From an optimization exercise on the open Yosys and OpenROAD flow, aimed at a short achievable clock period and few clock cycles; shortcuts taken in it are not production practice. Where RTL was checked, it was by simulation tests only, not by an equivalence proof against the original. Some runs may be left out. An edit can pass the tests and still lose a function that they never use. Only the layout flow was run in runs 2 and 3; the RTL was not checked for function there.

===== flow/design.v =====
`default_nettype none
module processor( input         clk, reset,
                  output [31:0] PC,
                  input  [31:0] instruction,
                  output        WE,
                  output [31:0] address_to_mem,
                  output [31:0] data_to_mem,
                  input  [31:0] data_from_mem
                );
    wire BranchBeq;
    wire BranchBlt;
    wire BranchJal;
    wire RegWrite;
    wire BranchJalr;
    wire MemToReg;
    wire MemWrite;
    wire [3:0] ALUControl;
    wire ALUSrc;
    wire [2:0] immControl;
    wire luiSignal;
    wire auipcSignal;
    control_unit control_unit_inst (   .instruction ( instruction ), 
                                       .BranchBeq ( BranchBeq ), 
                                       .BranchBlt ( BranchBlt ), 
                                       .BranchJal ( BranchJal ), 
                                       .RegWrite ( RegWrite ), 
                                       .BranchJalr ( BranchJalr ), 
                                       .MemToReg ( MemToReg ), 
                                       .MemWrite ( MemWrite ), 
                                       .ALUControl ( ALUControl ), 
                                       .ALUSrc ( ALUSrc ), 
                                       .immControl ( immControl ),
                                       .luiSignal ( luiSignal ), 
                                       .auipcSignal ( auipcSignal )
                        ); 
    data_path  data_path_inst   (      .clk ( clk ), 
                                       .reset ( reset ), 
                                       .instruction ( instruction ), 
                                       .data_from_mem ( data_from_mem ), 
                                       .PC ( PC ), 
                                       .address_to_mem ( address_to_mem ),
                                       .data_to_mem ( data_to_mem ),
                                       .BranchBeq ( BranchBeq ), 
                                       .BranchBlt ( BranchBlt ), 
                                       .BranchJal ( BranchJal ), 
                                       .RegWrite ( RegWrite ), 
                                       .BranchJalr ( BranchJalr ), 
                                       .MemToReg ( MemToReg ), 
                                       .MemWrite ( MemWrite ), 
                                       .ALUControl ( ALUControl ), 
                                       .ALUSrc ( ALUSrc ), 
                                       .immControl ( immControl ),
                                       .luiSignal ( luiSignal ), 
                                       .auipcSignal ( auipcSignal )
                                ); 
    assign WE = MemWrite;
endmodule
module control_unit (   input   [31:0]   instruction, 
                        output           BranchBeq, 
                        output           BranchBlt, 
                        output           BranchJal, 
                        output           RegWrite, 
                        output           BranchJalr, 
                        output           MemToReg, 
                        output           MemWrite, 
                        output   [3:0]   ALUControl, 
                        output           ALUSrc, 
                        output   [2:0]   immControl,
                        output           luiSignal, 
                        output           auipcSignal
                    ); 
    reg [6:0] opcode;
    reg [2:0] funct3;
    reg [6:0] funct7;
    reg BranchBeq_res ;
    reg BranchBlt_res ;
    reg BranchJal_res ;
    reg RegWrite_res ;
    reg BranchJalr_res ;
    reg MemToReg_res ;
    reg MemWrite_res ;
    reg [3:0] ALUControl_res ;
    reg ALUSrc_res ;
    reg [2:0] immControl_res;
    reg luiSignal_res ;
    reg auipcSignal_res;
    always @(*) begin
        opcode = instruction[6:0];
        funct3 = instruction[14:12];
        funct7 = instruction[31:25];
        BranchBeq_res = 0;
        BranchBlt_res = 0;
        BranchJal_res = 0;
        RegWrite_res = 0;
        BranchJalr_res = 0;
        MemToReg_res = 0;
        MemWrite_res = 0;
        ALUControl_res = 0;
        ALUSrc_res = 0;
        immControl_res= 0;
        luiSignal_res = 0;
        auipcSignal_res= 0;
        case ( opcode )
            7'b0110011: begin
                RegWrite_res = 1;
                case (funct3)
                    3'b000: begin
                        case (funct7)
                            7'b0000000: begin
                                ALUControl_res = 0;
                            end
                            7'b0100000: begin
                                ALUControl_res = 1;
                            end
                        endcase
                    end
                    3'b111: begin
                        ALUControl_res = 2;
                    end
                    3'b010: begin
                        ALUControl_res = 3;
                    end
                    3'b100: begin
                        ALUControl_res = 4;
                    end
                    3'b110: begin
                        ALUControl_res = 5;
                    end
                    3'b001: begin
                        ALUControl_res = 6;
                    end
                    3'b101: begin
                        case ( funct7 ) 
                            7'b0000000: begin
                                ALUControl_res = 7;
                            end
                            7'b0100000: begin
                                ALUControl_res = 8;
                            end
                        endcase
                    end
                endcase
            end
            7'b0010011: begin
                immControl_res = 0;
                ALUSrc_res = 1;
                ALUControl_res = 0;  
                RegWrite_res = 1;
            end
            7'b1100011: begin
                immControl_res = 2;
                ALUSrc_res = 0;  
                case ( funct3 ) 
                    3'b000: begin
                        BranchBeq_res = 1;
                        ALUControl_res = 1;  
                    end
                    3'b100: begin
                        BranchBlt_res = 1;
                        ALUControl_res = 3;  
                    end
                endcase
            end
            7'b0000011: begin
                immControl_res = 0;
                ALUSrc_res = 1;
                MemToReg_res = 1;
                RegWrite_res = 1;
            end
            7'b0100011: begin
                immControl_res = 1;
                ALUSrc_res = 1;
                ALUControl_res = 0;   
                MemWrite_res = 1;
            end
            7'b0110111: begin
                immControl_res = 3;
                RegWrite_res = 1;
                luiSignal_res = 1;
            end
            7'b1101111: begin
                immControl_res = 4;
                RegWrite_res = 1;
                BranchJal_res = 1;
            end
            7'b1100111: begin
                immControl_res = 0;
                ALUSrc_res = 1;
                ALUControl_res = 0;  
                RegWrite_res = 1;
                BranchJalr_res = 1;
            end
            7'b0010111: begin
                immControl_res = 3;
                RegWrite_res = 1;
                auipcSignal_res = 1;
            end
        endcase
    end
    assign BranchBeq = BranchBeq_res ;
    assign BranchBlt = BranchBlt_res ;
    assign BranchJal = BranchJal_res ;
    assign RegWrite = RegWrite_res ;
    assign BranchJalr = BranchJalr_res ;
    assign MemToReg = MemToReg_res ;
    assign MemWrite = MemWrite_res ;
    assign ALUControl = ALUControl_res ;
    assign ALUSrc = ALUSrc_res ;
    assign immControl= immControl_res;
    assign luiSignal = luiSignal_res ;
    assign auipcSignal= auipcSignal_res;
endmodule
module data_path    (   input           clk, reset, 
                        input  [31:0]   instruction, 
                        input  [31:0]   data_from_mem, 
                        output [31:0]   PC, 
                        output [31:0]   address_to_mem,
                        output [31:0]   data_to_mem,
                        input           BranchBeq, 
                        input           BranchBlt, 
                        input           BranchJal, 
                        input           RegWrite, 
                        input           BranchJalr, 
                        input           MemToReg, 
                        input           MemWrite, 
                        input   [3:0]   ALUControl, 
                        input           ALUSrc, 
                        input   [2:0]   immControl,
                        input           luiSignal, 
                        input           auipcSignal 
                    ); 
    wire [31:0] data_to_reg,
                rs1, 
                rs2;
    gpr_set gpr_set_inst    (   .clk ( clk ), 
                                .we3 ( RegWrite ), 
                                .a1 ( instruction[19:15] ),
                                .a2 ( instruction[24:20] ),
                                .a3 ( instruction[11:7]  ),
                                .wd3 ( data_to_reg ), 
                                .rd1 ( rs1 ), 
                                .rd2 ( rs2 ) 
                            );
    wire [31:0] ImmOp;
    imm_decode imm_decode_inst  (   .imm_ctrl ( immControl ),    
                                    .inst ( instruction ),   
                                    .imm_out ( ImmOp ) 
                                );
    wire [31:0] SrcA, SrcB;
    assign SrcA = rs1;
    assign SrcB = ALUSrc ? ImmOp : rs2  ;
    wire [31:0] ALUOut;
    wire zeroFlag, lessThanFlag;
    alu alu_inst    (   .alu_ctrl ( ALUControl ),
                        .src_a ( SrcA ), 
                        .src_b ( SrcB ), 
                        .alu_out ( ALUOut ), 
                        .zero ( zeroFlag ), 
                        .lessThan ( lessThanFlag )
                    );
    wire [31:0] ImmPcSum;
    assign ImmPcSum = $signed(ImmOp) + PC;       
    wire [31:0] BranchTarget;
    assign BranchTarget = BranchJalr ? ALUOut : ImmPcSum ;
    wire BranchJalx;
    assign BranchJalx = BranchJal | BranchJalr  ;
    wire [31:0] PCPlus4;
    assign PCPlus4 = PC + 4;
    wire [31:0] ALUOut_PCPlus4_res;
    assign ALUOut_PCPlus4_res = BranchJalx ? PCPlus4 : ALUOut;
    wire [31:0] res;
    assign res = MemToReg ? data_from_mem : ALUOut_PCPlus4_res  ;
    reg [31:0] data_to_reg_res;
    always @ ( * ) begin
        data_to_reg_res = luiSignal ? ImmOp : auipcSignal ? ImmPcSum : res ;
    end
    assign data_to_reg = data_to_reg_res;
    wire BranchBeq_res = BranchBeq & zeroFlag ;
    wire BranchBlt_res = BranchBlt & lessThanFlag ;
    wire BranchOutcome;
    assign BranchOutcome = BranchJalx | BranchBeq_res | BranchBlt_res ;
    wire [31:0] PCn;
    assign PCn = BranchOutcome ? BranchTarget : PCPlus4 ;
    register register_inst  (   .data_in ( PCn ), 
                                .clk ( clk ),
                                .reset ( reset ),
                                .data_out ( PC ) 
                            );
    assign address_to_mem = ALUOut;     
    assign data_to_mem = rs2;
endmodule
module gpr_set (    input clk, we3, 
                    input [4:0] a1, a2, a3, 
                    input [31:0] wd3, 
                    output [31:0] rd1, rd2 
                );
    reg [31:0] registers [31:0];
    always @(posedge clk) begin
        registers[0] = 0;
        if ( we3 ) begin
            registers[a3] = wd3;
        end
        registers[0] = 0;
    end
    assign rd1 = registers[a1];
    assign rd2 = registers[a2];
endmodule
module imm_decode   (   input [2:0] imm_ctrl,    
                        input [31:0] inst,   
                        output [31:0] imm_out 
                    );
    reg [31:0] res;
    reg zero;
    always @(*) begin
        res = 0;
        zero = 0;
        case ( imm_ctrl ) 
            0: begin
                res = {{21{inst[31]}}, inst[30:20] };
            end
            1: begin
                res = {{21{inst[31]}}, inst[30:25], inst[11:8], inst[7] };
            end 
            2: begin
                res = {{20{inst[31]}}, inst[7], inst[30:25], inst[11:8], zero };
            end
            3: begin
                res = {inst[31], inst[30:20], inst[19:12], {12{zero}} };
            end
            4: begin
                res = {{12{inst[31]}}, inst[19:12], inst[20], inst[30:21], zero };
            end
            default: begin
                res = 0;
            end
        endcase
    end
    assign imm_out = res;
endmodule
module alu  (   input [3:0] alu_ctrl,
                input [31:0] src_a, src_b, 
                output [31:0] alu_out, 
                output zero, 
                output lessThan
            );
    reg [31:0] res;
    reg zero_res;
    reg lessThan_res;
    wire div_zero = src_b == 32'h00000000;
    wire div_ovf  = src_a == 32'h80000000 && src_b == 32'hffffffff;
    wire [31:0] divisor = ( div_zero | div_ovf ) ? 32'h00000001 : src_b;
    wire signed [31:0] quot = $signed(src_a) / $signed(divisor);
    wire signed [31:0] remd = $signed(src_a) % $signed(divisor);
    always @(*) begin
        zero_res = 0;
        lessThan_res = 0;
        case ( alu_ctrl ) 
            0:  begin
                res = $signed(src_a) + $signed(src_b);
            end
            1: begin
                res = $signed(src_a) - $signed(src_b);
            end
            2: begin
                res = src_a & src_b;
            end
            3: begin
                res = ($signed(src_a)) < ($signed(src_b)) ? 1 : 0;
                lessThan_res = res;
            end
            4: begin
                res = div_zero ? 32'hffffffff : quot;
            end
            5: begin
                res = div_zero ? src_a : remd;
            end
            6: begin
                res = src_a << src_b;
            end
            7: begin
                res = $unsigned(src_a) >> src_b;
            end
            8: begin
                res = $signed(src_a) >>> src_b;  
            end             
            default:  begin
                res = 0;
            end
        endcase
        zero_res = res == 0 ? 1 : 0;
    end
    assign alu_out = res;
    assign zero = zero_res;
    assign lessThan = lessThan_res;
endmodule
module register (   input [31:0] data_in, 
                    input clk,
                    input reset,
                    output [31:0] data_out 
                );
    reg [31:0] rgst;
    assign data_out = rgst;
    always @(posedge clk, posedge reset ) begin
        if ( reset ) begin
            rgst = 0;
        end
        else begin
            rgst = data_in;
        end
    end
endmodule
`default_nettype wire

===== flow/run.sh =====
#!/bin/bash
# synth_recipe.tcl (not shown) runs the flow's synth.tcl, then flattens the netlist and writes it again
# the make line also repeats each setting of config.mk as NAME=value (left out here)
make -C /OpenROAD-flow-scripts/flow DESIGN_CONFIG=/design/flow/config.mk WORK_HOME=/design/flow/orfs CLKGATE_MAP_FILE= SYNTH_SCRIPT=/design/flow/synth_recipe.tcl finish

===== flow/config.mk =====
export PLATFORM = sky130hd
export DESIGN_NAME = processor
export DESIGN_NICKNAME = processor
export VERILOG_FILES = /design/flow/design.v
export SDC_FILE = /design/flow/constraint.sdc
export NUM_CORES = 4
export LEC_CHECK = 0
export CAP_MARGIN = 20
export CORE_MARGIN = 2
export CORE_UTILIZATION = 40
export SLEW_MARGIN = 20

===== flow/constraint.sdc =====
create_clock -name core_clock -period 150.0 [get_ports {clk}]
set_input_delay 30.0000 -clock core_clock [delete_from_list [all_inputs] [get_ports {clk}]]
set_output_delay 30.0000 -clock core_clock [all_outputs]
set_load 0.01 [all_outputs]

Run 1, where the registers sit:
Drawn at 1 px/micron. Other cells in gray.
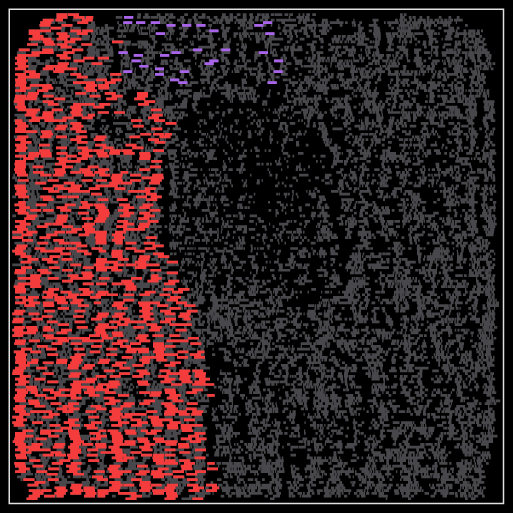
legend:
  red:
    signal: data_path_inst.gpr_set_inst.registers
    flops: 1024
  purple:
    signal: data_path_inst.register_inst.rgst
    flops: 32
Finished Core Util: 0.511
FF/Latch Area: 31200 sq um

Run 1, wire density map:
The die is cut into 25 by 25 equal tiles; dark purple is low, yellow is high, scaled to the fullest tile. Values are wire area over tile area, all layers added.
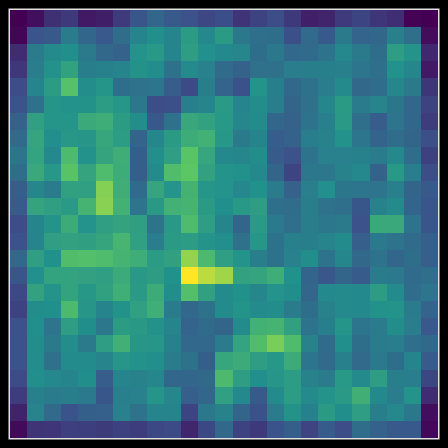
fullest tile: 0.84
mean over tiles: 0.36
nearly empty tiles: 0.60%
tiles over half the peak: 31%
emptiest ninth of the die: top right

Run 1, M4 wires:
Drawn at 1 px/micron.
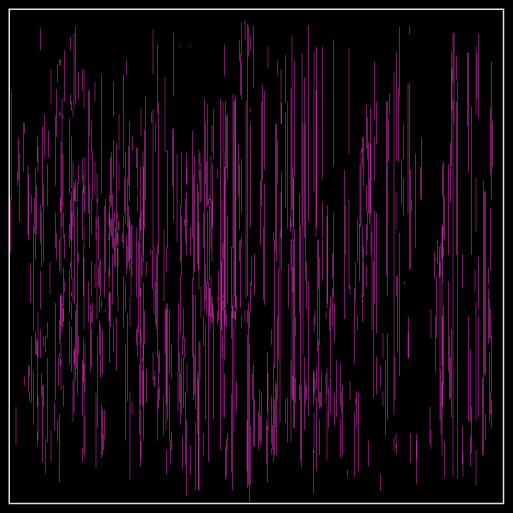
wire length on this layer: 40.8 mm
share of all routed wire: 8.0%
main direction: vertical
longest straight run: 397 microns
final WL: 509000 microns
Vias: 97400

Run 1, met1 routing:
Drawn at 1 px/micron. Cells faint in the background.
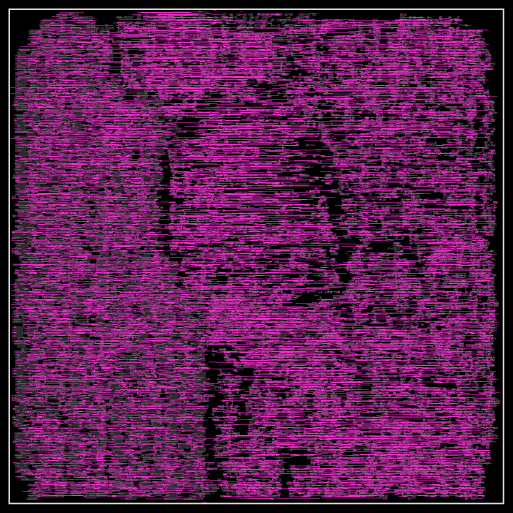
wire length on this layer: 188 mm
main direction: horizontal
longest straight run: 127 microns
share of all routed wire: 37%
nets with wire on the layer: 12135

==> results.toml, run 1 <==
[critical_path]
reg2reg_from = "data_path_inst.gpr_set_inst.registers[24][17]$_DFFE_PP_"
critPathMaxFanout = 21
cp.arrival_ns = 115.89
endpoint = "address_to_mem[26]"
reg2reg_to = "data_path_inst.register_inst.rgst[1]$_DFFE_PP0P_"
slowest_delay_ns = 0.54
cp_slowest_cell = "clkdlybuf4s50_1"
required_ns = 120.00
crit_path_start_kind = "primary input"
path_buf_inv = 58
timing.critical_path.from = "instruction[15]"
r2r_cells = 451

[sta]
worst_pin_slew_ns = 1.21
fin_ws_ns = 4.11
grt_setup_unrepaired = "true"
setup_violations = 0
final-hold-violation-count = 0
finalCritPeriodShare = 0.973
fmax_mhz = 6.85
finalSetupTns_ns = 0

[finish]
nMultiInputCombCells = 8289
final_common_cell = "buf_4"
top_area_cell_class = "multi-input combinational cells"
drive_gt1_frac = 0.265
final_cell_mix = "buf_4, edfxtp_1, nand2_1"
stdcell_count = 15200
multi_input_area_sq_um = 63400
nNetsFinal = 12600
buf_share = 0.151
area_growth_pct = 27.0
largest_register_ffs = 1024
fillers = 22100

[floorplan]
die_x_microns = 493
io_pins = 163
n_tap_cell = 3167
core_area_sq_um = 238000
rows = 179

[synthesis]
syn_inst = 10100
ys_seq_area_frac = 0.327
synth_seq_cells = 1056
async_flop_share = 0.0303
synth_top_family_by_area = "compound AO/OA/AOI/OAI gates"
synthFlopType = "edfxtp_1"
yosys-mux-area-fraction = 0.138
synth.top_cells.by_count = "edfxtp_1, nor2_1, nand2_1"
synth.most_common_cell = "edfxtp_1"
synthTopCellsByArea = "edfxtp_1, ha_1, mux2i_1, mux4_2, a21oi_1"
synthesis.area_sq_um = 95600
yosys.area.top_type_share = 0.312
ys_warn_count = 6
synth_simple_gate_area_frac = 0.153
synth_area_leader_cell = "edfxtp_1"
avgSynthCellArea_sq_um = 9.43
synthAdderAreaFrac = 0.0832
yosys.cell_types.count = 149

[grt]
grtUsageMet1 = 0.476
grt.busiest_layer = "met2"
grt_start_max_net_pins = 67
met2_usage = 0.673
overflow = 0

[min_path]
hold_start = "data_path_inst.register_inst.rgst[0]$_DFFE_PP0P_"
whs_path_depth = 1

[clock_tree]
cts_max_level = 3
numCtsBuffers = 98
clk_pin_slew_ns = 0.06
hold_buffers = 0
cts_tree = "yes"
cts_max_path_buffers = 3
clock-root-buffer = "clkbuf_16"
clock-sinks = 1056

[drt]
wl_per_cell_microns = 33.4
highest_layer = "met5"
drcViolationCount = 0
met1_length_microns = 188000
route.met3.wl_microns = 39700

[place]
post-place-ws_ns = -3.24
dp_hpwl_microns = 379000

[run_status]
status = "no timing/DRC/antenna violations"
Testbench counts for the RTL of run 1, summed over its fixed seeds: cycles 30,283.
--- run 2 (changed files replaced; the others as in run 1) ---
removed: flow/run.sh
==> flow/design.v <==
`default_nettype none
module processor( input         clk, reset,
                  output [31:0] PC,
                  input  [31:0] instruction,
                  output        WE,
                  output [31:0] address_to_mem,
                  output [31:0] data_to_mem,
                  input  [31:0] data_from_mem
                );
    localparam K_ADD = 4'd0, K_SUB = 4'd1, K_AND = 4'd2, K_SLT = 4'd3,
               K_SLL = 4'd4, K_SRL = 4'd5, K_SRA = 4'd6, K_DIV = 4'd7,
               K_PASS = 4'd8, K_MEM = 4'd9, K_JALR = 4'd10;
    reg  [31:0] pc_q;
    reg         mc_q;           
    reg         s2_v;           
    reg         s2_wen;         
    reg  [3:0]  s2_k;
    reg  [4:0]  s2_rd;
    reg  [31:0] s2_a, s2_b;
    reg  [31:0] sd_q;           
    reg         we_q;
    reg         d_rem, d_first;
    reg  [31:0] d_r, d_q;
    reg  [1:0]  d_idx;          
    reg  [31:0] rf [1:31];
    assign PC = pc_q;
    assign WE = we_q;
    assign data_to_mem = sd_q;
    wire [31:0] pc4 = pc_q + 32'd4;
    wire [31:0] sum  = s2_a + s2_b;
    wire [31:0] diff = s2_a - s2_b;
    wire        slt  = $signed(s2_a) < $signed(s2_b);
    wire        big  = |s2_b[31:5];
    wire [31:0] shl  = big ? 32'd0 : (s2_a << s2_b[4:0]);
    wire [31:0] shr  = big ? 32'd0 : (s2_a >> s2_b[4:0]);
    wire signed [31:0] s2_as = s2_a;
    wire [31:0] sra0 = s2_as >>> s2_b[4:0];
    wire [31:0] sra  = big ? {32{s2_a[31]}} : sra0;
    assign address_to_mem = sum;
    wire [31:0] mag_a = s2_a[31] ? -s2_a : s2_a;
    wire [31:0] mag_b = s2_b[31] ? -s2_b : s2_b;
    wire [33:0] mag_b3 = {2'b00, mag_b} + {1'b0, mag_b, 1'b0};
    function [35:0] r16;        
        input [31:0] r;
        input [3:0]  nib;
        input [31:0] b;
        input [33:0] b3;
        reg   [36:0] rn, y;
        reg   [36:0] m0, m1;
        reg   [15:0] ge;
        reg   [31:0] ro;
        reg   [3:0]  q;
        integer k;
        begin
            rn = ~{1'b0, r, nib};               
            ge = 16'd1;
            ro = {r[27:0], nib};
            q  = 4'd0;
            for (k = 1; k < 16; k = k + 1) begin
                case (k[3:2])
                    2'd0: m0 = 37'd0;
                    2'd1: m0 = {3'd0, b, 2'd0};
                    2'd2: m0 = {2'd0, b, 3'd0};
                    default: m0 = {1'b0, b3, 2'd0};
                endcase
                case (k[1:0])
                    2'd0: m1 = 37'd0;
                    2'd1: m1 = {5'd0, b};
                    2'd2: m1 = {4'd0, b, 1'b0};
                    default: m1 = {3'd0, b3};
                endcase
                y = rn + m0 + m1;               
                ge[k] = y[36];                  
            end
            for (k = 1; k < 16; k = k + 1) begin
                case (k[3:2])
                    2'd0: m0 = 37'd0;
                    2'd1: m0 = {3'd0, b, 2'd0};
                    2'd2: m0 = {2'd0, b, 3'd0};
                    default: m0 = {1'b0, b3, 2'd0};
                endcase
                case (k[1:0])
                    2'd0: m1 = 37'd0;
                    2'd1: m1 = {5'd0, b};
                    2'd2: m1 = {4'd0, b, 1'b0};
                    default: m1 = {3'd0, b3};
                endcase
                y = rn + m0 + m1;
                if (ge[k] && (k == 15 || !ge[(k + 1) % 16])) begin
                    ro = ~y[31:0];
                    q  = k;
                end
            end
            r16 = {q, ro};
        end
    endfunction
    wire        t1 = (mag_a >> 8)  < mag_b;
    wire        t2 = (mag_a >> 16) < mag_b;
    wire        t3 = (mag_a >> 24) < mag_b;
    reg  [31:0] f_r;
    reg  [7:0]  f_byte;
    reg  [1:0]  f_idx;          
    always @(*) begin
        if (t1)      begin f_r = {8'd0, mag_a[31:8]};  f_byte = mag_a[7:0];   f_idx = 2'd0; end
        else if (t2) begin f_r = {16'd0, mag_a[31:16]}; f_byte = mag_a[15:8];  f_idx = 2'd1; end
        else if (t3) begin f_r = {24'd0, mag_a[31:24]}; f_byte = mag_a[23:16]; f_idx = 2'd2; end
        else         begin f_r = 32'd0;                 f_byte = mag_a[31:24]; f_idx = 2'd3; end
    end
    wire [31:0] b_r    = d_first ? f_r : d_r;
    wire [7:0]  b_byte = d_first ? f_byte : mag_a[{d_idx, 3'd0} +: 8];
    wire [31:0] b_q    = d_first ? 32'd0 : d_q;
    wire [35:0] dg1 = r16(b_r, b_byte[7:4], mag_b, mag_b3);
    wire [35:0] dg2 = r16(dg1[31:0], b_byte[3:0], mag_b, mag_b3);
    wire [31:0] o_r = dg2[31:0];
    wire [31:0] o_q = {b_q[23:0], dg1[35:32], dg2[35:32]};
    wire [1:0]  c_idx  = d_first ? f_idx : d_idx;
    wire        d_bz   = s2_b == 32'd0;
    wire        d_done = d_bz | (c_idx == 2'd0);
    wire        d_sa   = s2_a[31];
    wire        d_sq   = s2_a[31] ^ s2_b[31];
    wire [31:0] d_x    = d_bz ? (d_rem ? s2_a : 32'hffffffff) : (d_rem ? o_r : o_q);
    wire        d_neg  = !d_bz & (d_rem ? d_sa : d_sq);
    wire [31:0] d_res  = (d_x ^ {32{d_neg}}) + {31'd0, d_neg};
    reg [31:0] s2_res;
    always @(*) begin
        case (s2_k)
            K_ADD:   s2_res = sum;
            K_SUB:   s2_res = diff;
            K_AND:   s2_res = s2_a & s2_b;
            K_SLT:   s2_res = {31'd0, slt};
            K_SLL:   s2_res = shl;
            K_SRL:   s2_res = shr;
            K_SRA:   s2_res = sra;
            K_DIV:   s2_res = d_res;
            K_JALR:  s2_res = pc4;
            default: s2_res = s2_a;
        endcase
    end
    wire s2_isdiv = s2_v && s2_k == K_DIV;
    wire stall    = s2_isdiv && !d_done;
    wire s2_write = s2_v && s2_wen && !stall;
    always @(posedge clk)
        if (s2_write) rf[s2_rd] <= s2_res;
    always @(posedge clk or posedge reset) begin
        if (reset) d_first <= 1'b0;
        else       d_first <= !stall;     
    end
    always @(posedge clk) begin
        if (stall) begin
            d_r   <= o_r;
            d_q   <= o_q;
            d_idx <= c_idx - 2'd1;
        end
    end
    wire [6:0] op  = instruction[6:0];
    wire [2:0] f3  = instruction[14:12];
    wire [6:0] f7  = instruction[31:25];
    wire [4:0] rd  = instruction[11:7];
    wire [4:0] ra1 = instruction[19:15];
    wire [4:0] ra2 = instruction[24:20];
    wire is_r    = op == 7'b0110011;
    wire is_addi = op == 7'b0010011;
    wire is_br   = op == 7'b1100011;
    wire is_lw   = op == 7'b0000011;
    wire is_sw   = op == 7'b0100011;
    wire is_lui  = op == 7'b0110111;
    wire is_jal  = op == 7'b1101111;
    wire is_jalr = op == 7'b1100111;
    wire is_aui  = op == 7'b0010111;
    wire [31:0] imm_i = {{20{instruction[31]}}, instruction[31:20]};
    wire [31:0] imm_s = {{20{instruction[31]}}, instruction[31:25], instruction[11:7]};
    wire [31:0] imm_b = {{20{instruction[31]}}, instruction[7], instruction[30:25], instruction[11:8], 1'b0};
    wire [31:0] imm_u = {instruction[31:12], 12'd0};
    wire [31:0] imm_j = {{12{instruction[31]}}, instruction[19:12], instruction[20], instruction[30:21], 1'b0};
    wire fw1 = s2_write && s2_rd == ra1;
    wire fw2 = s2_write && s2_rd == ra2;
    wire [31:0] rv1 = fw1 ? s2_res : (ra1 == 5'd0) ? 32'd0 : rf[ra1];
    wire [31:0] rv2 = fw2 ? s2_res : (ra2 == 5'd0) ? 32'd0 : rf[ra2];
    wire beq_t = rv1 == rv2;
    wire blt_t = $signed(rv1) < $signed(rv2);
    wire taken = (f3 == 3'b000) ? beq_t : (f3 == 3'b100) ? blt_t : 1'b0;
    wire [31:0] br_tgt  = pc_q + imm_b;
    wire [31:0] jal_tgt = pc_q + imm_j;
    wire two   = is_lw | is_sw | is_jalr;     
    wire first = two & !mc_q;                
    reg        n_v, n_wen;
    reg [3:0]  n_k;
    reg [31:0] n_a, n_b;
    wire       mdiv = f7 == 7'b0000001;
    always @(*) begin
        n_v = 1'b1; n_wen = rd != 5'd0; n_k = K_ADD; n_a = rv1; n_b = rv2;
        if (is_r) begin
            if (mdiv) begin
                n_k = K_DIV;
            end else case (f3)
                3'b000:  n_k = f7[5] ? K_SUB : K_ADD;
                3'b111:  n_k = K_AND;
                3'b010:  n_k = K_SLT;
                3'b001:  n_k = K_SLL;
                3'b101:  n_k = f7[5] ? K_SRA : K_SRL;
                default: n_k = K_ADD;
            endcase
        end else if (is_addi) begin
            n_b = imm_i;
        end else if (is_lui) begin
            n_k = K_PASS; n_a = imm_u;
        end else if (is_aui) begin
            n_a = pc_q; n_b = imm_u;
        end else if (is_jal) begin
            n_k = K_PASS; n_a = pc4;
        end else if (is_jalr) begin
            n_k = K_JALR; n_b = imm_i;
            if (mc_q) n_v = 1'b0;
        end else if (is_lw) begin
            n_k = K_MEM; n_b = imm_i; n_wen = 1'b0;
            if (mc_q) begin n_k = K_PASS; n_a = data_from_mem; n_wen = rd != 5'd0; end
        end else if (is_sw) begin
            n_k = K_MEM; n_b = imm_s; n_wen = 1'b0;
            if (mc_q) n_v = 1'b0;
        end else begin
            n_v = 1'b0;
        end
    end
    wire jalr2 = is_jalr & mc_q;
    reg [31:0] pc_n;
    always @(*) begin
        if (is_jal)               pc_n = jal_tgt;
        else if (is_br && taken)  pc_n = br_tgt;
        else if (jalr2)           pc_n = sum;
        else                      pc_n = pc4;
    end
    always @(posedge clk or posedge reset) begin
        if (reset) begin
            pc_q <= 32'd0;
            mc_q <= 1'b0;
            s2_v <= 1'b0;
            we_q <= 1'b0;
        end else if (!stall) begin
            if (!first) pc_q <= pc_n;
            mc_q <= first;
            s2_v <= n_v;
            we_q <= is_sw & !mc_q;
        end
    end
    always @(posedge clk) begin
        if (!stall) begin
            s2_wen <= n_wen;
            s2_k   <= n_k;
            s2_rd  <= rd;
            s2_a   <= n_a;
            s2_b   <= n_b;
            sd_q   <= rv2;
            d_rem  <= f3[1];
        end
    end
endmodule
`default_nettype wire
==> flow/flow/run.sh <==
#!/bin/bash
# The standard ORFS layout (standard.sh), with repair_timing asked to
# keep a setup margin: the I/O delays are fixed at 30 ns, so at the 150 ns
# clock every path has a large positive slack and the resizer would otherwise
# leave the critical paths alone.
set -euo pipefail
bash standard.sh SETUP_SLACK_MARGIN=116 finish > standard_make.log 2>&1
==> flow/standard.sh <==
#!/bin/bash
# synth_recipe.tcl (not shown) runs the flow's synth.tcl, then flattens the netlist and writes it again
# the make line also repeats each setting of config.mk as NAME=value (left out here)
make -C /OpenROAD-flow-scripts/flow DESIGN_CONFIG=/design/flow/config.mk WORK_HOME=/design/flow/orfs CLKGATE_MAP_FILE= SYNTH_SCRIPT=/design/flow/synth_recipe.tcl "${@:-finish}"
Run 2, wire density map:
Drawn at 0.5 px/micron. The die is cut into 29 by 29 equal tiles; dark purple is low, yellow is high, scaled to the fullest tile. Values are wire area over tile area, all layers added.
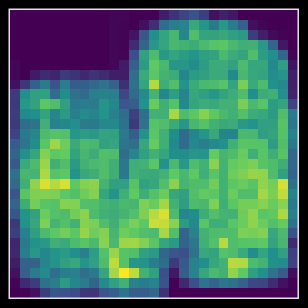
fullest tile: 0.76
emptiest ninth of the die: top left
densest ninth of the die: right middle
tiles over half the peak: 57%
per-cell routed wire length: 35.3 microns
Total GRT Usage: 0.390
Vias: 130000
final WL: 670000 microns

==> run 2 against run 1 <==
Effect of this change:
- cell area is 22% higher
- maximum frequency grew to 4.0 times the previous value
- die area is 36% higher
- global-route usage is 0.92 points lower
- largest cell class unchanged
==> results.toml, run 2 <==
[critical_path]
cp.arrival_ns = 6.09
r2r_cells = 116
slowest_delay_ns = 0.45
reg2reg_to = "pc_q[15]$_DFFE_PP0P_"
required_ns = 120.00
crit_path_start_kind = "flip-flop"
cp_num_cells = 33
reg2reg_from = "s2_b[0]$_DFFE_PN_"
crit_type = "flip-flop to output pin"
endpoint = "address_to_mem[30]"
path_buf_inv = 2
critPathMaxFanout = 5
timing.critical_path.from = "s2_b[2]$_DFFE_PN_"
cp_slowest_cell = "edfxtp_1"

[sta]
grt_setup_unrepaired = "true"
report.final.slew_viol_count = 0
setup_violations = 0
fin_ws_ns = 113.91
final-hold-violation-count = 0
maxSlewHeadroom = 0.124
skew_ns = 0.148
fmax_mhz = 27.7
finalSetupTns_ns = 0
finalCritPeriodShare = 0.241
worst_pin_slew_ns = 1.31

[synthesis]
synth.most_common_cell = "a21oi_1"
synth.top_cells.by_count = "a21oi_1, nor2_1, edfxtp_1"
synth_top_family_by_area = "compound AO/OA/AOI/OAI gates"
async_flop_share = 0.0302
ys_warn_count = 1
avgSynthCellArea_sq_um = 9.18
synth_seq_cells = 1193
synthTopCellsByArea = "edfxtp_1, ha_1, mux4_2, a21oi_1, xnor2_1"
synth_edf_count = 1157
synthAdderAreaFrac = 0.113
ys_seq_area_frac = 0.273
yosys.cell_types.count = 143
synth_area_leader_cell = "edfxtp_1"
synth_simple_gate_area_frac = 0.136
synth_xor_area_frac = 0.0721
yosys.area.top_type_share = 0.266
syn_inst = 14200
synth_compound_area_frac = 0.250
yosys-mux-area-fraction = 0.119
synthesis.area_sq_um = 130000
synthFlopType = "edfxtp_1"

[finish]
drive_gt1_frac = 0.140
multi_input_area_sq_um = 92100
nMultiInputCombCells = 11800
fillers = 31200
final_cell_mix = "a21oi_1, edfxtp_1, nor2_1"
buf_share = 0.0613
area_growth_pct = 13.9
stdcell_count = 19000
n_all_inverters = 566
top_area_cell_class = "multi-input combinational cells"
nNetsFinal = 15700
final_common_cell = "a21oi_1"
seqCellArea_sq_um = 35600
largest_register_ffs = 992
design.seq.count = 1193
post-route-util = 0.458

[min_path]
hp-class = "flip-flop to flip-flop"
whs_path_depth = 1
hold_start = "d_q[11]$_DFFE_PP_"

[clock_tree]
clock-sinks = 1193
clock-root-buffer = "clkbuf_16"
hold_buffers = 0
cts_max_level = 3
clk_pin_slew_ns = 0.07
cts_max_path_buffers = 3
numCtsBuffers = 119
cts_tree = "yes"

[place]
dp_hpwl_microns = 481000
numPortBuffers = 162
post-place-ws_ns = 112.20

[floorplan]
start_util = 0.402
n_tap_cell = 4325
rows = 209
io_pins = 163
die_x_microns = 575
die_h_microns = 575
die_area_sq_um = 331000
core_area_sq_um = 324000

[drt]
drcViolationCount = 0
met1_length_microns = 245000
route.met3.wl_microns = 76900
highest_layer = "met5"
drt_pre_antenna_iters = 8

[run_status]
status = "no timing/DRC/antenna violations"

[grt]
met2_usage = 0.584
grt_pass1_wl_microns = 924000
grt.busiest_layer = "met2"
grt_start_max_net_pins = 113
overflow = 0
grt_pass1_vias = 120000
antenna_found_initial = 40
Run 2, met1 routing:
Drawn at 1 px/micron. Cells faint in the background.
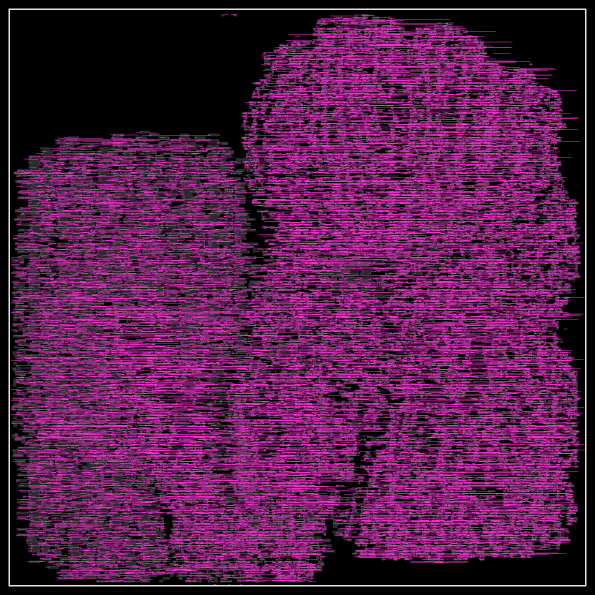
main direction: horizontal
nets with wire on the layer: 15001
share of all routed wire: 37%
wire length on this layer: 245 mm
longest straight run: 123 microns
met1 GRT Util: 0.483

Run 2, where the registers sit:
Drawn at 1 px/micron. Other sequential cells in the stronger gray, the rest of the logic in the fainter gray.
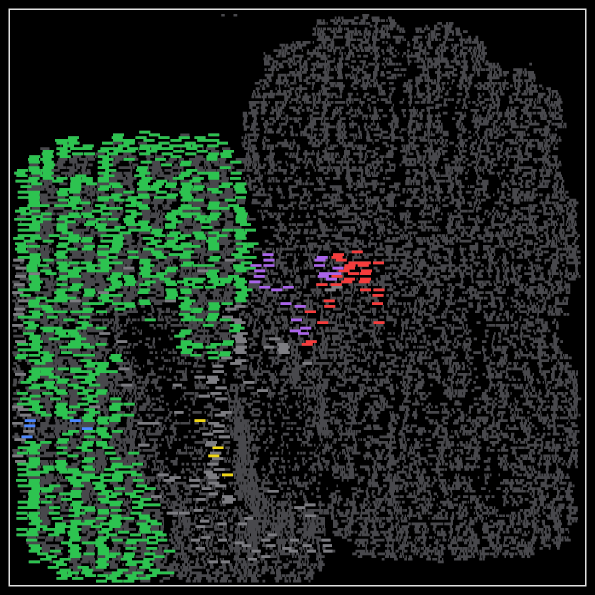

--- run 3 (changed files replaced; the others as in run 2) ---
==> flow/design.v <==
`default_nettype none
module processor( input         clk, reset,
                  output [31:0] PC,
                  input  [31:0] instruction,
                  output        WE,
                  output [31:0] address_to_mem,
                  output [31:0] data_to_mem,
                  input  [31:0] data_from_mem
                );
    reg  [31:0] pc_q;
    reg         mc_q;           
    reg         s2_v;           
    reg         s2_wen;         
    reg  [3:0]  s2_k;
    reg  [4:0]  s2_rd;
    reg  [31:0] s2_a, s2_b;
    reg  [31:0] sd_q;           
    reg         we_q;
    reg         d_rem, d_first;
    reg  [31:0] d_r, d_q;
    reg  [1:0]  d_idx;          
    assign PC = pc_q;
    assign WE = we_q;
    assign data_to_mem = sd_q;
    wire [31:0] pc4 = pc_q + 32'd4;
    wire [31:0] sum;
    rv_add add_inst ( .a(s2_a), .b(s2_b), .y(sum) );
    assign address_to_mem = sum;
    wire [31:0] o_r, o_q, d_res;
    wire [1:0]  c_idx;
    wire        d_done;
    rv_div div_inst ( .a(s2_a), .b(s2_b), .rem(d_rem), .first(d_first),
                      .r_in(d_r), .q_in(d_q), .idx_in(d_idx),
                      .r_out(o_r), .q_out(o_q), .idx_out(c_idx),
                      .done(d_done), .res(d_res) );
    wire [31:0] s2_res;
    rv_alu alu_inst ( .k(s2_k), .a(s2_a), .b(s2_b), .pc4(pc4), .div_res(d_res),
                      .res(s2_res) );
    wire s2_isdiv = s2_v && s2_k == 4'd7;
    wire stall    = s2_isdiv && !d_done;
    wire s2_write = s2_v && s2_wen && !stall;
    wire [1023:0] rf_flat;
    assign rf_flat[31:0] = 32'd0;
    genvar gi;
    generate
        for (gi = 1; gi < 32; gi = gi + 1) begin : g_rf
            reg [31:0] r;
            always @(posedge clk)
                if (s2_write && s2_rd == gi) r <= s2_res;
            assign rf_flat[gi*32 +: 32] = r;
        end
    endgenerate
    always @(posedge clk or posedge reset) begin
        if (reset) d_first <= 1'b0;
        else       d_first <= !stall;     
    end
    always @(posedge clk) begin
        if (stall) begin
            d_r   <= o_r;
            d_q   <= o_q;
            d_idx <= c_idx - 2'd1;
        end
    end
    wire [31:0] pc_n, n_a, n_b, rv2;
    wire        first, n_v, n_wen, we_n;
    wire [3:0]  n_k;
    rv_stage1 st1_inst ( .instruction(instruction), .rf(rf_flat), .pc(pc_q), .pc4(pc4),
                         .mc(mc_q), .fw_en(s2_write), .fw_rd(s2_rd), .fw_val(s2_res),
                         .data_from_mem(data_from_mem), .jalr_tgt(sum),
                         .pc_n(pc_n), .first(first), .n_v(n_v), .n_wen(n_wen),
                         .n_k(n_k), .n_a(n_a), .n_b(n_b), .rv2(rv2), .we_n(we_n) );
    always @(posedge clk or posedge reset) begin
        if (reset) begin
            pc_q <= 32'd0;
            mc_q <= 1'b0;
            s2_v <= 1'b0;
            we_q <= 1'b0;
        end else if (!stall) begin
            if (!first) pc_q <= pc_n;
            mc_q <= first;
            s2_v <= n_v;
            we_q <= we_n;
        end
    end
    always @(posedge clk) begin
        if (!stall) begin
            s2_wen <= n_wen;
            s2_k   <= n_k;
            s2_rd  <= instruction[11:7];
            s2_a   <= n_a;
            s2_b   <= n_b;
            sd_q   <= rv2;
            d_rem  <= instruction[13];
        end
    end
endmodule
module rv_stage1 ( input  [31:0]   instruction,
                   input  [1023:0] rf,
                   input  [31:0]   pc, pc4,
                   input           mc,
                   input           fw_en,
                   input  [4:0]    fw_rd,
                   input  [31:0]   fw_val,
                   input  [31:0]   data_from_mem,
                   input  [31:0]   jalr_tgt,
                   output [31:0]   pc_n,
                   output          first,
                   output reg      n_v, n_wen,
                   output reg [3:0]  n_k,
                   output reg [31:0] n_a, n_b,
                   output [31:0]   rv2,
                   output          we_n );
    wire [6:0] op  = instruction[6:0];
    wire [2:0] f3  = instruction[14:12];
    wire [6:0] f7  = instruction[31:25];
    wire [4:0] rd  = instruction[11:7];
    wire [4:0] ra1 = instruction[19:15];
    wire [4:0] ra2 = instruction[24:20];
    wire is_r    = op == 7'b0110011;
    wire is_addi = op == 7'b0010011;
    wire is_br   = op == 7'b1100011;
    wire is_lw   = op == 7'b0000011;
    wire is_sw   = op == 7'b0100011;
    wire is_lui  = op == 7'b0110111;
    wire is_jal  = op == 7'b1101111;
    wire is_jalr = op == 7'b1100111;
    wire is_aui  = op == 7'b0010111;
    wire [31:0] imm_i = {{20{instruction[31]}}, instruction[31:20]};
    wire [31:0] imm_s = {{20{instruction[31]}}, instruction[31:25], instruction[11:7]};
    wire [31:0] imm_b = {{20{instruction[31]}}, instruction[7], instruction[30:25], instruction[11:8], 1'b0};
    wire [31:0] imm_u = {instruction[31:12], 12'd0};
    wire [31:0] imm_j = {{12{instruction[31]}}, instruction[19:12], instruction[20], instruction[30:21], 1'b0};
    wire fw1 = fw_en && fw_rd == ra1;
    wire fw2 = fw_en && fw_rd == ra2;
    wire [31:0] rv1 = fw1 ? fw_val : rf[ra1*32 +: 32];
    assign      rv2 = fw2 ? fw_val : rf[ra2*32 +: 32];
    wire beq_t = rv1 == rv2;
    wire blt_t = $signed(rv1) < $signed(rv2);
    wire taken = is_br && ((f3 == 3'b000) ? beq_t : (f3 == 3'b100) ? blt_t : 1'b0);
    wire [31:0] tgt = pc + (is_jal ? imm_j : imm_b);
    wire two = is_lw | is_sw | is_jalr;      
    assign first = two & !mc;                
    wire jalr2 = is_jalr & mc;
    wire [31:0] seq = jalr2 ? jalr_tgt : pc4;
    assign pc_n = (is_jal | taken) ? tgt : seq;
    assign we_n = is_sw & !mc;
    wire mdiv = f7 == 7'b0000001;
    always @(*) begin
        n_v = 1'b1; n_wen = rd != 5'd0; n_k = 4'd0; n_a = rv1; n_b = rv2;
        if (is_r) begin
            if (mdiv) n_k = 4'd7;
            else case (f3)
                3'b000:  n_k = f7[5] ? 4'd1 : 4'd0;
                3'b111:  n_k = 4'd2;
                3'b010:  n_k = 4'd3;
                3'b001:  n_k = 4'd4;
                3'b101:  n_k = f7[5] ? 4'd6 : 4'd5;
                default: n_k = 4'd0;
            endcase
        end else if (is_addi) begin
            n_b = imm_i;
        end else if (is_lui) begin
            n_k = 4'd8; n_a = imm_u;
        end else if (is_aui) begin
            n_a = pc; n_b = imm_u;
        end else if (is_jal) begin
            n_k = 4'd8; n_a = pc4;
        end else if (is_jalr) begin
            n_k = 4'd10; n_b = imm_i;
            if (mc) n_v = 1'b0;
        end else if (is_lw) begin
            n_k = 4'd9; n_b = imm_i; n_wen = 1'b0;
            if (mc) begin n_k = 4'd8; n_a = data_from_mem; n_wen = rd != 5'd0; end
        end else if (is_sw) begin
            n_k = 4'd9; n_b = imm_s; n_wen = 1'b0;
            if (mc) n_v = 1'b0;
        end else begin
            n_v = 1'b0;
        end
    end
endmodule
module rv_add ( input [31:0] a, b, output [31:0] y );
    assign y = a + b;
endmodule
module rv_alu ( input [3:0] k, input [31:0] a, b, pc4, div_res, output reg [31:0] res );
    wire [31:0] sum  = a + b;
    wire [31:0] diff = a - b;
    wire        slt  = $signed(a) < $signed(b);
    wire        big  = |b[31:5];
    wire signed [31:0] as = a;
    wire [31:0] shl  = big ? 32'd0 : (a << b[4:0]);
    wire [31:0] shr  = big ? 32'd0 : (a >> b[4:0]);
    wire [31:0] sra0 = as >>> b[4:0];
    wire [31:0] sra  = big ? {32{a[31]}} : sra0;
    always @(*) begin
        case (k)
            4'd0:  res = sum;
            4'd1:  res = diff;
            4'd2:  res = a & b;
            4'd3:  res = {31'd0, slt};
            4'd4:  res = shl;
            4'd5:  res = shr;
            4'd6:  res = sra;
            4'd7:  res = div_res;
            4'd10: res = pc4;
            default: res = a;
        endcase
    end
endmodule
module rv_div ( input  [31:0] a, b,
                input         rem, first,
                input  [31:0] r_in, q_in,
                input  [1:0]  idx_in,
                output [31:0] r_out, q_out,
                output [1:0]  idx_out,
                output        done,
                output [31:0] res );
    wire [31:0] mag_a = a[31] ? -a : a;
    wire [31:0] mag_b = b[31] ? -b : b;
    wire [33:0] mag_b3 = {2'b00, mag_b} + {1'b0, mag_b, 1'b0};
    function [35:0] r16;        
        input [31:0] r;
        input [3:0]  nib;
        input [31:0] bb;
        input [33:0] b3;
        reg   [36:0] rn, y;
        reg   [36:0] m0, m1;
        reg   [15:0] ge;
        reg   [31:0] ro;
        reg   [3:0]  q;
        integer k;
        begin
            rn = ~{1'b0, r, nib};               
            ge = 16'd1;
            ro = {r[27:0], nib};
            q  = 4'd0;
            for (k = 1; k < 16; k = k + 1) begin
                case (k[3:2])
                    2'd0: m0 = 37'd0;
                    2'd1: m0 = {3'd0, bb, 2'd0};
                    2'd2: m0 = {2'd0, bb, 3'd0};
                    default: m0 = {1'b0, b3, 2'd0};
                endcase
                case (k[1:0])
                    2'd0: m1 = 37'd0;
                    2'd1: m1 = {5'd0, bb};
                    2'd2: m1 = {4'd0, bb, 1'b0};
                    default: m1 = {3'd0, b3};
                endcase
                y = rn + m0 + m1;               
                ge[k] = y[36];                  
            end
            for (k = 1; k < 16; k = k + 1) begin
                case (k[3:2])
                    2'd0: m0 = 37'd0;
                    2'd1: m0 = {3'd0, bb, 2'd0};
                    2'd2: m0 = {2'd0, bb, 3'd0};
                    default: m0 = {1'b0, b3, 2'd0};
                endcase
                case (k[1:0])
                    2'd0: m1 = 37'd0;
                    2'd1: m1 = {5'd0, bb};
                    2'd2: m1 = {4'd0, bb, 1'b0};
                    default: m1 = {3'd0, b3};
                endcase
                y = rn + m0 + m1;
                if (ge[k] && (k == 15 || !ge[(k + 1) % 16])) begin
                    ro = ~y[31:0];
                    q  = k;
                end
            end
            r16 = {q, ro};
        end
    endfunction
    wire        t1 = (mag_a >> 8)  < mag_b;
    wire        t2 = (mag_a >> 16) < mag_b;
    wire        t3 = (mag_a >> 24) < mag_b;
    reg  [31:0] f_r;
    reg  [7:0]  f_byte;
    reg  [1:0]  f_idx;          
    always @(*) begin
        if (t1)      begin f_r = {8'd0, mag_a[31:8]};  f_byte = mag_a[7:0];   f_idx = 2'd0; end
        else if (t2) begin f_r = {16'd0, mag_a[31:16]}; f_byte = mag_a[15:8];  f_idx = 2'd1; end
        else if (t3) begin f_r = {24'd0, mag_a[31:24]}; f_byte = mag_a[23:16]; f_idx = 2'd2; end
        else         begin f_r = 32'd0;                 f_byte = mag_a[31:24]; f_idx = 2'd3; end
    end
    wire [31:0] b_r    = first ? f_r : r_in;
    wire [7:0]  b_byte = first ? f_byte : mag_a[{idx_in, 3'd0} +: 8];
    wire [31:0] b_q    = first ? 32'd0 : q_in;
    wire [35:0] dg1 = r16(b_r, b_byte[7:4], mag_b, mag_b3);
    wire [35:0] dg2 = r16(dg1[31:0], b_byte[3:0], mag_b, mag_b3);
    assign r_out   = dg2[31:0];
    assign q_out   = {b_q[23:0], dg1[35:32], dg2[35:32]};
    assign idx_out = first ? f_idx : idx_in;
    wire   bz      = b == 32'd0;
    assign done    = bz | (idx_out == 2'd0);
    wire [31:0] x  = bz ? (rem ? a : 32'hffffffff) : (rem ? r_out : q_out);
    wire   neg     = !bz & (rem ? a[31] : a[31] ^ b[31]);
    assign res     = (x ^ {32{neg}}) + {31'd0, neg};
endmodule
`default_nettype wire
==> flow/config.mk <==
export PLATFORM = sky130hd
export DESIGN_NAME = processor
export DESIGN_NICKNAME = processor
export VERILOG_FILES = /design/flow/design.v
export SDC_FILE = /design/flow/constraint.sdc
export NUM_CORES = 4
export LEC_CHECK = 0
export CAP_MARGIN = 20
export CORE_MARGIN = 2
export CORE_UTILIZATION = 40
export SLEW_MARGIN = 20
export SYNTH_HIERARCHICAL = 1
Run 3, where the registers sit:
Drawn at 1 px/micron. Other sequential cells in the stronger gray, the rest of the logic in the fainter gray.
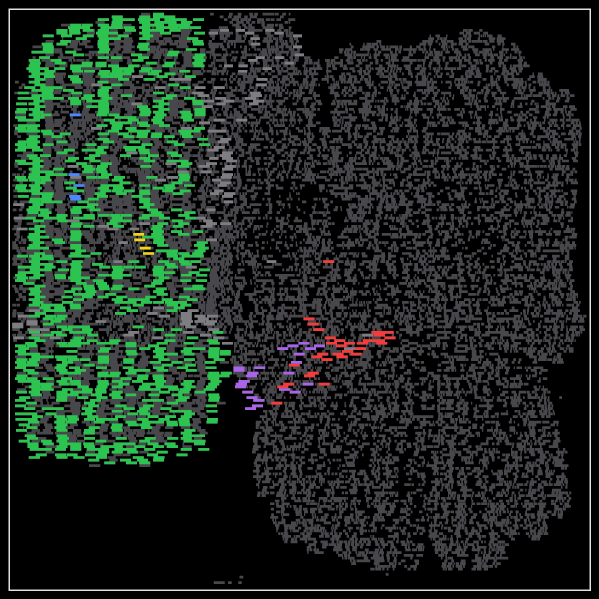
legend:
  yellow:
    signal: s2_k
    flops: 4
    where: left middle
  red:
    signal: d_r
    flops: 32
    where: middle
  green:
    signal: g_rf.r
    flops: 992
  blue:
    signal: s2_rd
    flops: 5
  purple:
    signal: d_q
    flops: 24
FF/Latch Area: 35600 sq um
Finished Core Util: 0.455

==> run 3 against run 2 <==
Effect of this change:
- count of clock-buffer cells in the layout decreased by 10
- clock skew decreased by 0.057 ns
- global-route usage decreased by 1.2 points
- critical endpoint is now pc_q[29]$_DFFE_PP0P_
- largest cell class unchanged
==> results.toml, run 3 <==
[run_status]
status = "no timing/DRC/antenna violations"

[sta]
fin_ws_ns = 115.95
final-hold-violation-count = 0
grt_setup_unrepaired = "true"
fmax_mhz = 29.4
setup_violations = 0
worst_pin_slew_ns = 1.33
skew_ns = 0.0914
report.final.slew_viol_count = 0

[finish]
stdcell_count = 18800
nMultiInputCombCells = 11600
area_growth_pct = 13.3
multi_input_area_sq_um = 94100
n_all_inverters = 556
final_cell_mix = "a21oi_1, edfxtp_1, ha_1"
drive_gt1_frac = 0.149
design.seq.count = 1193
final_common_cell = "a21oi_1"
largest_register_ffs = 992
top_area_cell_class = "multi-input combinational cells"

[grt]
overflow = 0
grtUsageMet1 = 0.463
grt_start_max_net_pins = 73
grt.busiest_layer = "met2"
grt_pass1_vias = 120000
grt_pass1_wl_microns = 907000

[clock_tree]
cts_max_path_buffers = 3
clk_pin_slew_ns = 0.06
cts_tree = "yes"
clock-sinks = 1193

[critical_path]
endpoint = "pc_q[29]$_DFFE_PP0P_"
path_buf_inv = 7
critPathMaxFanout = 12
reg2reg_to = "pc_q[29]$_DFFE_PP0P_"
reg2reg_from = "s2_b[5]$_DFFE_PP_"
cp_slowest_cell = "mux4_2"
crit_type = "primary input to flip-flop"
cp.arrival_ns = 34.72
cp_num_cells = 21
crit_path_start_kind = "primary input"
r2r_cells = 118

[min_path]
hp-class = "flip-flop to flip-flop"
whs_path_depth = 1

[floorplan]
start_util = 0.401
io_pins = 163
rows = 211

[drt]
met1_length_microns = 234000
route.met3.wl_microns = 82600
drt_pre_antenna_iters = 11
highest_layer = "met5"

[synthesis]
synthesis.area_sq_um = 132000
avgSynthCellArea_sq_um = 9.49

[place]
post-place-ws_ns = 113.15
dp_hpwl_microns = 473000
numPortBuffers = 162
Run 3, wire density map:
Drawn at 0.5 px/micron. The die is cut into 29 by 29 equal tiles; dark purple is low, yellow is high, scaled to the fullest tile. Values are wire area over tile area, all layers added.
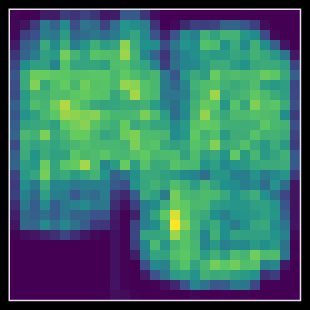
nearly empty tiles: 15%
tiles over half the peak: 52%
mean over tiles: 0.36
emptiest ninth of the die: bottom left
fullest tile: 0.82
final WL: 657000 microns
per-cell routed wire length: 34.9 microns
Vias: 129000
Total GRT Usage: 0.378

Run 3, M4 wires:
Drawn at 1 px/micron.
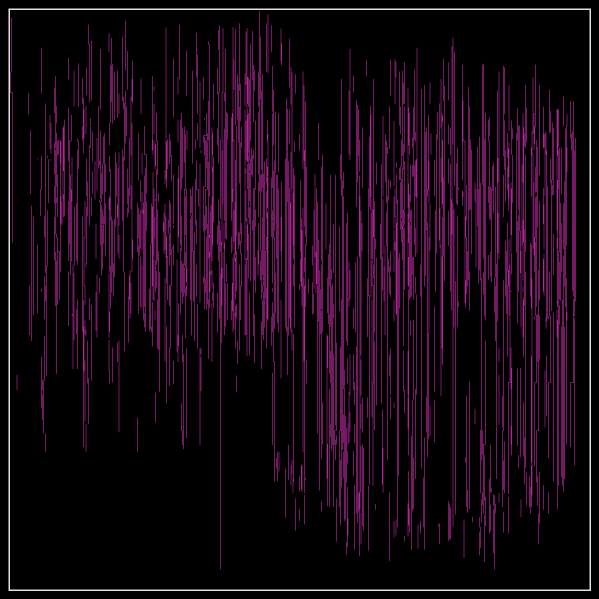

==> run 4: changes to the inputs <==
--- a/flow/design.v
+++ b/flow/design.v
@@ -9,3 +9,5 @@
                 );
-    reg  [31:0] pc_q;
+    reg  [31:0] pca_q, pcb_q;   
+    reg         pcsel_q;
+    reg  [31:0] ad_a, ad_b;     
     reg         mc_q;           
@@ -21,8 +23,9 @@
     reg  [1:0]  d_idx;          
-    assign PC = pc_q;
+    wire [31:0] pc_cur = pcsel_q ? pca_q : pcb_q;
+    assign PC = pc_cur;
     assign WE = we_q;
     assign data_to_mem = sd_q;
-    wire [31:0] pc4 = pc_q + 32'd4;
+    wire [31:0] pc4 = pc_cur + 32'd4;
     wire [31:0] sum;
-    rv_add add_inst ( .a(s2_a), .b(s2_b), .y(sum) );
+    rv_add add_inst ( .a(ad_a), .b(ad_b), .y(sum) );
     assign address_to_mem = sum;
@@ -63,13 +66,27 @@
     end
-    wire [31:0] pc_n, n_a, n_b, rv2;
-    wire        first, n_v, n_wen, we_n;
+    wire [31:0] tgt, seq, n_a, n_b, rv1, rv2, n_adb;
+    wire        first, n_v, n_wen, we_n, take;
     wire [3:0]  n_k;
-    rv_stage1 st1_inst ( .instruction(instruction), .rf(rf_flat), .pc(pc_q), .pc4(pc4),
+    rv_stage1 st1_inst ( .instruction(instruction), .rf(rf_flat), .pc(pc_cur), .pc4(pc4),
                          .mc(mc_q), .fw_en(s2_write), .fw_rd(s2_rd), .fw_val(s2_res),
                          .data_from_mem(data_from_mem), .jalr_tgt(sum),
-                         .pc_n(pc_n), .first(first), .n_v(n_v), .n_wen(n_wen),
-                         .n_k(n_k), .n_a(n_a), .n_b(n_b), .rv2(rv2), .we_n(we_n) );
+                         .tgt(tgt), .seq(seq), .first(first), .n_v(n_v), .n_wen(n_wen),
+                         .n_k(n_k), .n_a(n_a), .n_b(n_b), .rv1(rv1), .rv2(rv2),
+                         .n_adb(n_adb), .we_n(we_n) );
+    rv_take take_inst ( .instruction(instruction), .rf(rf_flat), .fw_en(s2_write),
+                        .fw_rd(s2_rd), .fw_val(s2_res), .take(take) );
+    wire hold = stall | first;
+    always @(posedge clk or posedge reset) begin
+        if (reset) begin
+            pca_q   <= 32'd0;
+            pcb_q   <= 32'd0;
+            pcsel_q <= 1'b0;
+        end else begin
+            pca_q   <= hold ? pc_cur : tgt;
+            pcb_q   <= hold ? pc_cur : seq;
+            pcsel_q <= take & !hold;
+        end
+    end
     always @(posedge clk or posedge reset) begin
         if (reset) begin
-            pc_q <= 32'd0;
             mc_q <= 1'b0;
@@ -78,3 +95,2 @@
         end else if (!stall) begin
-            if (!first) pc_q <= pc_n;
             mc_q <= first;
@@ -92,2 +108,4 @@
             sd_q   <= rv2;
+            ad_a   <= rv1;
+            ad_b   <= n_adb;
             d_rem  <= instruction[13];
@@ -105,3 +123,3 @@
                    input  [31:0]   jalr_tgt,
-                   output [31:0]   pc_n,
+                   output [31:0]   tgt, seq,
                    output          first,
@@ -110,3 +128,3 @@
                    output reg [31:0] n_a, n_b,
-                   output [31:0]   rv2,
+                   output [31:0]   rv1, rv2, n_adb,
                    output          we_n );
@@ -134,8 +152,6 @@
     wire fw2 = fw_en && fw_rd == ra2;
-    wire [31:0] rv1 = fw1 ? fw_val : rf[ra1*32 +: 32];
-    assign      rv2 = fw2 ? fw_val : rf[ra2*32 +: 32];
-    wire beq_t = rv1 == rv2;
-    wire blt_t = $signed(rv1) < $signed(rv2);
-    wire taken = is_br && ((f3 == 3'b000) ? beq_t : (f3 == 3'b100) ? blt_t : 1'b0);
-    wire [31:0] tgt = pc + (is_jal ? imm_j : imm_b);
+    assign rv1 = fw1 ? fw_val : rf[ra1*32 +: 32];
+    assign rv2 = fw2 ? fw_val : rf[ra2*32 +: 32];
+    assign tgt = pc + (is_jal ? imm_j : imm_b);
+    assign n_adb = is_sw ? imm_s : imm_i;
     wire two = is_lw | is_sw | is_jalr;      
@@ -143,4 +159,3 @@
     wire jalr2 = is_jalr & mc;
-    wire [31:0] seq = jalr2 ? jalr_tgt : pc4;
-    assign pc_n = (is_jal | taken) ? tgt : seq;
+    assign seq = jalr2 ? jalr_tgt : pc4;
     assign we_n = is_sw & !mc;
@@ -181,2 +196,29 @@
 endmodule
+module rv_take ( input  [31:0]   instruction,
+                 input  [1023:0] rf,
+                 input           fw_en,
+                 input  [4:0]    fw_rd,
+                 input  [31:0]   fw_val,
+                 output          take );
+    wire [6:0] op  = instruction[6:0];
+    wire [2:0] f3  = instruction[14:12];
+    wire [4:0] ra1 = instruction[19:15];
+    wire [4:0] ra2 = instruction[24:20];
+    wire fw1 = fw_en && fw_rd == ra1;
+    wire fw2 = fw_en && fw_rd == ra2;
+    reg  [31:0] v1, v2;
+    integer i;
+    always @(*) begin
+        v1 = fw1 ? fw_val : 32'd0;
+        v2 = fw2 ? fw_val : 32'd0;
+        for (i = 1; i < 32; i = i + 1) begin
+            if (!fw1 && ra1 == i) v1 = v1 | rf[i*32 +: 32];
+            if (!fw2 && ra2 == i) v2 = v2 | rf[i*32 +: 32];
+        end
+    end
+    wire beq_t = v1 == v2;
+    wire blt_t = $signed(v1) < $signed(v2);
+    assign take = (op == 7'b1101111) |
+                  ((op == 7'b1100011) && ((f3 == 3'b000) ? beq_t : (f3 == 3'b100) ? blt_t : 1'b0));
+endmodule
 module rv_add ( input [31:0] a, b, output [31:0] y );
--- a/flow/flow/run.sh
+++ b/flow/flow/run.sh
@@ -6,2 +6,2 @@
 set -euo pipefail
-bash standard.sh SETUP_SLACK_MARGIN=116 finish > standard_make.log 2>&1
+bash standard.sh SETUP_SLACK_MARGIN=118.5 finish > standard_make.log 2>&1
Run 4, M4 wires:
Drawn at 1 px/micron.
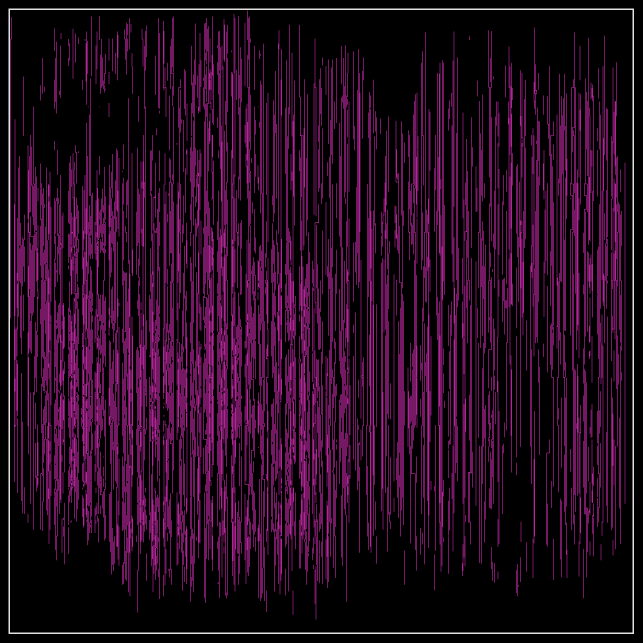
wire length on this layer: 127 mm
share of all routed wire: 12%
longest straight run: 437 microns
final WL: 1030000 microns
Vias: 174000

==> run 4 against run 3 <==
Effect of this change:
- still clean
- wire length rose by 56%
- die area grew 15%
- synthesized cell count is 20% higher
- register-to-register slack got worse by 0.68 ns
- global-route usage increased by 13 points
- critical endpoint is now pcsel_q$_DFF_PP0_
- largest cell class unchanged
==> results.toml, run 4 <==
[floorplan]
die_h_microns = 623
rows = 227
start_util = 0.401
n_tap_cell = 5038
core_area_sq_um = 381000
io_pins = 163
die_area_sq_um = 388000

[clock_tree]
cts_max_path_buffers = 4
cts_max_level = 4
clk_pin_slew_ns = 0.07
clock-sinks = 1290
hold_buffers = 0
cts_tree = "yes"

[grt]
grt_start_max_net_pins = 128
overflow = 0
met2_usage = 0.709
grtUsageMet1 = 0.575
antenna_found_initial = 100
grt_pass1_vias = 157000
grt_pass1_wl_microns = 1350000
grt.busiest_layer = "met2"
grtUsageTotal = 0.504

[finish]
final_cell_mix = "nand2_1, edfxtp_1, a21oi_1"
fillers = 35400
top_area_cell_class = "multi-input combinational cells"
nMultiInputCombCells = 13900
multi_input_area_sq_um = 115000
stdcell_count = 22800
final_common_cell = "nand2_1"
antenna_cells = 102
area_growth_pct = 21.7
design.seq.count = 1290
drive_gt1_frac = 0.212
n_all_inverters = 621
nNetsFinal = 18800
buf_share = 0.104

[critical_path]
cp_num_cells = 17
cp_slowest_cell = "o211ai_1"
slowest_delay_ns = 0.55
timing.critical_path.from = "instruction[22]"
reg2reg_from = "s2_b[6]$_DFFE_PN_"
crit_type = "primary input to flip-flop"
path_buf_inv = 4
crit_path_start_kind = "primary input"
endpoint = "pcsel_q$_DFF_PP0_"
cp.arrival_ns = 34.98
reg2reg_to = "pcsel_q$_DFF_PP0_"
critPathMaxFanout = 81
r2r_cells = 113
required_ns = 150.87

[sta]
final-hold-violation-count = 0
grt_setup_unrepaired = "true"
finalSetupTns_ns = 0
worst_pin_slew_ns = 1.38
fmax_mhz = 29.3
report.final.slew_viol_count = 0
skew_ns = 0.127
maxSlewHeadroom = 0.0710
fin_ws_ns = 115.89
finalCritPeriodShare = 0.227
setup_violations = 0

[synthesis]
syn_inst = 16800
synthesis.area_sq_um = 153000
avgSynthCellArea_sq_um = 9.11

[place]
post-place-ws_ns = 112.29
numPortBuffers = 162

[min_path]
hp-class = "flip-flop to flip-flop"
hold_start = "we_q$_DFFE_PP0N_"
whs_path_depth = 2

[run]
maxCapViolCount = 0

[drt]
drt_pre_antenna_iters = 14
drcViolationCount = 0
route.met3.wl_microns = 146000
wl_per_cell_microns = 44.9
met1_length_microns = 342000

[run_status]
status = "no timing/DRC/antenna violations"
Testbench counts for the RTL of run 4, summed over its fixed seeds: cycles 32,499.
Run 4, where the registers sit:
Drawn at 1 px/micron. Other sequential cells in the stronger gray, the rest of the logic in the fainter gray.
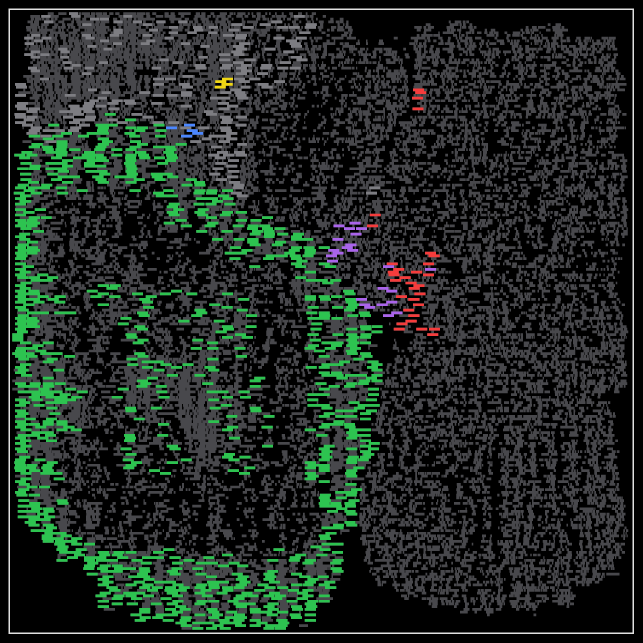
legend:
  green:
    signal: g_rf.r
    flops: 992
  red:
    signal: d_r
    flops: 32
  yellow:
    signal: s2_k
    flops: 4
  blue:
    signal: s2_rd
    flops: 5
  purple:
    signal: d_q
    flops: 24
    where: middle
FF/Latch Area: 38400 sq um
Finished Core Util: 0.488
flip-flop and latch share of the layout cell area: 0.206

Run 4, met1 routing:
Drawn at 1 px/micron. Cells faint in the background.
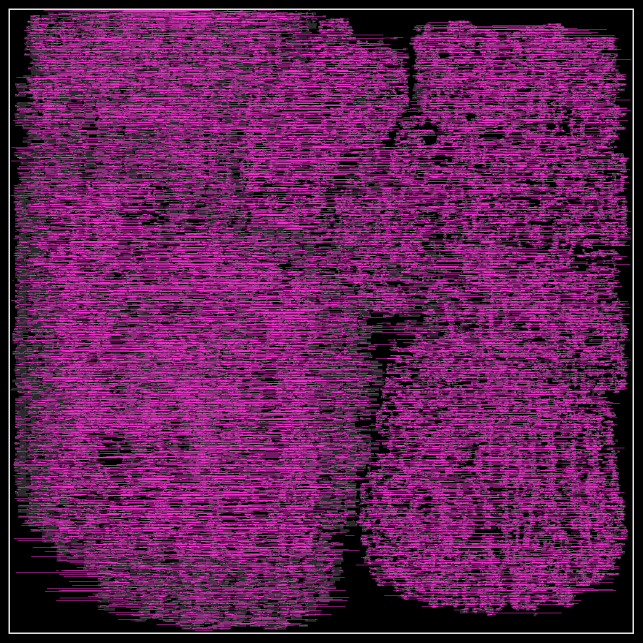

## Run 5: files that changed since run 4, shown whole
==> flow/design.v <==
`default_nettype none
module processor( input         clk, reset,
                  output [31:0] PC,
                  input  [31:0] instruction,
                  output        WE,
                  output [31:0] address_to_mem,
                  output [31:0] data_to_mem,
                  input  [31:0] data_from_mem
                );
    reg  [31:0] pca_q, pcb_q;   
    reg         pcsel_q;
    reg         pcselo_q;       
    reg  [12:0] ad_lo;
    reg  [19:0] ad_hi, ad_hp, ad_hm;
    reg         ad_s;           
    reg         mc_q;           
    reg         s2_v;           
    reg         s2_wen;         
    reg  [3:0]  s2_k;
    reg  [4:0]  s2_rd;
    reg  [31:0] s2_a, s2_b;
    reg  [31:0] sd_q;           
    reg         we_q;
    reg         d_rem, d_first;
    reg  [31:0] d_r, d_q;
    reg  [1:0]  d_idx;          
    wire [31:0] pc_cur;
    rv_pcmux pcmux_int ( .sel(pcsel_q), .a(pca_q), .b(pcb_q), .y(pc_cur) );
    rv_pcmux pcmux_out ( .sel(pcselo_q), .a(pca_q), .b(pcb_q), .y(PC) );
    assign WE = we_q;
    assign data_to_mem = sd_q;
    wire [31:0] pc4 = pc_cur + 32'd4;
    wire [31:0] sum;
    rv_addr addr_inst ( .lo(ad_lo), .hi(ad_hi), .hp(ad_hp), .hm(ad_hm), .s(ad_s), .y(sum) );
    assign address_to_mem = sum;
    wire [31:0] o_r, o_q, d_res;
    wire [1:0]  n_idx;
    wire        d_done;
    rv_div div_inst ( .a(s2_a), .b(s2_b), .rem(d_rem), .first(d_first),
                      .r_in(d_r), .q_in(d_q), .idx_in(d_idx),
                      .r_next(o_r), .q_next(o_q), .idx_next(n_idx),
                      .done(d_done), .res(d_res) );
    wire [31:0] s2_res;
    rv_alu alu_inst ( .k(s2_k), .a(s2_a), .b(s2_b), .pc4(pc4), .div_res(d_res),
                      .res(s2_res) );
    wire s2_isdiv = s2_v && s2_k == 4'd7;
    wire stall    = s2_isdiv && !d_done;
    wire s2_write = s2_v && s2_wen && !stall;
    wire [1023:0] rf_flat;
    assign rf_flat[31:0] = 32'd0;
    genvar gi;
    generate
        for (gi = 1; gi < 32; gi = gi + 1) begin : g_rf
            reg [31:0] r;
            always @(posedge clk)
                if (s2_write && s2_rd == gi) r <= s2_res;
            assign rf_flat[gi*32 +: 32] = r;
        end
    endgenerate
    always @(posedge clk or posedge reset) begin
        if (reset) d_first <= 1'b0;
        else       d_first <= !stall;     
    end
    always @(posedge clk) begin
        if (stall) begin
            d_r   <= o_r;
            d_q   <= o_q;
            d_idx <= n_idx;
        end
    end
    wire [31:0] tgt, seq, n_a, n_b, rv2;
    wire [12:0] n_adlo;
    wire [19:0] n_adhi, n_adhp, n_adhm;
    wire        n_ads;
    wire        first, n_v, n_wen, we_n, take, take_o;
    wire [3:0]  n_k;
    rv_stage1 st1_inst ( .instruction(instruction), .rf(rf_flat), .pc(pc_cur), .pc4(pc4),
                         .mc(mc_q), .fw_en(s2_write), .fw_rd(s2_rd), .fw_val(s2_res),
                         .data_from_mem(data_from_mem), .jalr_tgt(sum),
                         .tgt(tgt), .seq(seq), .first(first), .n_v(n_v), .n_wen(n_wen),
                         .n_k(n_k), .n_a(n_a), .n_b(n_b), .rv2(rv2),
                         .n_adlo(n_adlo), .n_adhi(n_adhi), .n_adhp(n_adhp), .n_adhm(n_adhm),
                         .n_ads(n_ads), .we_n(we_n) );
    rv_take take_inst ( .instruction(instruction), .rf(rf_flat), .fw_en(s2_write),
                        .fw_rd(s2_rd), .fw_val(s2_res), .stall(stall), .take(take),
                        .take_o(take_o) );
    wire hold = stall | first;
    always @(posedge clk or posedge reset) begin
        if (reset) begin
            pca_q   <= 32'd0;
            pcb_q   <= 32'd0;
            pcsel_q <= 1'b0;
            pcselo_q <= 1'b0;
        end else begin
            pca_q   <= hold ? pc_cur : tgt;
            pcb_q   <= hold ? pc_cur : seq;
            pcsel_q <= take;            
            pcselo_q <= take_o;
        end
    end
    always @(posedge clk or posedge reset) begin
        if (reset) begin
            mc_q <= 1'b0;
            s2_v <= 1'b0;
            we_q <= 1'b0;
        end else if (!stall) begin
            mc_q <= first;
            s2_v <= n_v;
            we_q <= we_n;
        end
    end
    always @(posedge clk) begin
        if (!stall) begin
            s2_wen <= n_wen;
            s2_k   <= n_k;
            s2_rd  <= instruction[11:7];
            s2_a   <= n_a;
            s2_b   <= n_b;
            d_rem  <= instruction[13];
        end
    end
    always @(posedge clk) begin
        sd_q   <= rv2;
        ad_lo  <= n_adlo;
        ad_hi  <= n_adhi;
        ad_hp  <= n_adhp;
        ad_hm  <= n_adhm;
        ad_s   <= n_ads;
    end
endmodule
module rv_stage1 ( input  [31:0]   instruction,
                   input  [1023:0] rf,
                   input  [31:0]   pc, pc4,
                   input           mc,
                   input           fw_en,
                   input  [4:0]    fw_rd,
                   input  [31:0]   fw_val,
                   input  [31:0]   data_from_mem,
                   input  [31:0]   jalr_tgt,
                   output [31:0]   tgt, seq,
                   output          first,
                   output reg      n_v, n_wen,
                   output reg [3:0]  n_k,
                   output reg [31:0] n_a, n_b,
                   output [31:0]   rv2,
                   output [12:0]   n_adlo,
                   output [19:0]   n_adhi, n_adhp, n_adhm,
                   output          n_ads,
                   output          we_n );
    wire [6:0] op  = instruction[6:0];
    wire [2:0] f3  = instruction[14:12];
    wire [6:0] f7  = instruction[31:25];
    wire [4:0] rd  = instruction[11:7];
    wire [4:0] ra1 = instruction[19:15];
    wire [4:0] ra2 = instruction[24:20];
    wire is_r    = op == 7'b0110011;
    wire is_addi = op == 7'b0010011;
    wire is_br   = op == 7'b1100011;
    wire is_lw   = op == 7'b0000011;
    wire is_sw   = op == 7'b0100011;
    wire is_lui  = op == 7'b0110111;
    wire is_jal  = op == 7'b1101111;
    wire is_jalr = op == 7'b1100111;
    wire is_aui  = op == 7'b0010111;
    wire [31:0] imm_i = {{20{instruction[31]}}, instruction[31:20]};
    wire [31:0] imm_s = {{20{instruction[31]}}, instruction[31:25], instruction[11:7]};
    wire [31:0] imm_b = {{20{instruction[31]}}, instruction[7], instruction[30:25], instruction[11:8], 1'b0};
    wire [31:0] imm_u = {instruction[31:12], 12'd0};
    wire [31:0] imm_j = {{12{instruction[31]}}, instruction[19:12], instruction[20], instruction[30:21], 1'b0};
    wire fw1 = fw_en && fw_rd == ra1;
    wire fw2 = fw_en && fw_rd == ra2;
    wire [31:0] rr1, rr2;
    rv_rdport rp1 ( .ra(ra1), .rf(rf), .v(rr1) );
    rv_rdport rp2 ( .ra(ra2), .rf(rf), .v(rr2) );
    wire [31:0] rv1 = fw1 ? fw_val : rr1;
    assign      rv2 = fw2 ? fw_val : rr2;
    wire [31:0] tgt_j, tgt_b;
    rv_add32 tgtj_inst ( .a(pc), .b(imm_j), .y(tgt_j) );
    rv_add32 tgtb_inst ( .a(pc), .b(imm_b), .y(tgt_b) );
    assign tgt = is_jal ? tgt_j : tgt_b;
    wire [11:0] adb = is_sw ? imm_s[11:0] : imm_i[11:0];
    rv_add12 adlo_inst ( .a(rv1[11:0]), .b(adb), .y(n_adlo) );
    rv_incdec hi_inst ( .a(rv1[31:12]), .p(n_adhp), .m(n_adhm) );
    assign n_adhi = rv1[31:12];
    assign n_ads  = adb[11];
    wire two = is_lw | is_sw | is_jalr;      
    assign first = two & !mc;                
    wire jalr2 = is_jalr & mc;
    assign seq = jalr2 ? jalr_tgt : pc4;
    assign we_n = is_sw & !mc;
    wire mdiv = f7 == 7'b0000001;
    always @(*) begin
        n_v = 1'b1; n_wen = rd != 5'd0; n_k = 4'd0; n_a = rv1; n_b = rv2;
        if (is_r) begin
            if (mdiv) n_k = 4'd7;
            else case (f3)
                3'b000:  n_k = f7[5] ? 4'd1 : 4'd0;
                3'b111:  n_k = 4'd2;
                3'b010:  n_k = 4'd3;
                3'b001:  n_k = 4'd4;
                3'b101:  n_k = f7[5] ? 4'd6 : 4'd5;
                default: n_k = 4'd0;
            endcase
        end else if (is_addi) begin
            n_b = imm_i;
        end else if (is_lui) begin
            n_k = 4'd8; n_a = imm_u;
        end else if (is_aui) begin
            n_a = pc; n_b = imm_u;
        end else if (is_jal) begin
            n_k = 4'd8; n_a = pc4;
        end else if (is_jalr) begin
            n_k = 4'd10; n_b = imm_i;
            if (mc) n_v = 1'b0;
        end else if (is_lw) begin
            n_k = 4'd9; n_b = imm_i; n_wen = 1'b0;
            if (mc) begin n_k = 4'd8; n_a = data_from_mem; n_wen = rd != 5'd0; end
        end else if (is_sw) begin
            n_k = 4'd9; n_b = imm_s; n_wen = 1'b0;
            if (mc) n_v = 1'b0;
        end else begin
            n_v = 1'b0;
        end
    end
endmodule
module rv_take ( input  [31:0]   instruction,
                 input  [1023:0] rf,
                 input           fw_en,
                 input  [4:0]    fw_rd,
                 input  [31:0]   fw_val,
                 input           stall,
                 output          take, take_o );
    wire [6:0] op  = instruction[6:0];
    wire [2:0] f3  = instruction[14:12];
    wire [4:0] ra1 = instruction[19:15];
    wire [4:0] ra2 = instruction[24:20];
    wire fw1 = fw_en && fw_rd == ra1;
    wire fw2 = fw_en && fw_rd == ra2;
    wire go  = !stall;
    wire beq = go && op == 7'b1100011 && f3 == 3'b000;
    wire blt = go && op == 7'b1100011 && f3 == 3'b100;
    wire [7:0] m;
    assign m[0] = go && op == 7'b1101111;      
    assign m[1] = beq & !fw1 & !fw2;           
    assign m[2] = blt & !fw1 & !fw2;           
    assign m[3] = beq &  fw1 & !fw2;           
    assign m[4] = blt &  fw1 & !fw2;           
    assign m[5] = beq & !fw1 &  fw2;           
    assign m[6] = blt & !fw1 &  fw2;           
    assign m[7] = beq &  fw1 &  fw2;           
    wire [31:0] v1, v2;
    rv_rdport rp1 ( .ra(ra1), .rf(rf), .v(v1) );
    rv_rdport rp2 ( .ra(ra2), .rf(rf), .v(v2) );
    rv_cmpsel cs ( .v1(v1), .v2(v2), .fw(fw_val), .m(m), .take(take) );
    assign take_o = take;
endmodule
module rv_cmpsel ( input [31:0] v1, v2, fw, input [7:0] m, output take );
    function [1:0] cmp_lt_eq;
        input [31:0] a, b;
        reg   [31:0] lt, eq;
        integer w, i;
        begin
            lt = ~a & b;
            lt[31] = a[31] & ~b[31];
            eq = ~(a ^ b);
            for (w = 1; w < 32; w = w * 2)
                for (i = 0; i < 32; i = i + 2 * w) begin
                    lt[i] = lt[i + w] | (eq[i + w] & lt[i]);
                    eq[i] = eq[i + w] & eq[i];
                end
            cmp_lt_eq = {lt[0], eq[0]};
        end
    endfunction
    wire [1:0] c_rr = cmp_lt_eq(v1, v2);
    wire [1:0] c_fr = cmp_lt_eq(fw, v2);
    wire [1:0] c_rf = cmp_lt_eq(v1, fw);
    assign take = m[0] | (m[1] & c_rr[0]) | (m[2] & c_rr[1]) |
                  (m[3] & c_fr[0]) | (m[4] & c_fr[1]) |
                  (m[5] & c_rf[0]) | (m[6] & c_rf[1]) | m[7];
endmodule
module rv_pcmux ( input sel, input [31:0] a, b, output [31:0] y );
    assign y = sel ? a : b;
endmodule
module rv_add32 ( input [31:0] a, b, output [31:0] y );
    assign y = a + b;
endmodule
module rv_add12 ( input [11:0] a, b, output [12:0] y );
    assign y = {1'b0, a} + {1'b0, b};
endmodule
module rv_incdec ( input [19:0] a, output [19:0] p, m );
    assign p = a + 20'd1;
    assign m = a - 20'd1;
endmodule
module rv_rdport ( input [4:0] ra, input [1023:0] rf, output [31:0] v );
    assign v = rf[ra*32 +: 32];
endmodule
module rv_addr ( input [12:0] lo, input [19:0] hi, hp, hm, input s, output [31:0] y );
    assign y[11:0]  = lo[11:0];
    assign y[31:12] = (lo[12] & !s) ? hp : (!lo[12] & s) ? hm : hi;
endmodule
module rv_alu ( input [3:0] k, input [31:0] a, b, pc4, div_res, output reg [31:0] res );
    wire [31:0] sum  = a + b;
    wire [31:0] diff = a - b;
    wire        slt  = $signed(a) < $signed(b);
    wire        big  = |b[31:5];
    wire signed [31:0] as = a;
    wire [31:0] shl  = big ? 32'd0 : (a << b[4:0]);
    wire [31:0] shr  = big ? 32'd0 : (a >> b[4:0]);
    wire [31:0] sra0 = as >>> b[4:0];
    wire [31:0] sra  = big ? {32{a[31]}} : sra0;
    always @(*) begin
        case (k)
            4'd0:  res = sum;
            4'd1:  res = diff;
            4'd2:  res = a & b;
            4'd3:  res = {31'd0, slt};
            4'd4:  res = shl;
            4'd5:  res = shr;
            4'd6:  res = sra;
            4'd7:  res = div_res;
            4'd10: res = pc4;
            default: res = a;
        endcase
    end
endmodule
module rv_div ( input  [31:0] a, b,
                input         rem, first,
                input  [31:0] r_in, q_in,
                input  [1:0]  idx_in,
                output [31:0] r_next, q_next,
                output [1:0]  idx_next,
                output        done,
                output [31:0] res );
    wire        sa = a[31];
    wire        sb = b[31];
    wire [31:0] mag_a = sa ? -a : a;
    wire [31:0] mag_b = sb ? -b : b;
    wire [31:0] bx = b ^ {32{sb}};
    wire [33:0] mag_b3 = {2'b00, bx} + {1'b0, bx, 1'b0} + {32'd0, sb, sb};
    function [35:0] r16;        
        input [31:0] r;
        input [3:0]  nib;
        input [31:0] bb;
        input [33:0] b3;
        reg   [36:0] rn, y;
        reg   [36:0] m0, m1;
        reg   [15:0] ge;
        reg   [31:0] ro;
        reg   [3:0]  q;
        integer k;
        begin
            rn = ~{1'b0, r, nib};               
            ge = 16'd1;
            ro = {r[27:0], nib};
            q  = 4'd0;
            for (k = 1; k < 16; k = k + 1) begin
                case (k[3:2])
                    2'd0: m0 = 37'd0;
                    2'd1: m0 = {3'd0, bb, 2'd0};
                    2'd2: m0 = {2'd0, bb, 3'd0};
                    default: m0 = {1'b0, b3, 2'd0};
                endcase
                case (k[1:0])
                    2'd0: m1 = 37'd0;
                    2'd1: m1 = {5'd0, bb};
                    2'd2: m1 = {4'd0, bb, 1'b0};
                    default: m1 = {3'd0, b3};
                endcase
                y = rn + m0 + m1;               
                ge[k] = y[36];                  
            end
            for (k = 1; k < 16; k = k + 1) begin
                case (k[3:2])
                    2'd0: m0 = 37'd0;
                    2'd1: m0 = {3'd0, bb, 2'd0};
                    2'd2: m0 = {2'd0, bb, 3'd0};
                    default: m0 = {1'b0, b3, 2'd0};
                endcase
                case (k[1:0])
                    2'd0: m1 = 37'd0;
                    2'd1: m1 = {5'd0, bb};
                    2'd2: m1 = {4'd0, bb, 1'b0};
                    default: m1 = {3'd0, b3};
                endcase
                y = rn + m0 + m1;
                if (ge[k] && (k == 15 || !ge[(k + 1) % 16])) begin
                    ro = ~y[31:0];
                    q  = k;
                end
            end
            r16 = {q, ro};
        end
    endfunction
    wire        t1 = (mag_a >> 8)  < mag_b;
    wire        t2 = (mag_a >> 16) < mag_b;
    wire        t3 = (mag_a >> 24) < mag_b;
    wire [31:0] b_r    = first ? {8'd0, mag_a[31:8]} : r_in;
    wire [7:0]  b_byte = first ? mag_a[7:0] : mag_a[{idx_in, 3'd0} +: 8];
    wire [23:0] b_q    = first ? 24'd0 : q_in[23:0];
    wire [35:0] dg1 = r16(b_r, b_byte[7:4], mag_b, mag_b3);
    wire [35:0] dg2 = r16(dg1[31:0], b_byte[3:0], mag_b, mag_b3);
    wire [31:0] o_r = dg2[31:0];
    wire [7:0]  qb  = {dg1[35:32], dg2[35:32]};
    wire [31:0] o_q = {b_q, qb};
    reg  [31:0] f_r;
    reg  [1:0]  f_idx;
    always @(*) begin
        if (t2)      begin f_r = {16'd0, mag_a[31:16]}; f_idx = 2'd1; end
        else if (t3) begin f_r = {24'd0, mag_a[31:24]}; f_idx = 2'd2; end
        else         begin f_r = 32'd0;                 f_idx = 2'd3; end
    end
    assign r_next   = first ? f_r : o_r;
    assign q_next   = first ? 32'd0 : o_q;
    assign idx_next = first ? f_idx : idx_in - 2'd1;
    wire   bz      = b == 32'd0;
    assign done    = bz | (first ? t1 : idx_in == 2'd0);
    wire [23:0] nbq = -b_q;
    wire [7:0]  nqb = -qb;
    wire [31:0] neg_q = {(qb == 8'd0) ? nbq : ~b_q, nqb};
    wire [31:0] neg_r = -o_r;
    assign res = bz  ? (rem ? a : 32'hffffffff) :
                 rem ? (sa ? neg_r : o_r) :
                       ((sa ^ sb) ? neg_q : o_q);
endmodule
`default_nettype wire
Run 5, met1 routing:
Drawn at 1 px/micron. Cells faint in the background.
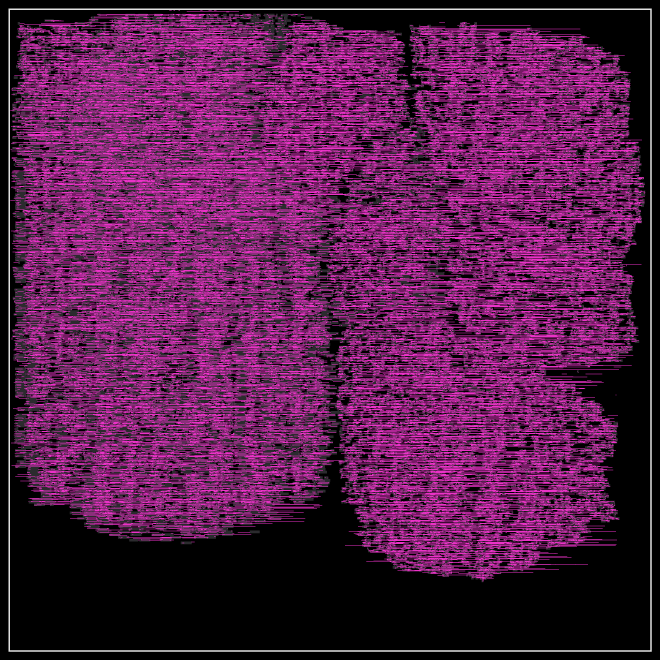
wire length on this layer: 307 mm
share of all routed wire: 34%
nets with wire on the layer: 20033
longest straight run: 117 microns
main direction: horizontal

==> run 5 against run 4 <==
Effect of this change:
- still clean
- final cell count grew 10%
- die area grew 5.8%
- critical path depth grew 3
- utilization shrank 0.54 points
- sequential cell count grew 11
==> results.toml, run 5 <==
[grt]
grt_start_max_net_pins = 103
overflow = 0
grtUsageMet1 = 0.478
grt_pass1_wl_microns = 1210000
antenna_found_initial = 77
grtUsageTotal = 0.409

[place]
dp_hpwl_microns = 562000
numPortBuffers = 162

[finish]
design.seq.count = 1301
buf_share = 0.103
antenna_cells = 85
fillers = 37500
stdcell_count = 25200
nMultiInputCombCells = 16000
largest_register_ffs = 992
seq_share = 0.194
drive_gt1_frac = 0.154
multi_input_area_sq_um = 123000
final_common_cell = "mux2i_1"
top_area_cell_class = "multi-input combinational cells"
final_cell_mix = "mux2i_1, a21oi_1, nand2_1"
seqCellArea_sq_um = 37700

[critical_path]
critPathMaxFanout = 7
crit_type = "primary input to flip-flop"
cp_num_cells = 20
reg2reg_from = "s2_b[31]$_DFFE_PN_"
slowest_delay_ns = 0.42
required_ns = 150.76
endpoint = "ad_hm[11]$_DFF_P_"
timing.critical_path.from = "instruction[17]"
r2r_cells = 103
crit_path_start_kind = "primary input"

[sta]
fin_ws_ns = 117.31
fmax_mhz = 30.6
final-hold-violation-count = 0
setup_violations = 0
finalSetupTns_ns = 0
grt_setup_unrepaired = "true"
skew_ns = 0.0508
maxSlewHeadroom = 0.0784

[floorplan]
io_pins = 163
start_util = 0.402
die_x_microns = 640
core_area_sq_um = 403000
rows = 233
n_tap_cell = 5405
die_area_sq_um = 410000

[synthesis]
synthesis.area_sq_um = 162000
syn_inst = 18800
ys_warn_count = 11
avgSynthCellArea_sq_um = 8.60

[clock_tree]
numCtsBuffers = 152
cts_tree = "yes"
hold_buffers = 0
clock-root-buffer = "clkbuf_16"
clock-sinks = 1301

[run_status]
status = "no timing/DRC/antenna violations"

[drt]
drt_pre_antenna_iters = 13
highest_layer = "met5"
route.met3.wl_microns = 125000
met1_length_microns = 307000

[min_path]
whs_path_depth = 1
Testbench counts for the RTL of run 5, summed over its fixed seeds: cycles 32,599.
Run 5, wire density map:
Drawn at 0.5 px/micron. The die is cut into 32 by 32 equal tiles; dark purple is low, yellow is high, scaled to the fullest tile. Values are wire area over tile area, all layers added.
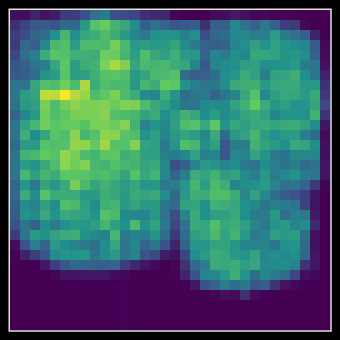
fullest tile: 1.0
nearly empty tiles: 18%
tiles over half the peak: 43%
densest ninth of the die: left middle
per-cell routed wire length: 35.4 microns
Vias: 176000
final WL: 891000 microns

Run 5, where the registers sit:
Drawn at 1 px/micron. Other sequential cells in the stronger gray, the rest of the logic in the fainter gray.
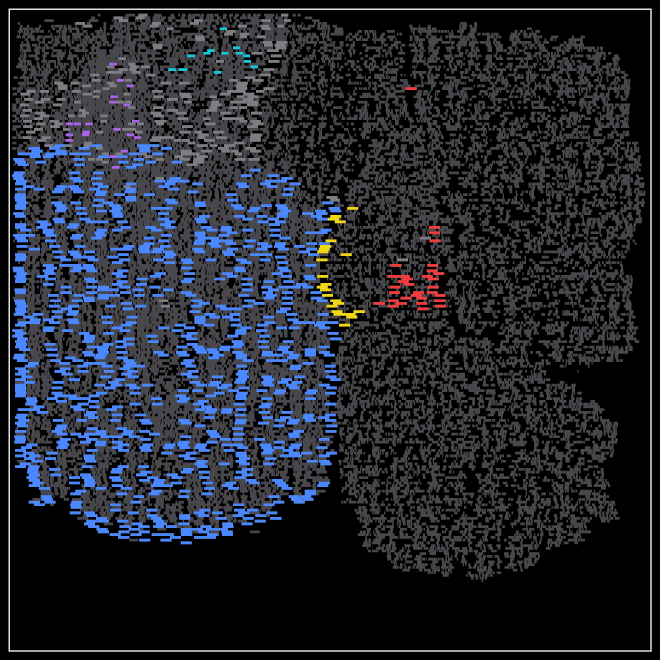

==> run 6: changes to the inputs <==
--- a/flow/config.mk
+++ b/flow/config.mk
@@ -7,6 +7,6 @@
 export LEC_CHECK = 0
-export CAP_MARGIN = 20
+export CAP_MARGIN = 40
 export CORE_MARGIN = 2
 export CORE_UTILIZATION = 40
-export SLEW_MARGIN = 20
+export SLEW_MARGIN = 40
 export SYNTH_HIERARCHICAL = 1
Run 6, where the registers sit:
Drawn at 1 px/micron. Other sequential cells in the stronger gray, the rest of the logic in the fainter gray.
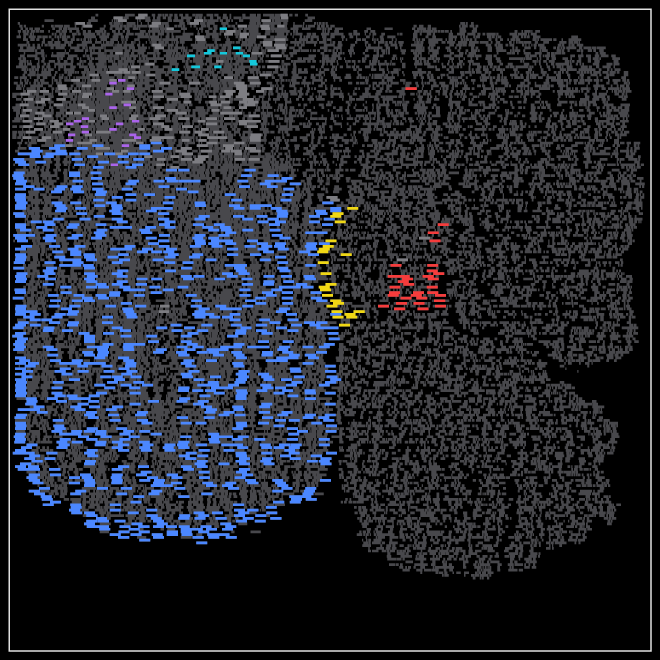
legend:
  blue:
    signal: g_rf.r
    flops: 992
  cyan:
    signal: ad_lo
    flops: 13
  purple:
    signal: ad_hp
    flops: 20
    where: top left
  red:
    signal: d_r
    flops: 32
  yellow:
    signal: d_q
    flops: 24
    where: middle
not colored: 220
flip-flop and latch share of the layout cell area: 0.194
Finished Core Util: 0.482
FF/Latch Area: 37700 sq um

Run 6, met1 routing:
Drawn at 1 px/micron. Cells faint in the background.
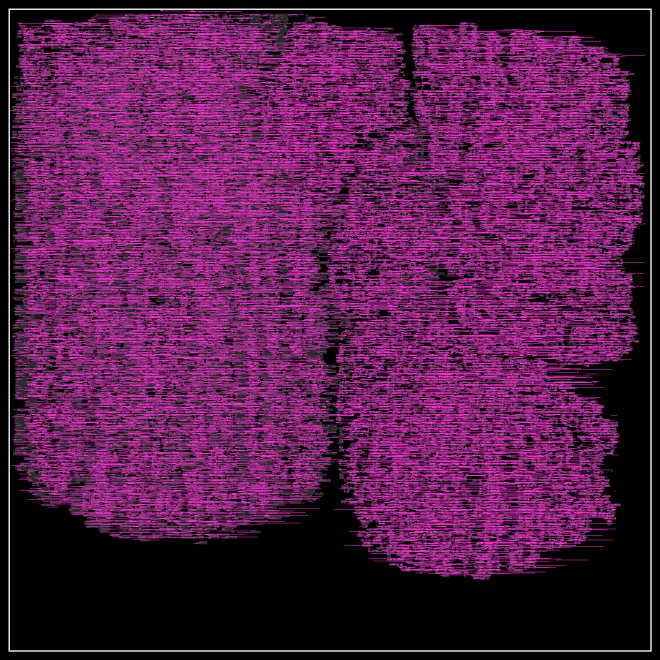
longest straight run: 115 microns
main direction: horizontal
share of all routed wire: 35%
nets with wire on the layer: 19981
Vias: 176000
final WL: 886000 microns
met1 GRT Util: 0.479

==> run 6 against run 5 <==
Effect of this change:
- worst hold slack improved by 0.0083 ns
- sequential cell count unchanged
- sequential share of layout area hardly changed
- global-route usage fell by 0.31 points
==> results.toml, run 6 <==
[sta]
maxSlewHeadroom = 0.275
worst_pin_slew_ns = 1.08
skew_ns = 0.0747
finalSetupTns_ns = 0
finalCritPeriodShare = 0.218
fin_ws_ns = 117.30
grt_setup_unrepaired = "true"
final-hold-violation-count = 0
setup_violations = 0

[clock_tree]
cts_tree = "yes"
cts_max_level = 4
cts_max_path_buffers = 4
hold_buffers = 0
clk_pin_slew_ns = 0.07
clock-root-buffer = "clkbuf_16"
numCtsBuffers = 153
clock-sinks = 1301

[finish]
nNetsFinal = 20900
drive_gt1_frac = 0.154
top_area_cell_class = "multi-input combinational cells"
stdcell_count = 25200
final_cell_mix = "mux2i_1, a21oi_1, nand2_1"
area_growth_pct = 19.9
multi_input_area_sq_um = 123000
fillers = 37800
largest_register_ffs = 992
nMultiInputCombCells = 16000
buf_share = 0.102
antenna_cells = 84
n_all_inverters = 533
design.seq.count = 1301

[critical_path]
required_ns = 150.74
crit_path_start_kind = "primary input"
reg2reg_to = "ad_hm[14]$_DFF_P_"
cp.arrival_ns = 33.44
reg2reg_from = "s2_b[31]$_DFFE_PN_"
cp_num_cells = 21
r2r_cells = 101
cp_slowest_cell = "mux2_4"
path_buf_inv = 11
endpoint = "ad_hm[17]$_DFF_P_"
critPathMaxFanout = 8
crit_type = "primary input to flip-flop"
slowest_delay_ns = 0.42

[floorplan]
die_area_sq_um = 410000
io_pins = 163
core_area_sq_um = 403000
rows = 233
start_util = 0.402
n_tap_cell = 5405
die_x_microns = 640

[drt]
met1_length_microns = 308000
drt_pre_antenna_iters = 13
wl_per_cell_microns = 35.2
drt-initial-drc-count = 25800
route.met3.wl_microns = 123000
highest_layer = "met5"
drcViolationCount = 0

[run_status]
status = "no timing/DRC/antenna violations"

[grt]
grt_pass1_wl_microns = 1200000
grtUsageTotal = 0.406
met2_usage = 0.570
grt_start_max_net_pins = 103
grtUsageMet3 = 0.138
antenna_found_initial = 73
grt.busiest_layer = "met2"
grt_pass1_vias = 159000

[synthesis]
avgSynthCellArea_sq_um = 8.60
syn_inst = 18800
ys_warn_count = 11
synthesis.area_sq_um = 162000

[min_path]
hp-class = "flip-flop to flip-flop"
hold-path-endpoint = "we_q$_DFFE_PP0N_"
whs_path_depth = 1
hold_start = "we_q$_DFFE_PP0N_"

[place]
post-place-ws_ns = 114.13
numPortBuffers = 162
post_dp_cell_area_sq_um = 172000
dp_hpwl_microns = 562000

[run]
maxCapViolCount = 0
Run 6, wire density map:
Drawn at 0.5 px/micron. The die is cut into 32 by 32 equal tiles; dark purple is low, yellow is high, scaled to the fullest tile. Values are wire area over tile area, all layers added.
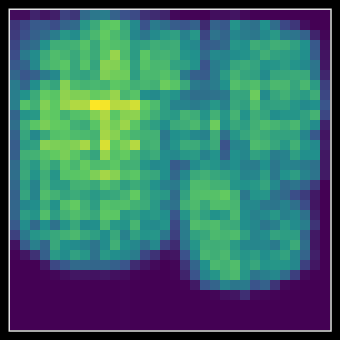

==> run 7: changes to the inputs <==
==> flow/run.sh (new file) <==
#!/bin/bash
# synth_recipe.tcl (not shown) runs the flow's synth.tcl, then flattens the netlist and writes it again
# the make line also repeats each setting of config.mk as NAME=value (left out here)
make -C /OpenROAD-flow-scripts/flow DESIGN_CONFIG=/design/flow/config.mk WORK_HOME=/design/flow/orfs CLKGATE_MAP_FILE= SYNTH_SCRIPT=/design/flow/synth_recipe.tcl finish
--- a/flow/config.mk
+++ b/flow/config.mk
@@ -7,6 +7,6 @@
 export LEC_CHECK = 0
-export CAP_MARGIN = 40
+export CAP_MARGIN = 20
 export CORE_MARGIN = 2
 export CORE_UTILIZATION = 40
-export SLEW_MARGIN = 40
+export SLEW_MARGIN = 20
 export SYNTH_HIERARCHICAL = 1
removed: flow/flow/run.sh
removed: flow/standard.sh
Run 7, wire density map:
Drawn at 0.5 px/micron. The die is cut into 32 by 32 equal tiles; dark purple is low, yellow is high, scaled to the fullest tile. Values are wire area over tile area, all layers added.
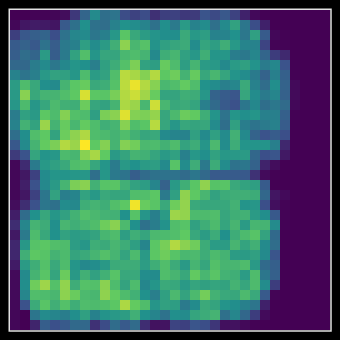
mean over tiles: 0.36
fullest tile: 0.82
tiles over half the peak: 52%
nearly empty tiles: 17%

Run 7, where the registers sit:
Drawn at 1 px/micron. Other sequential cells in the stronger gray, the rest of the logic in the fainter gray.
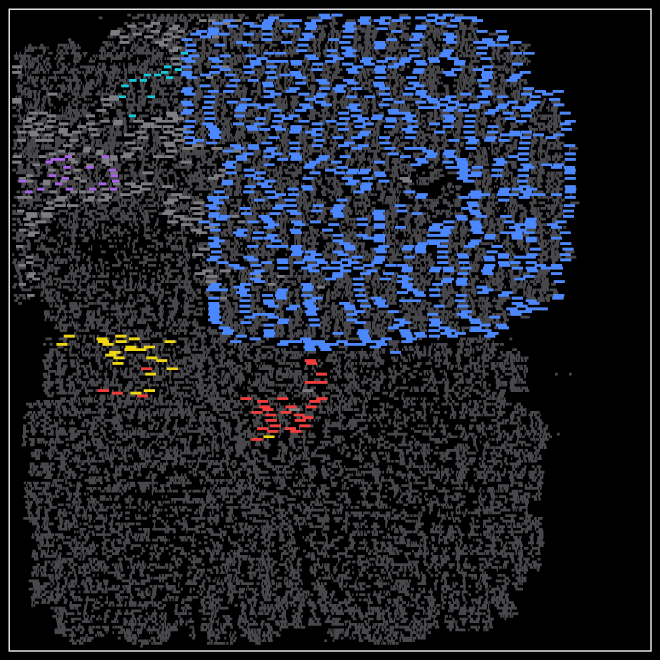
legend:
  purple:
    signal: ad_hp
    flops: 20
    where: top left
  blue:
    signal: g_rf.r
    flops: 992
  cyan:
    signal: ad_lo
    flops: 13
    where: top left
  red:
    signal: d_r
    flops: 32
  yellow:
    signal: d_q
    flops: 24
    where: left middle
not colored: 220
flip-flop and latch share of the layout cell area: 0.214
Finished Core Util: 0.436
FF/Latch Area: 37700 sq um

==> run 7 against run 6 <==
Effect of this change:
- still clean
- via count shrank 5.5%
- worst hold slack gained 0.012 ns
- cell area shrank 9.5%
- sequential cell count is the same
- utilization shrank 4.6 points
- synthesized cell count is the same
- maximum frequency shrank 8.9%
- critical path depth shrank 4
- register-to-register slack lost 0.68 ns
- critical path type unchanged
- largest cell class unchanged
==> results.toml, run 7 <==
[finish]
design.seq.count = 1301
stdcell_count = 24400
antenna_cells = 76
nMultiInputCombCells = 16000
multi_input_area_sq_um = 118000
fillers = 40100
area_growth_pct = 8.52
n_all_inverters = 533
top_area_cell_class = "multi-input combinational cells"
buf_share = 0.0364
final_cell_mix = "mux2i_1, a21oi_1, nand2_1"
drive_gt1_frac = 0.0795

[floorplan]
die_x_microns = 640
core_area_sq_um = 403000
io_pins = 163
die_area_sq_um = 410000
rows = 233
n_tap_cell = 5405

[grt]
grt.busiest_layer = "met2"
grt_pass1_vias = 151000
grtUsageMet3 = 0.139
grt_pass1_wl_microns = 1130000
grtUsageTotal = 0.378
overflow = 0
grtUsageMet1 = 0.493
met2_usage = 0.522

[drt]
highest_layer = "met5"
drt-initial-drc-count = 25700
wl_per_cell_microns = 33.4
met1_length_microns = 316000
vias = 166000
drt_pre_antenna_iters = 8

[sta]
skew_ns = 0.0701
report.final.slew_viol_count = 0
fin_ws_ns = 114.10
final-hold-violation-count = 0
finalCritPeriodShare = 0.239
worst_pin_slew_ns = 1.29
finalSetupTns_ns = 0
setup_violations = 0

[place]
dp_hpwl_microns = 576000
numPortBuffers = 162
post-place-ws_ns = 113.28

[clock_tree]
clock-sinks = 1301
cts_max_path_buffers = 4
clock-root-buffer = "clkbuf_16"
hold_buffers = 0
cts_max_level = 4
clk_pin_slew_ns = 0.06

[critical_path]
slowest_delay_ns = 0.90
timing.critical_path.from = "instruction[21]"
cp_slowest_cell = "buf_4"
critPathMaxFanout = 121
crit_type = "primary input to flip-flop"
endpoint = "pcsel_q$_DFF_PP0_"
cp_num_cells = 17

[synthesis]
synthesis.area_sq_um = 162000
avgSynthCellArea_sq_um = 8.60
syn_inst = 18800

[min_path]
whs_path_depth = 3
hold_start = "ad_lo[11]$_DFF_P_"
hold-path-endpoint = "pcb_q[11]$_DFF_PP0_"

[run_status]
status = "no timing/DRC/antenna violations"

[run]
maxCapViolCount = 0

==> screenshots <==
M4 wires.
Drawn at 1 px/micron.
picture 1
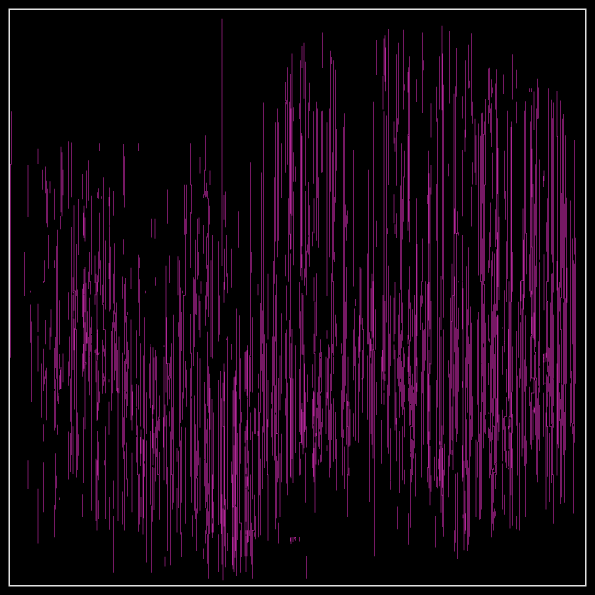
picture 2
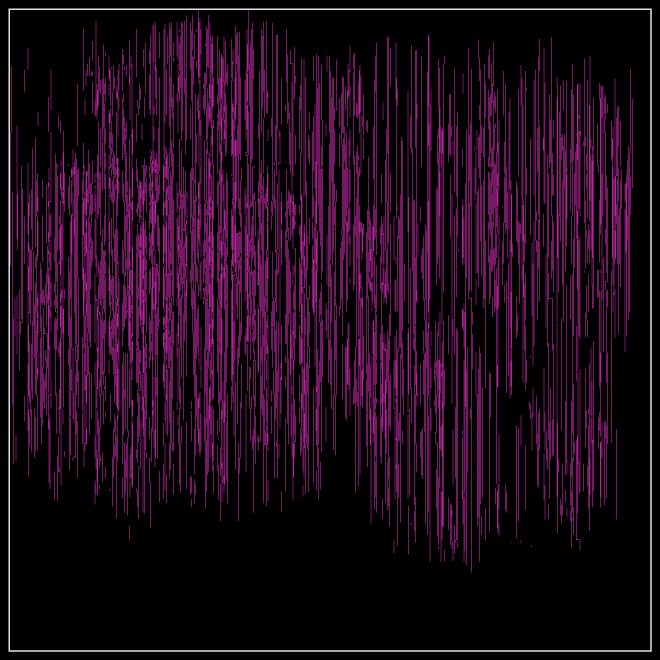
picture 3
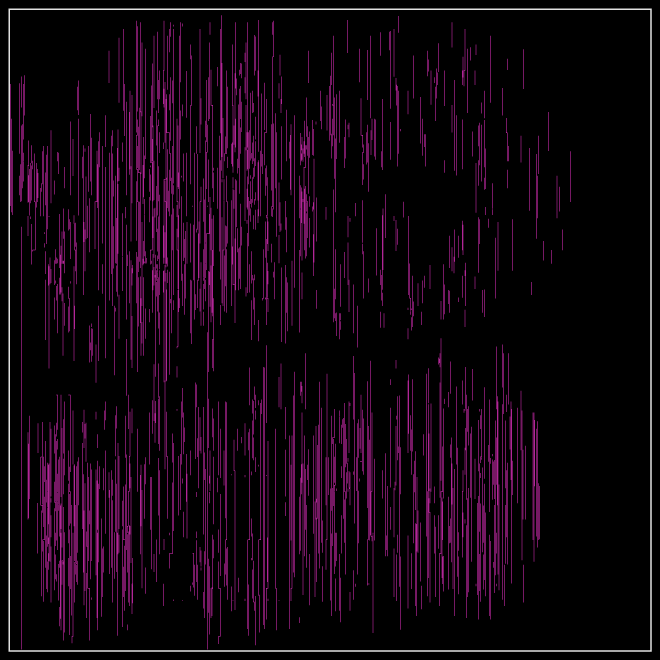
- smallest die: picture 1
Picture 2 comes from run 5.
Picture 3 comes from run 7.
Picture 1 comes from run 2.

Key to picture 2:
longest straight run: 274 microns
nets with wire on the layer: 1212
share of all routed wire: 12%
main direction: vertical
wire length on this layer: 108 mm

port drivers added, routing unchanged:
The flow's constraints put no driver on any port. The routed layouts listed below were extracted and timed again, unchanged, in two steps.
Step 1, drivers: a clkbuf_16 drives clk and a buf_2 each remaining input, both assumed.
Step 2 adds t to the input delays and takes it off the output delays; t is the mean of the earliest and latest rising clock arrival at the registers after step 1. Input paths then give back, and output paths get back, about the clock's delay inside the block.
Three values: ideal, step 1, step 2; two values: the first two.
run	t (ns)	setup WS [ns]	worst setup path after step 2	slew at the worst register clock pin (ns)
run 1	0.783	4.109 / 3.791 / 3.791	input to output	0.07 / 0.07
run 2	0.855	113.914 / 113.824 / 114.550	input to register	0.08 / 0.08
run 3	0.854	115.948 / 115.694 / 114.840	input to register	0.07 / 0.07
run 4	1.015	115.885 / 115.606 / 114.591	input to register	0.07 / 0.07
run 5	0.945	117.306 / 117.122 / 116.178	input to register	0.08 / 0.08
run 6	0.955	117.300 / 117.108 / 116.154	input to register	0.08 / 0.08
run 7	0.972	114.096 / 113.912 / 112.940	input to register	0.07 / 0.07
After both steps every run listed still meets setup and hold. For run 4, which loses most, drivers alone change the setup slack by -0.279 ns; drivers and shift together by -1.294 ns.
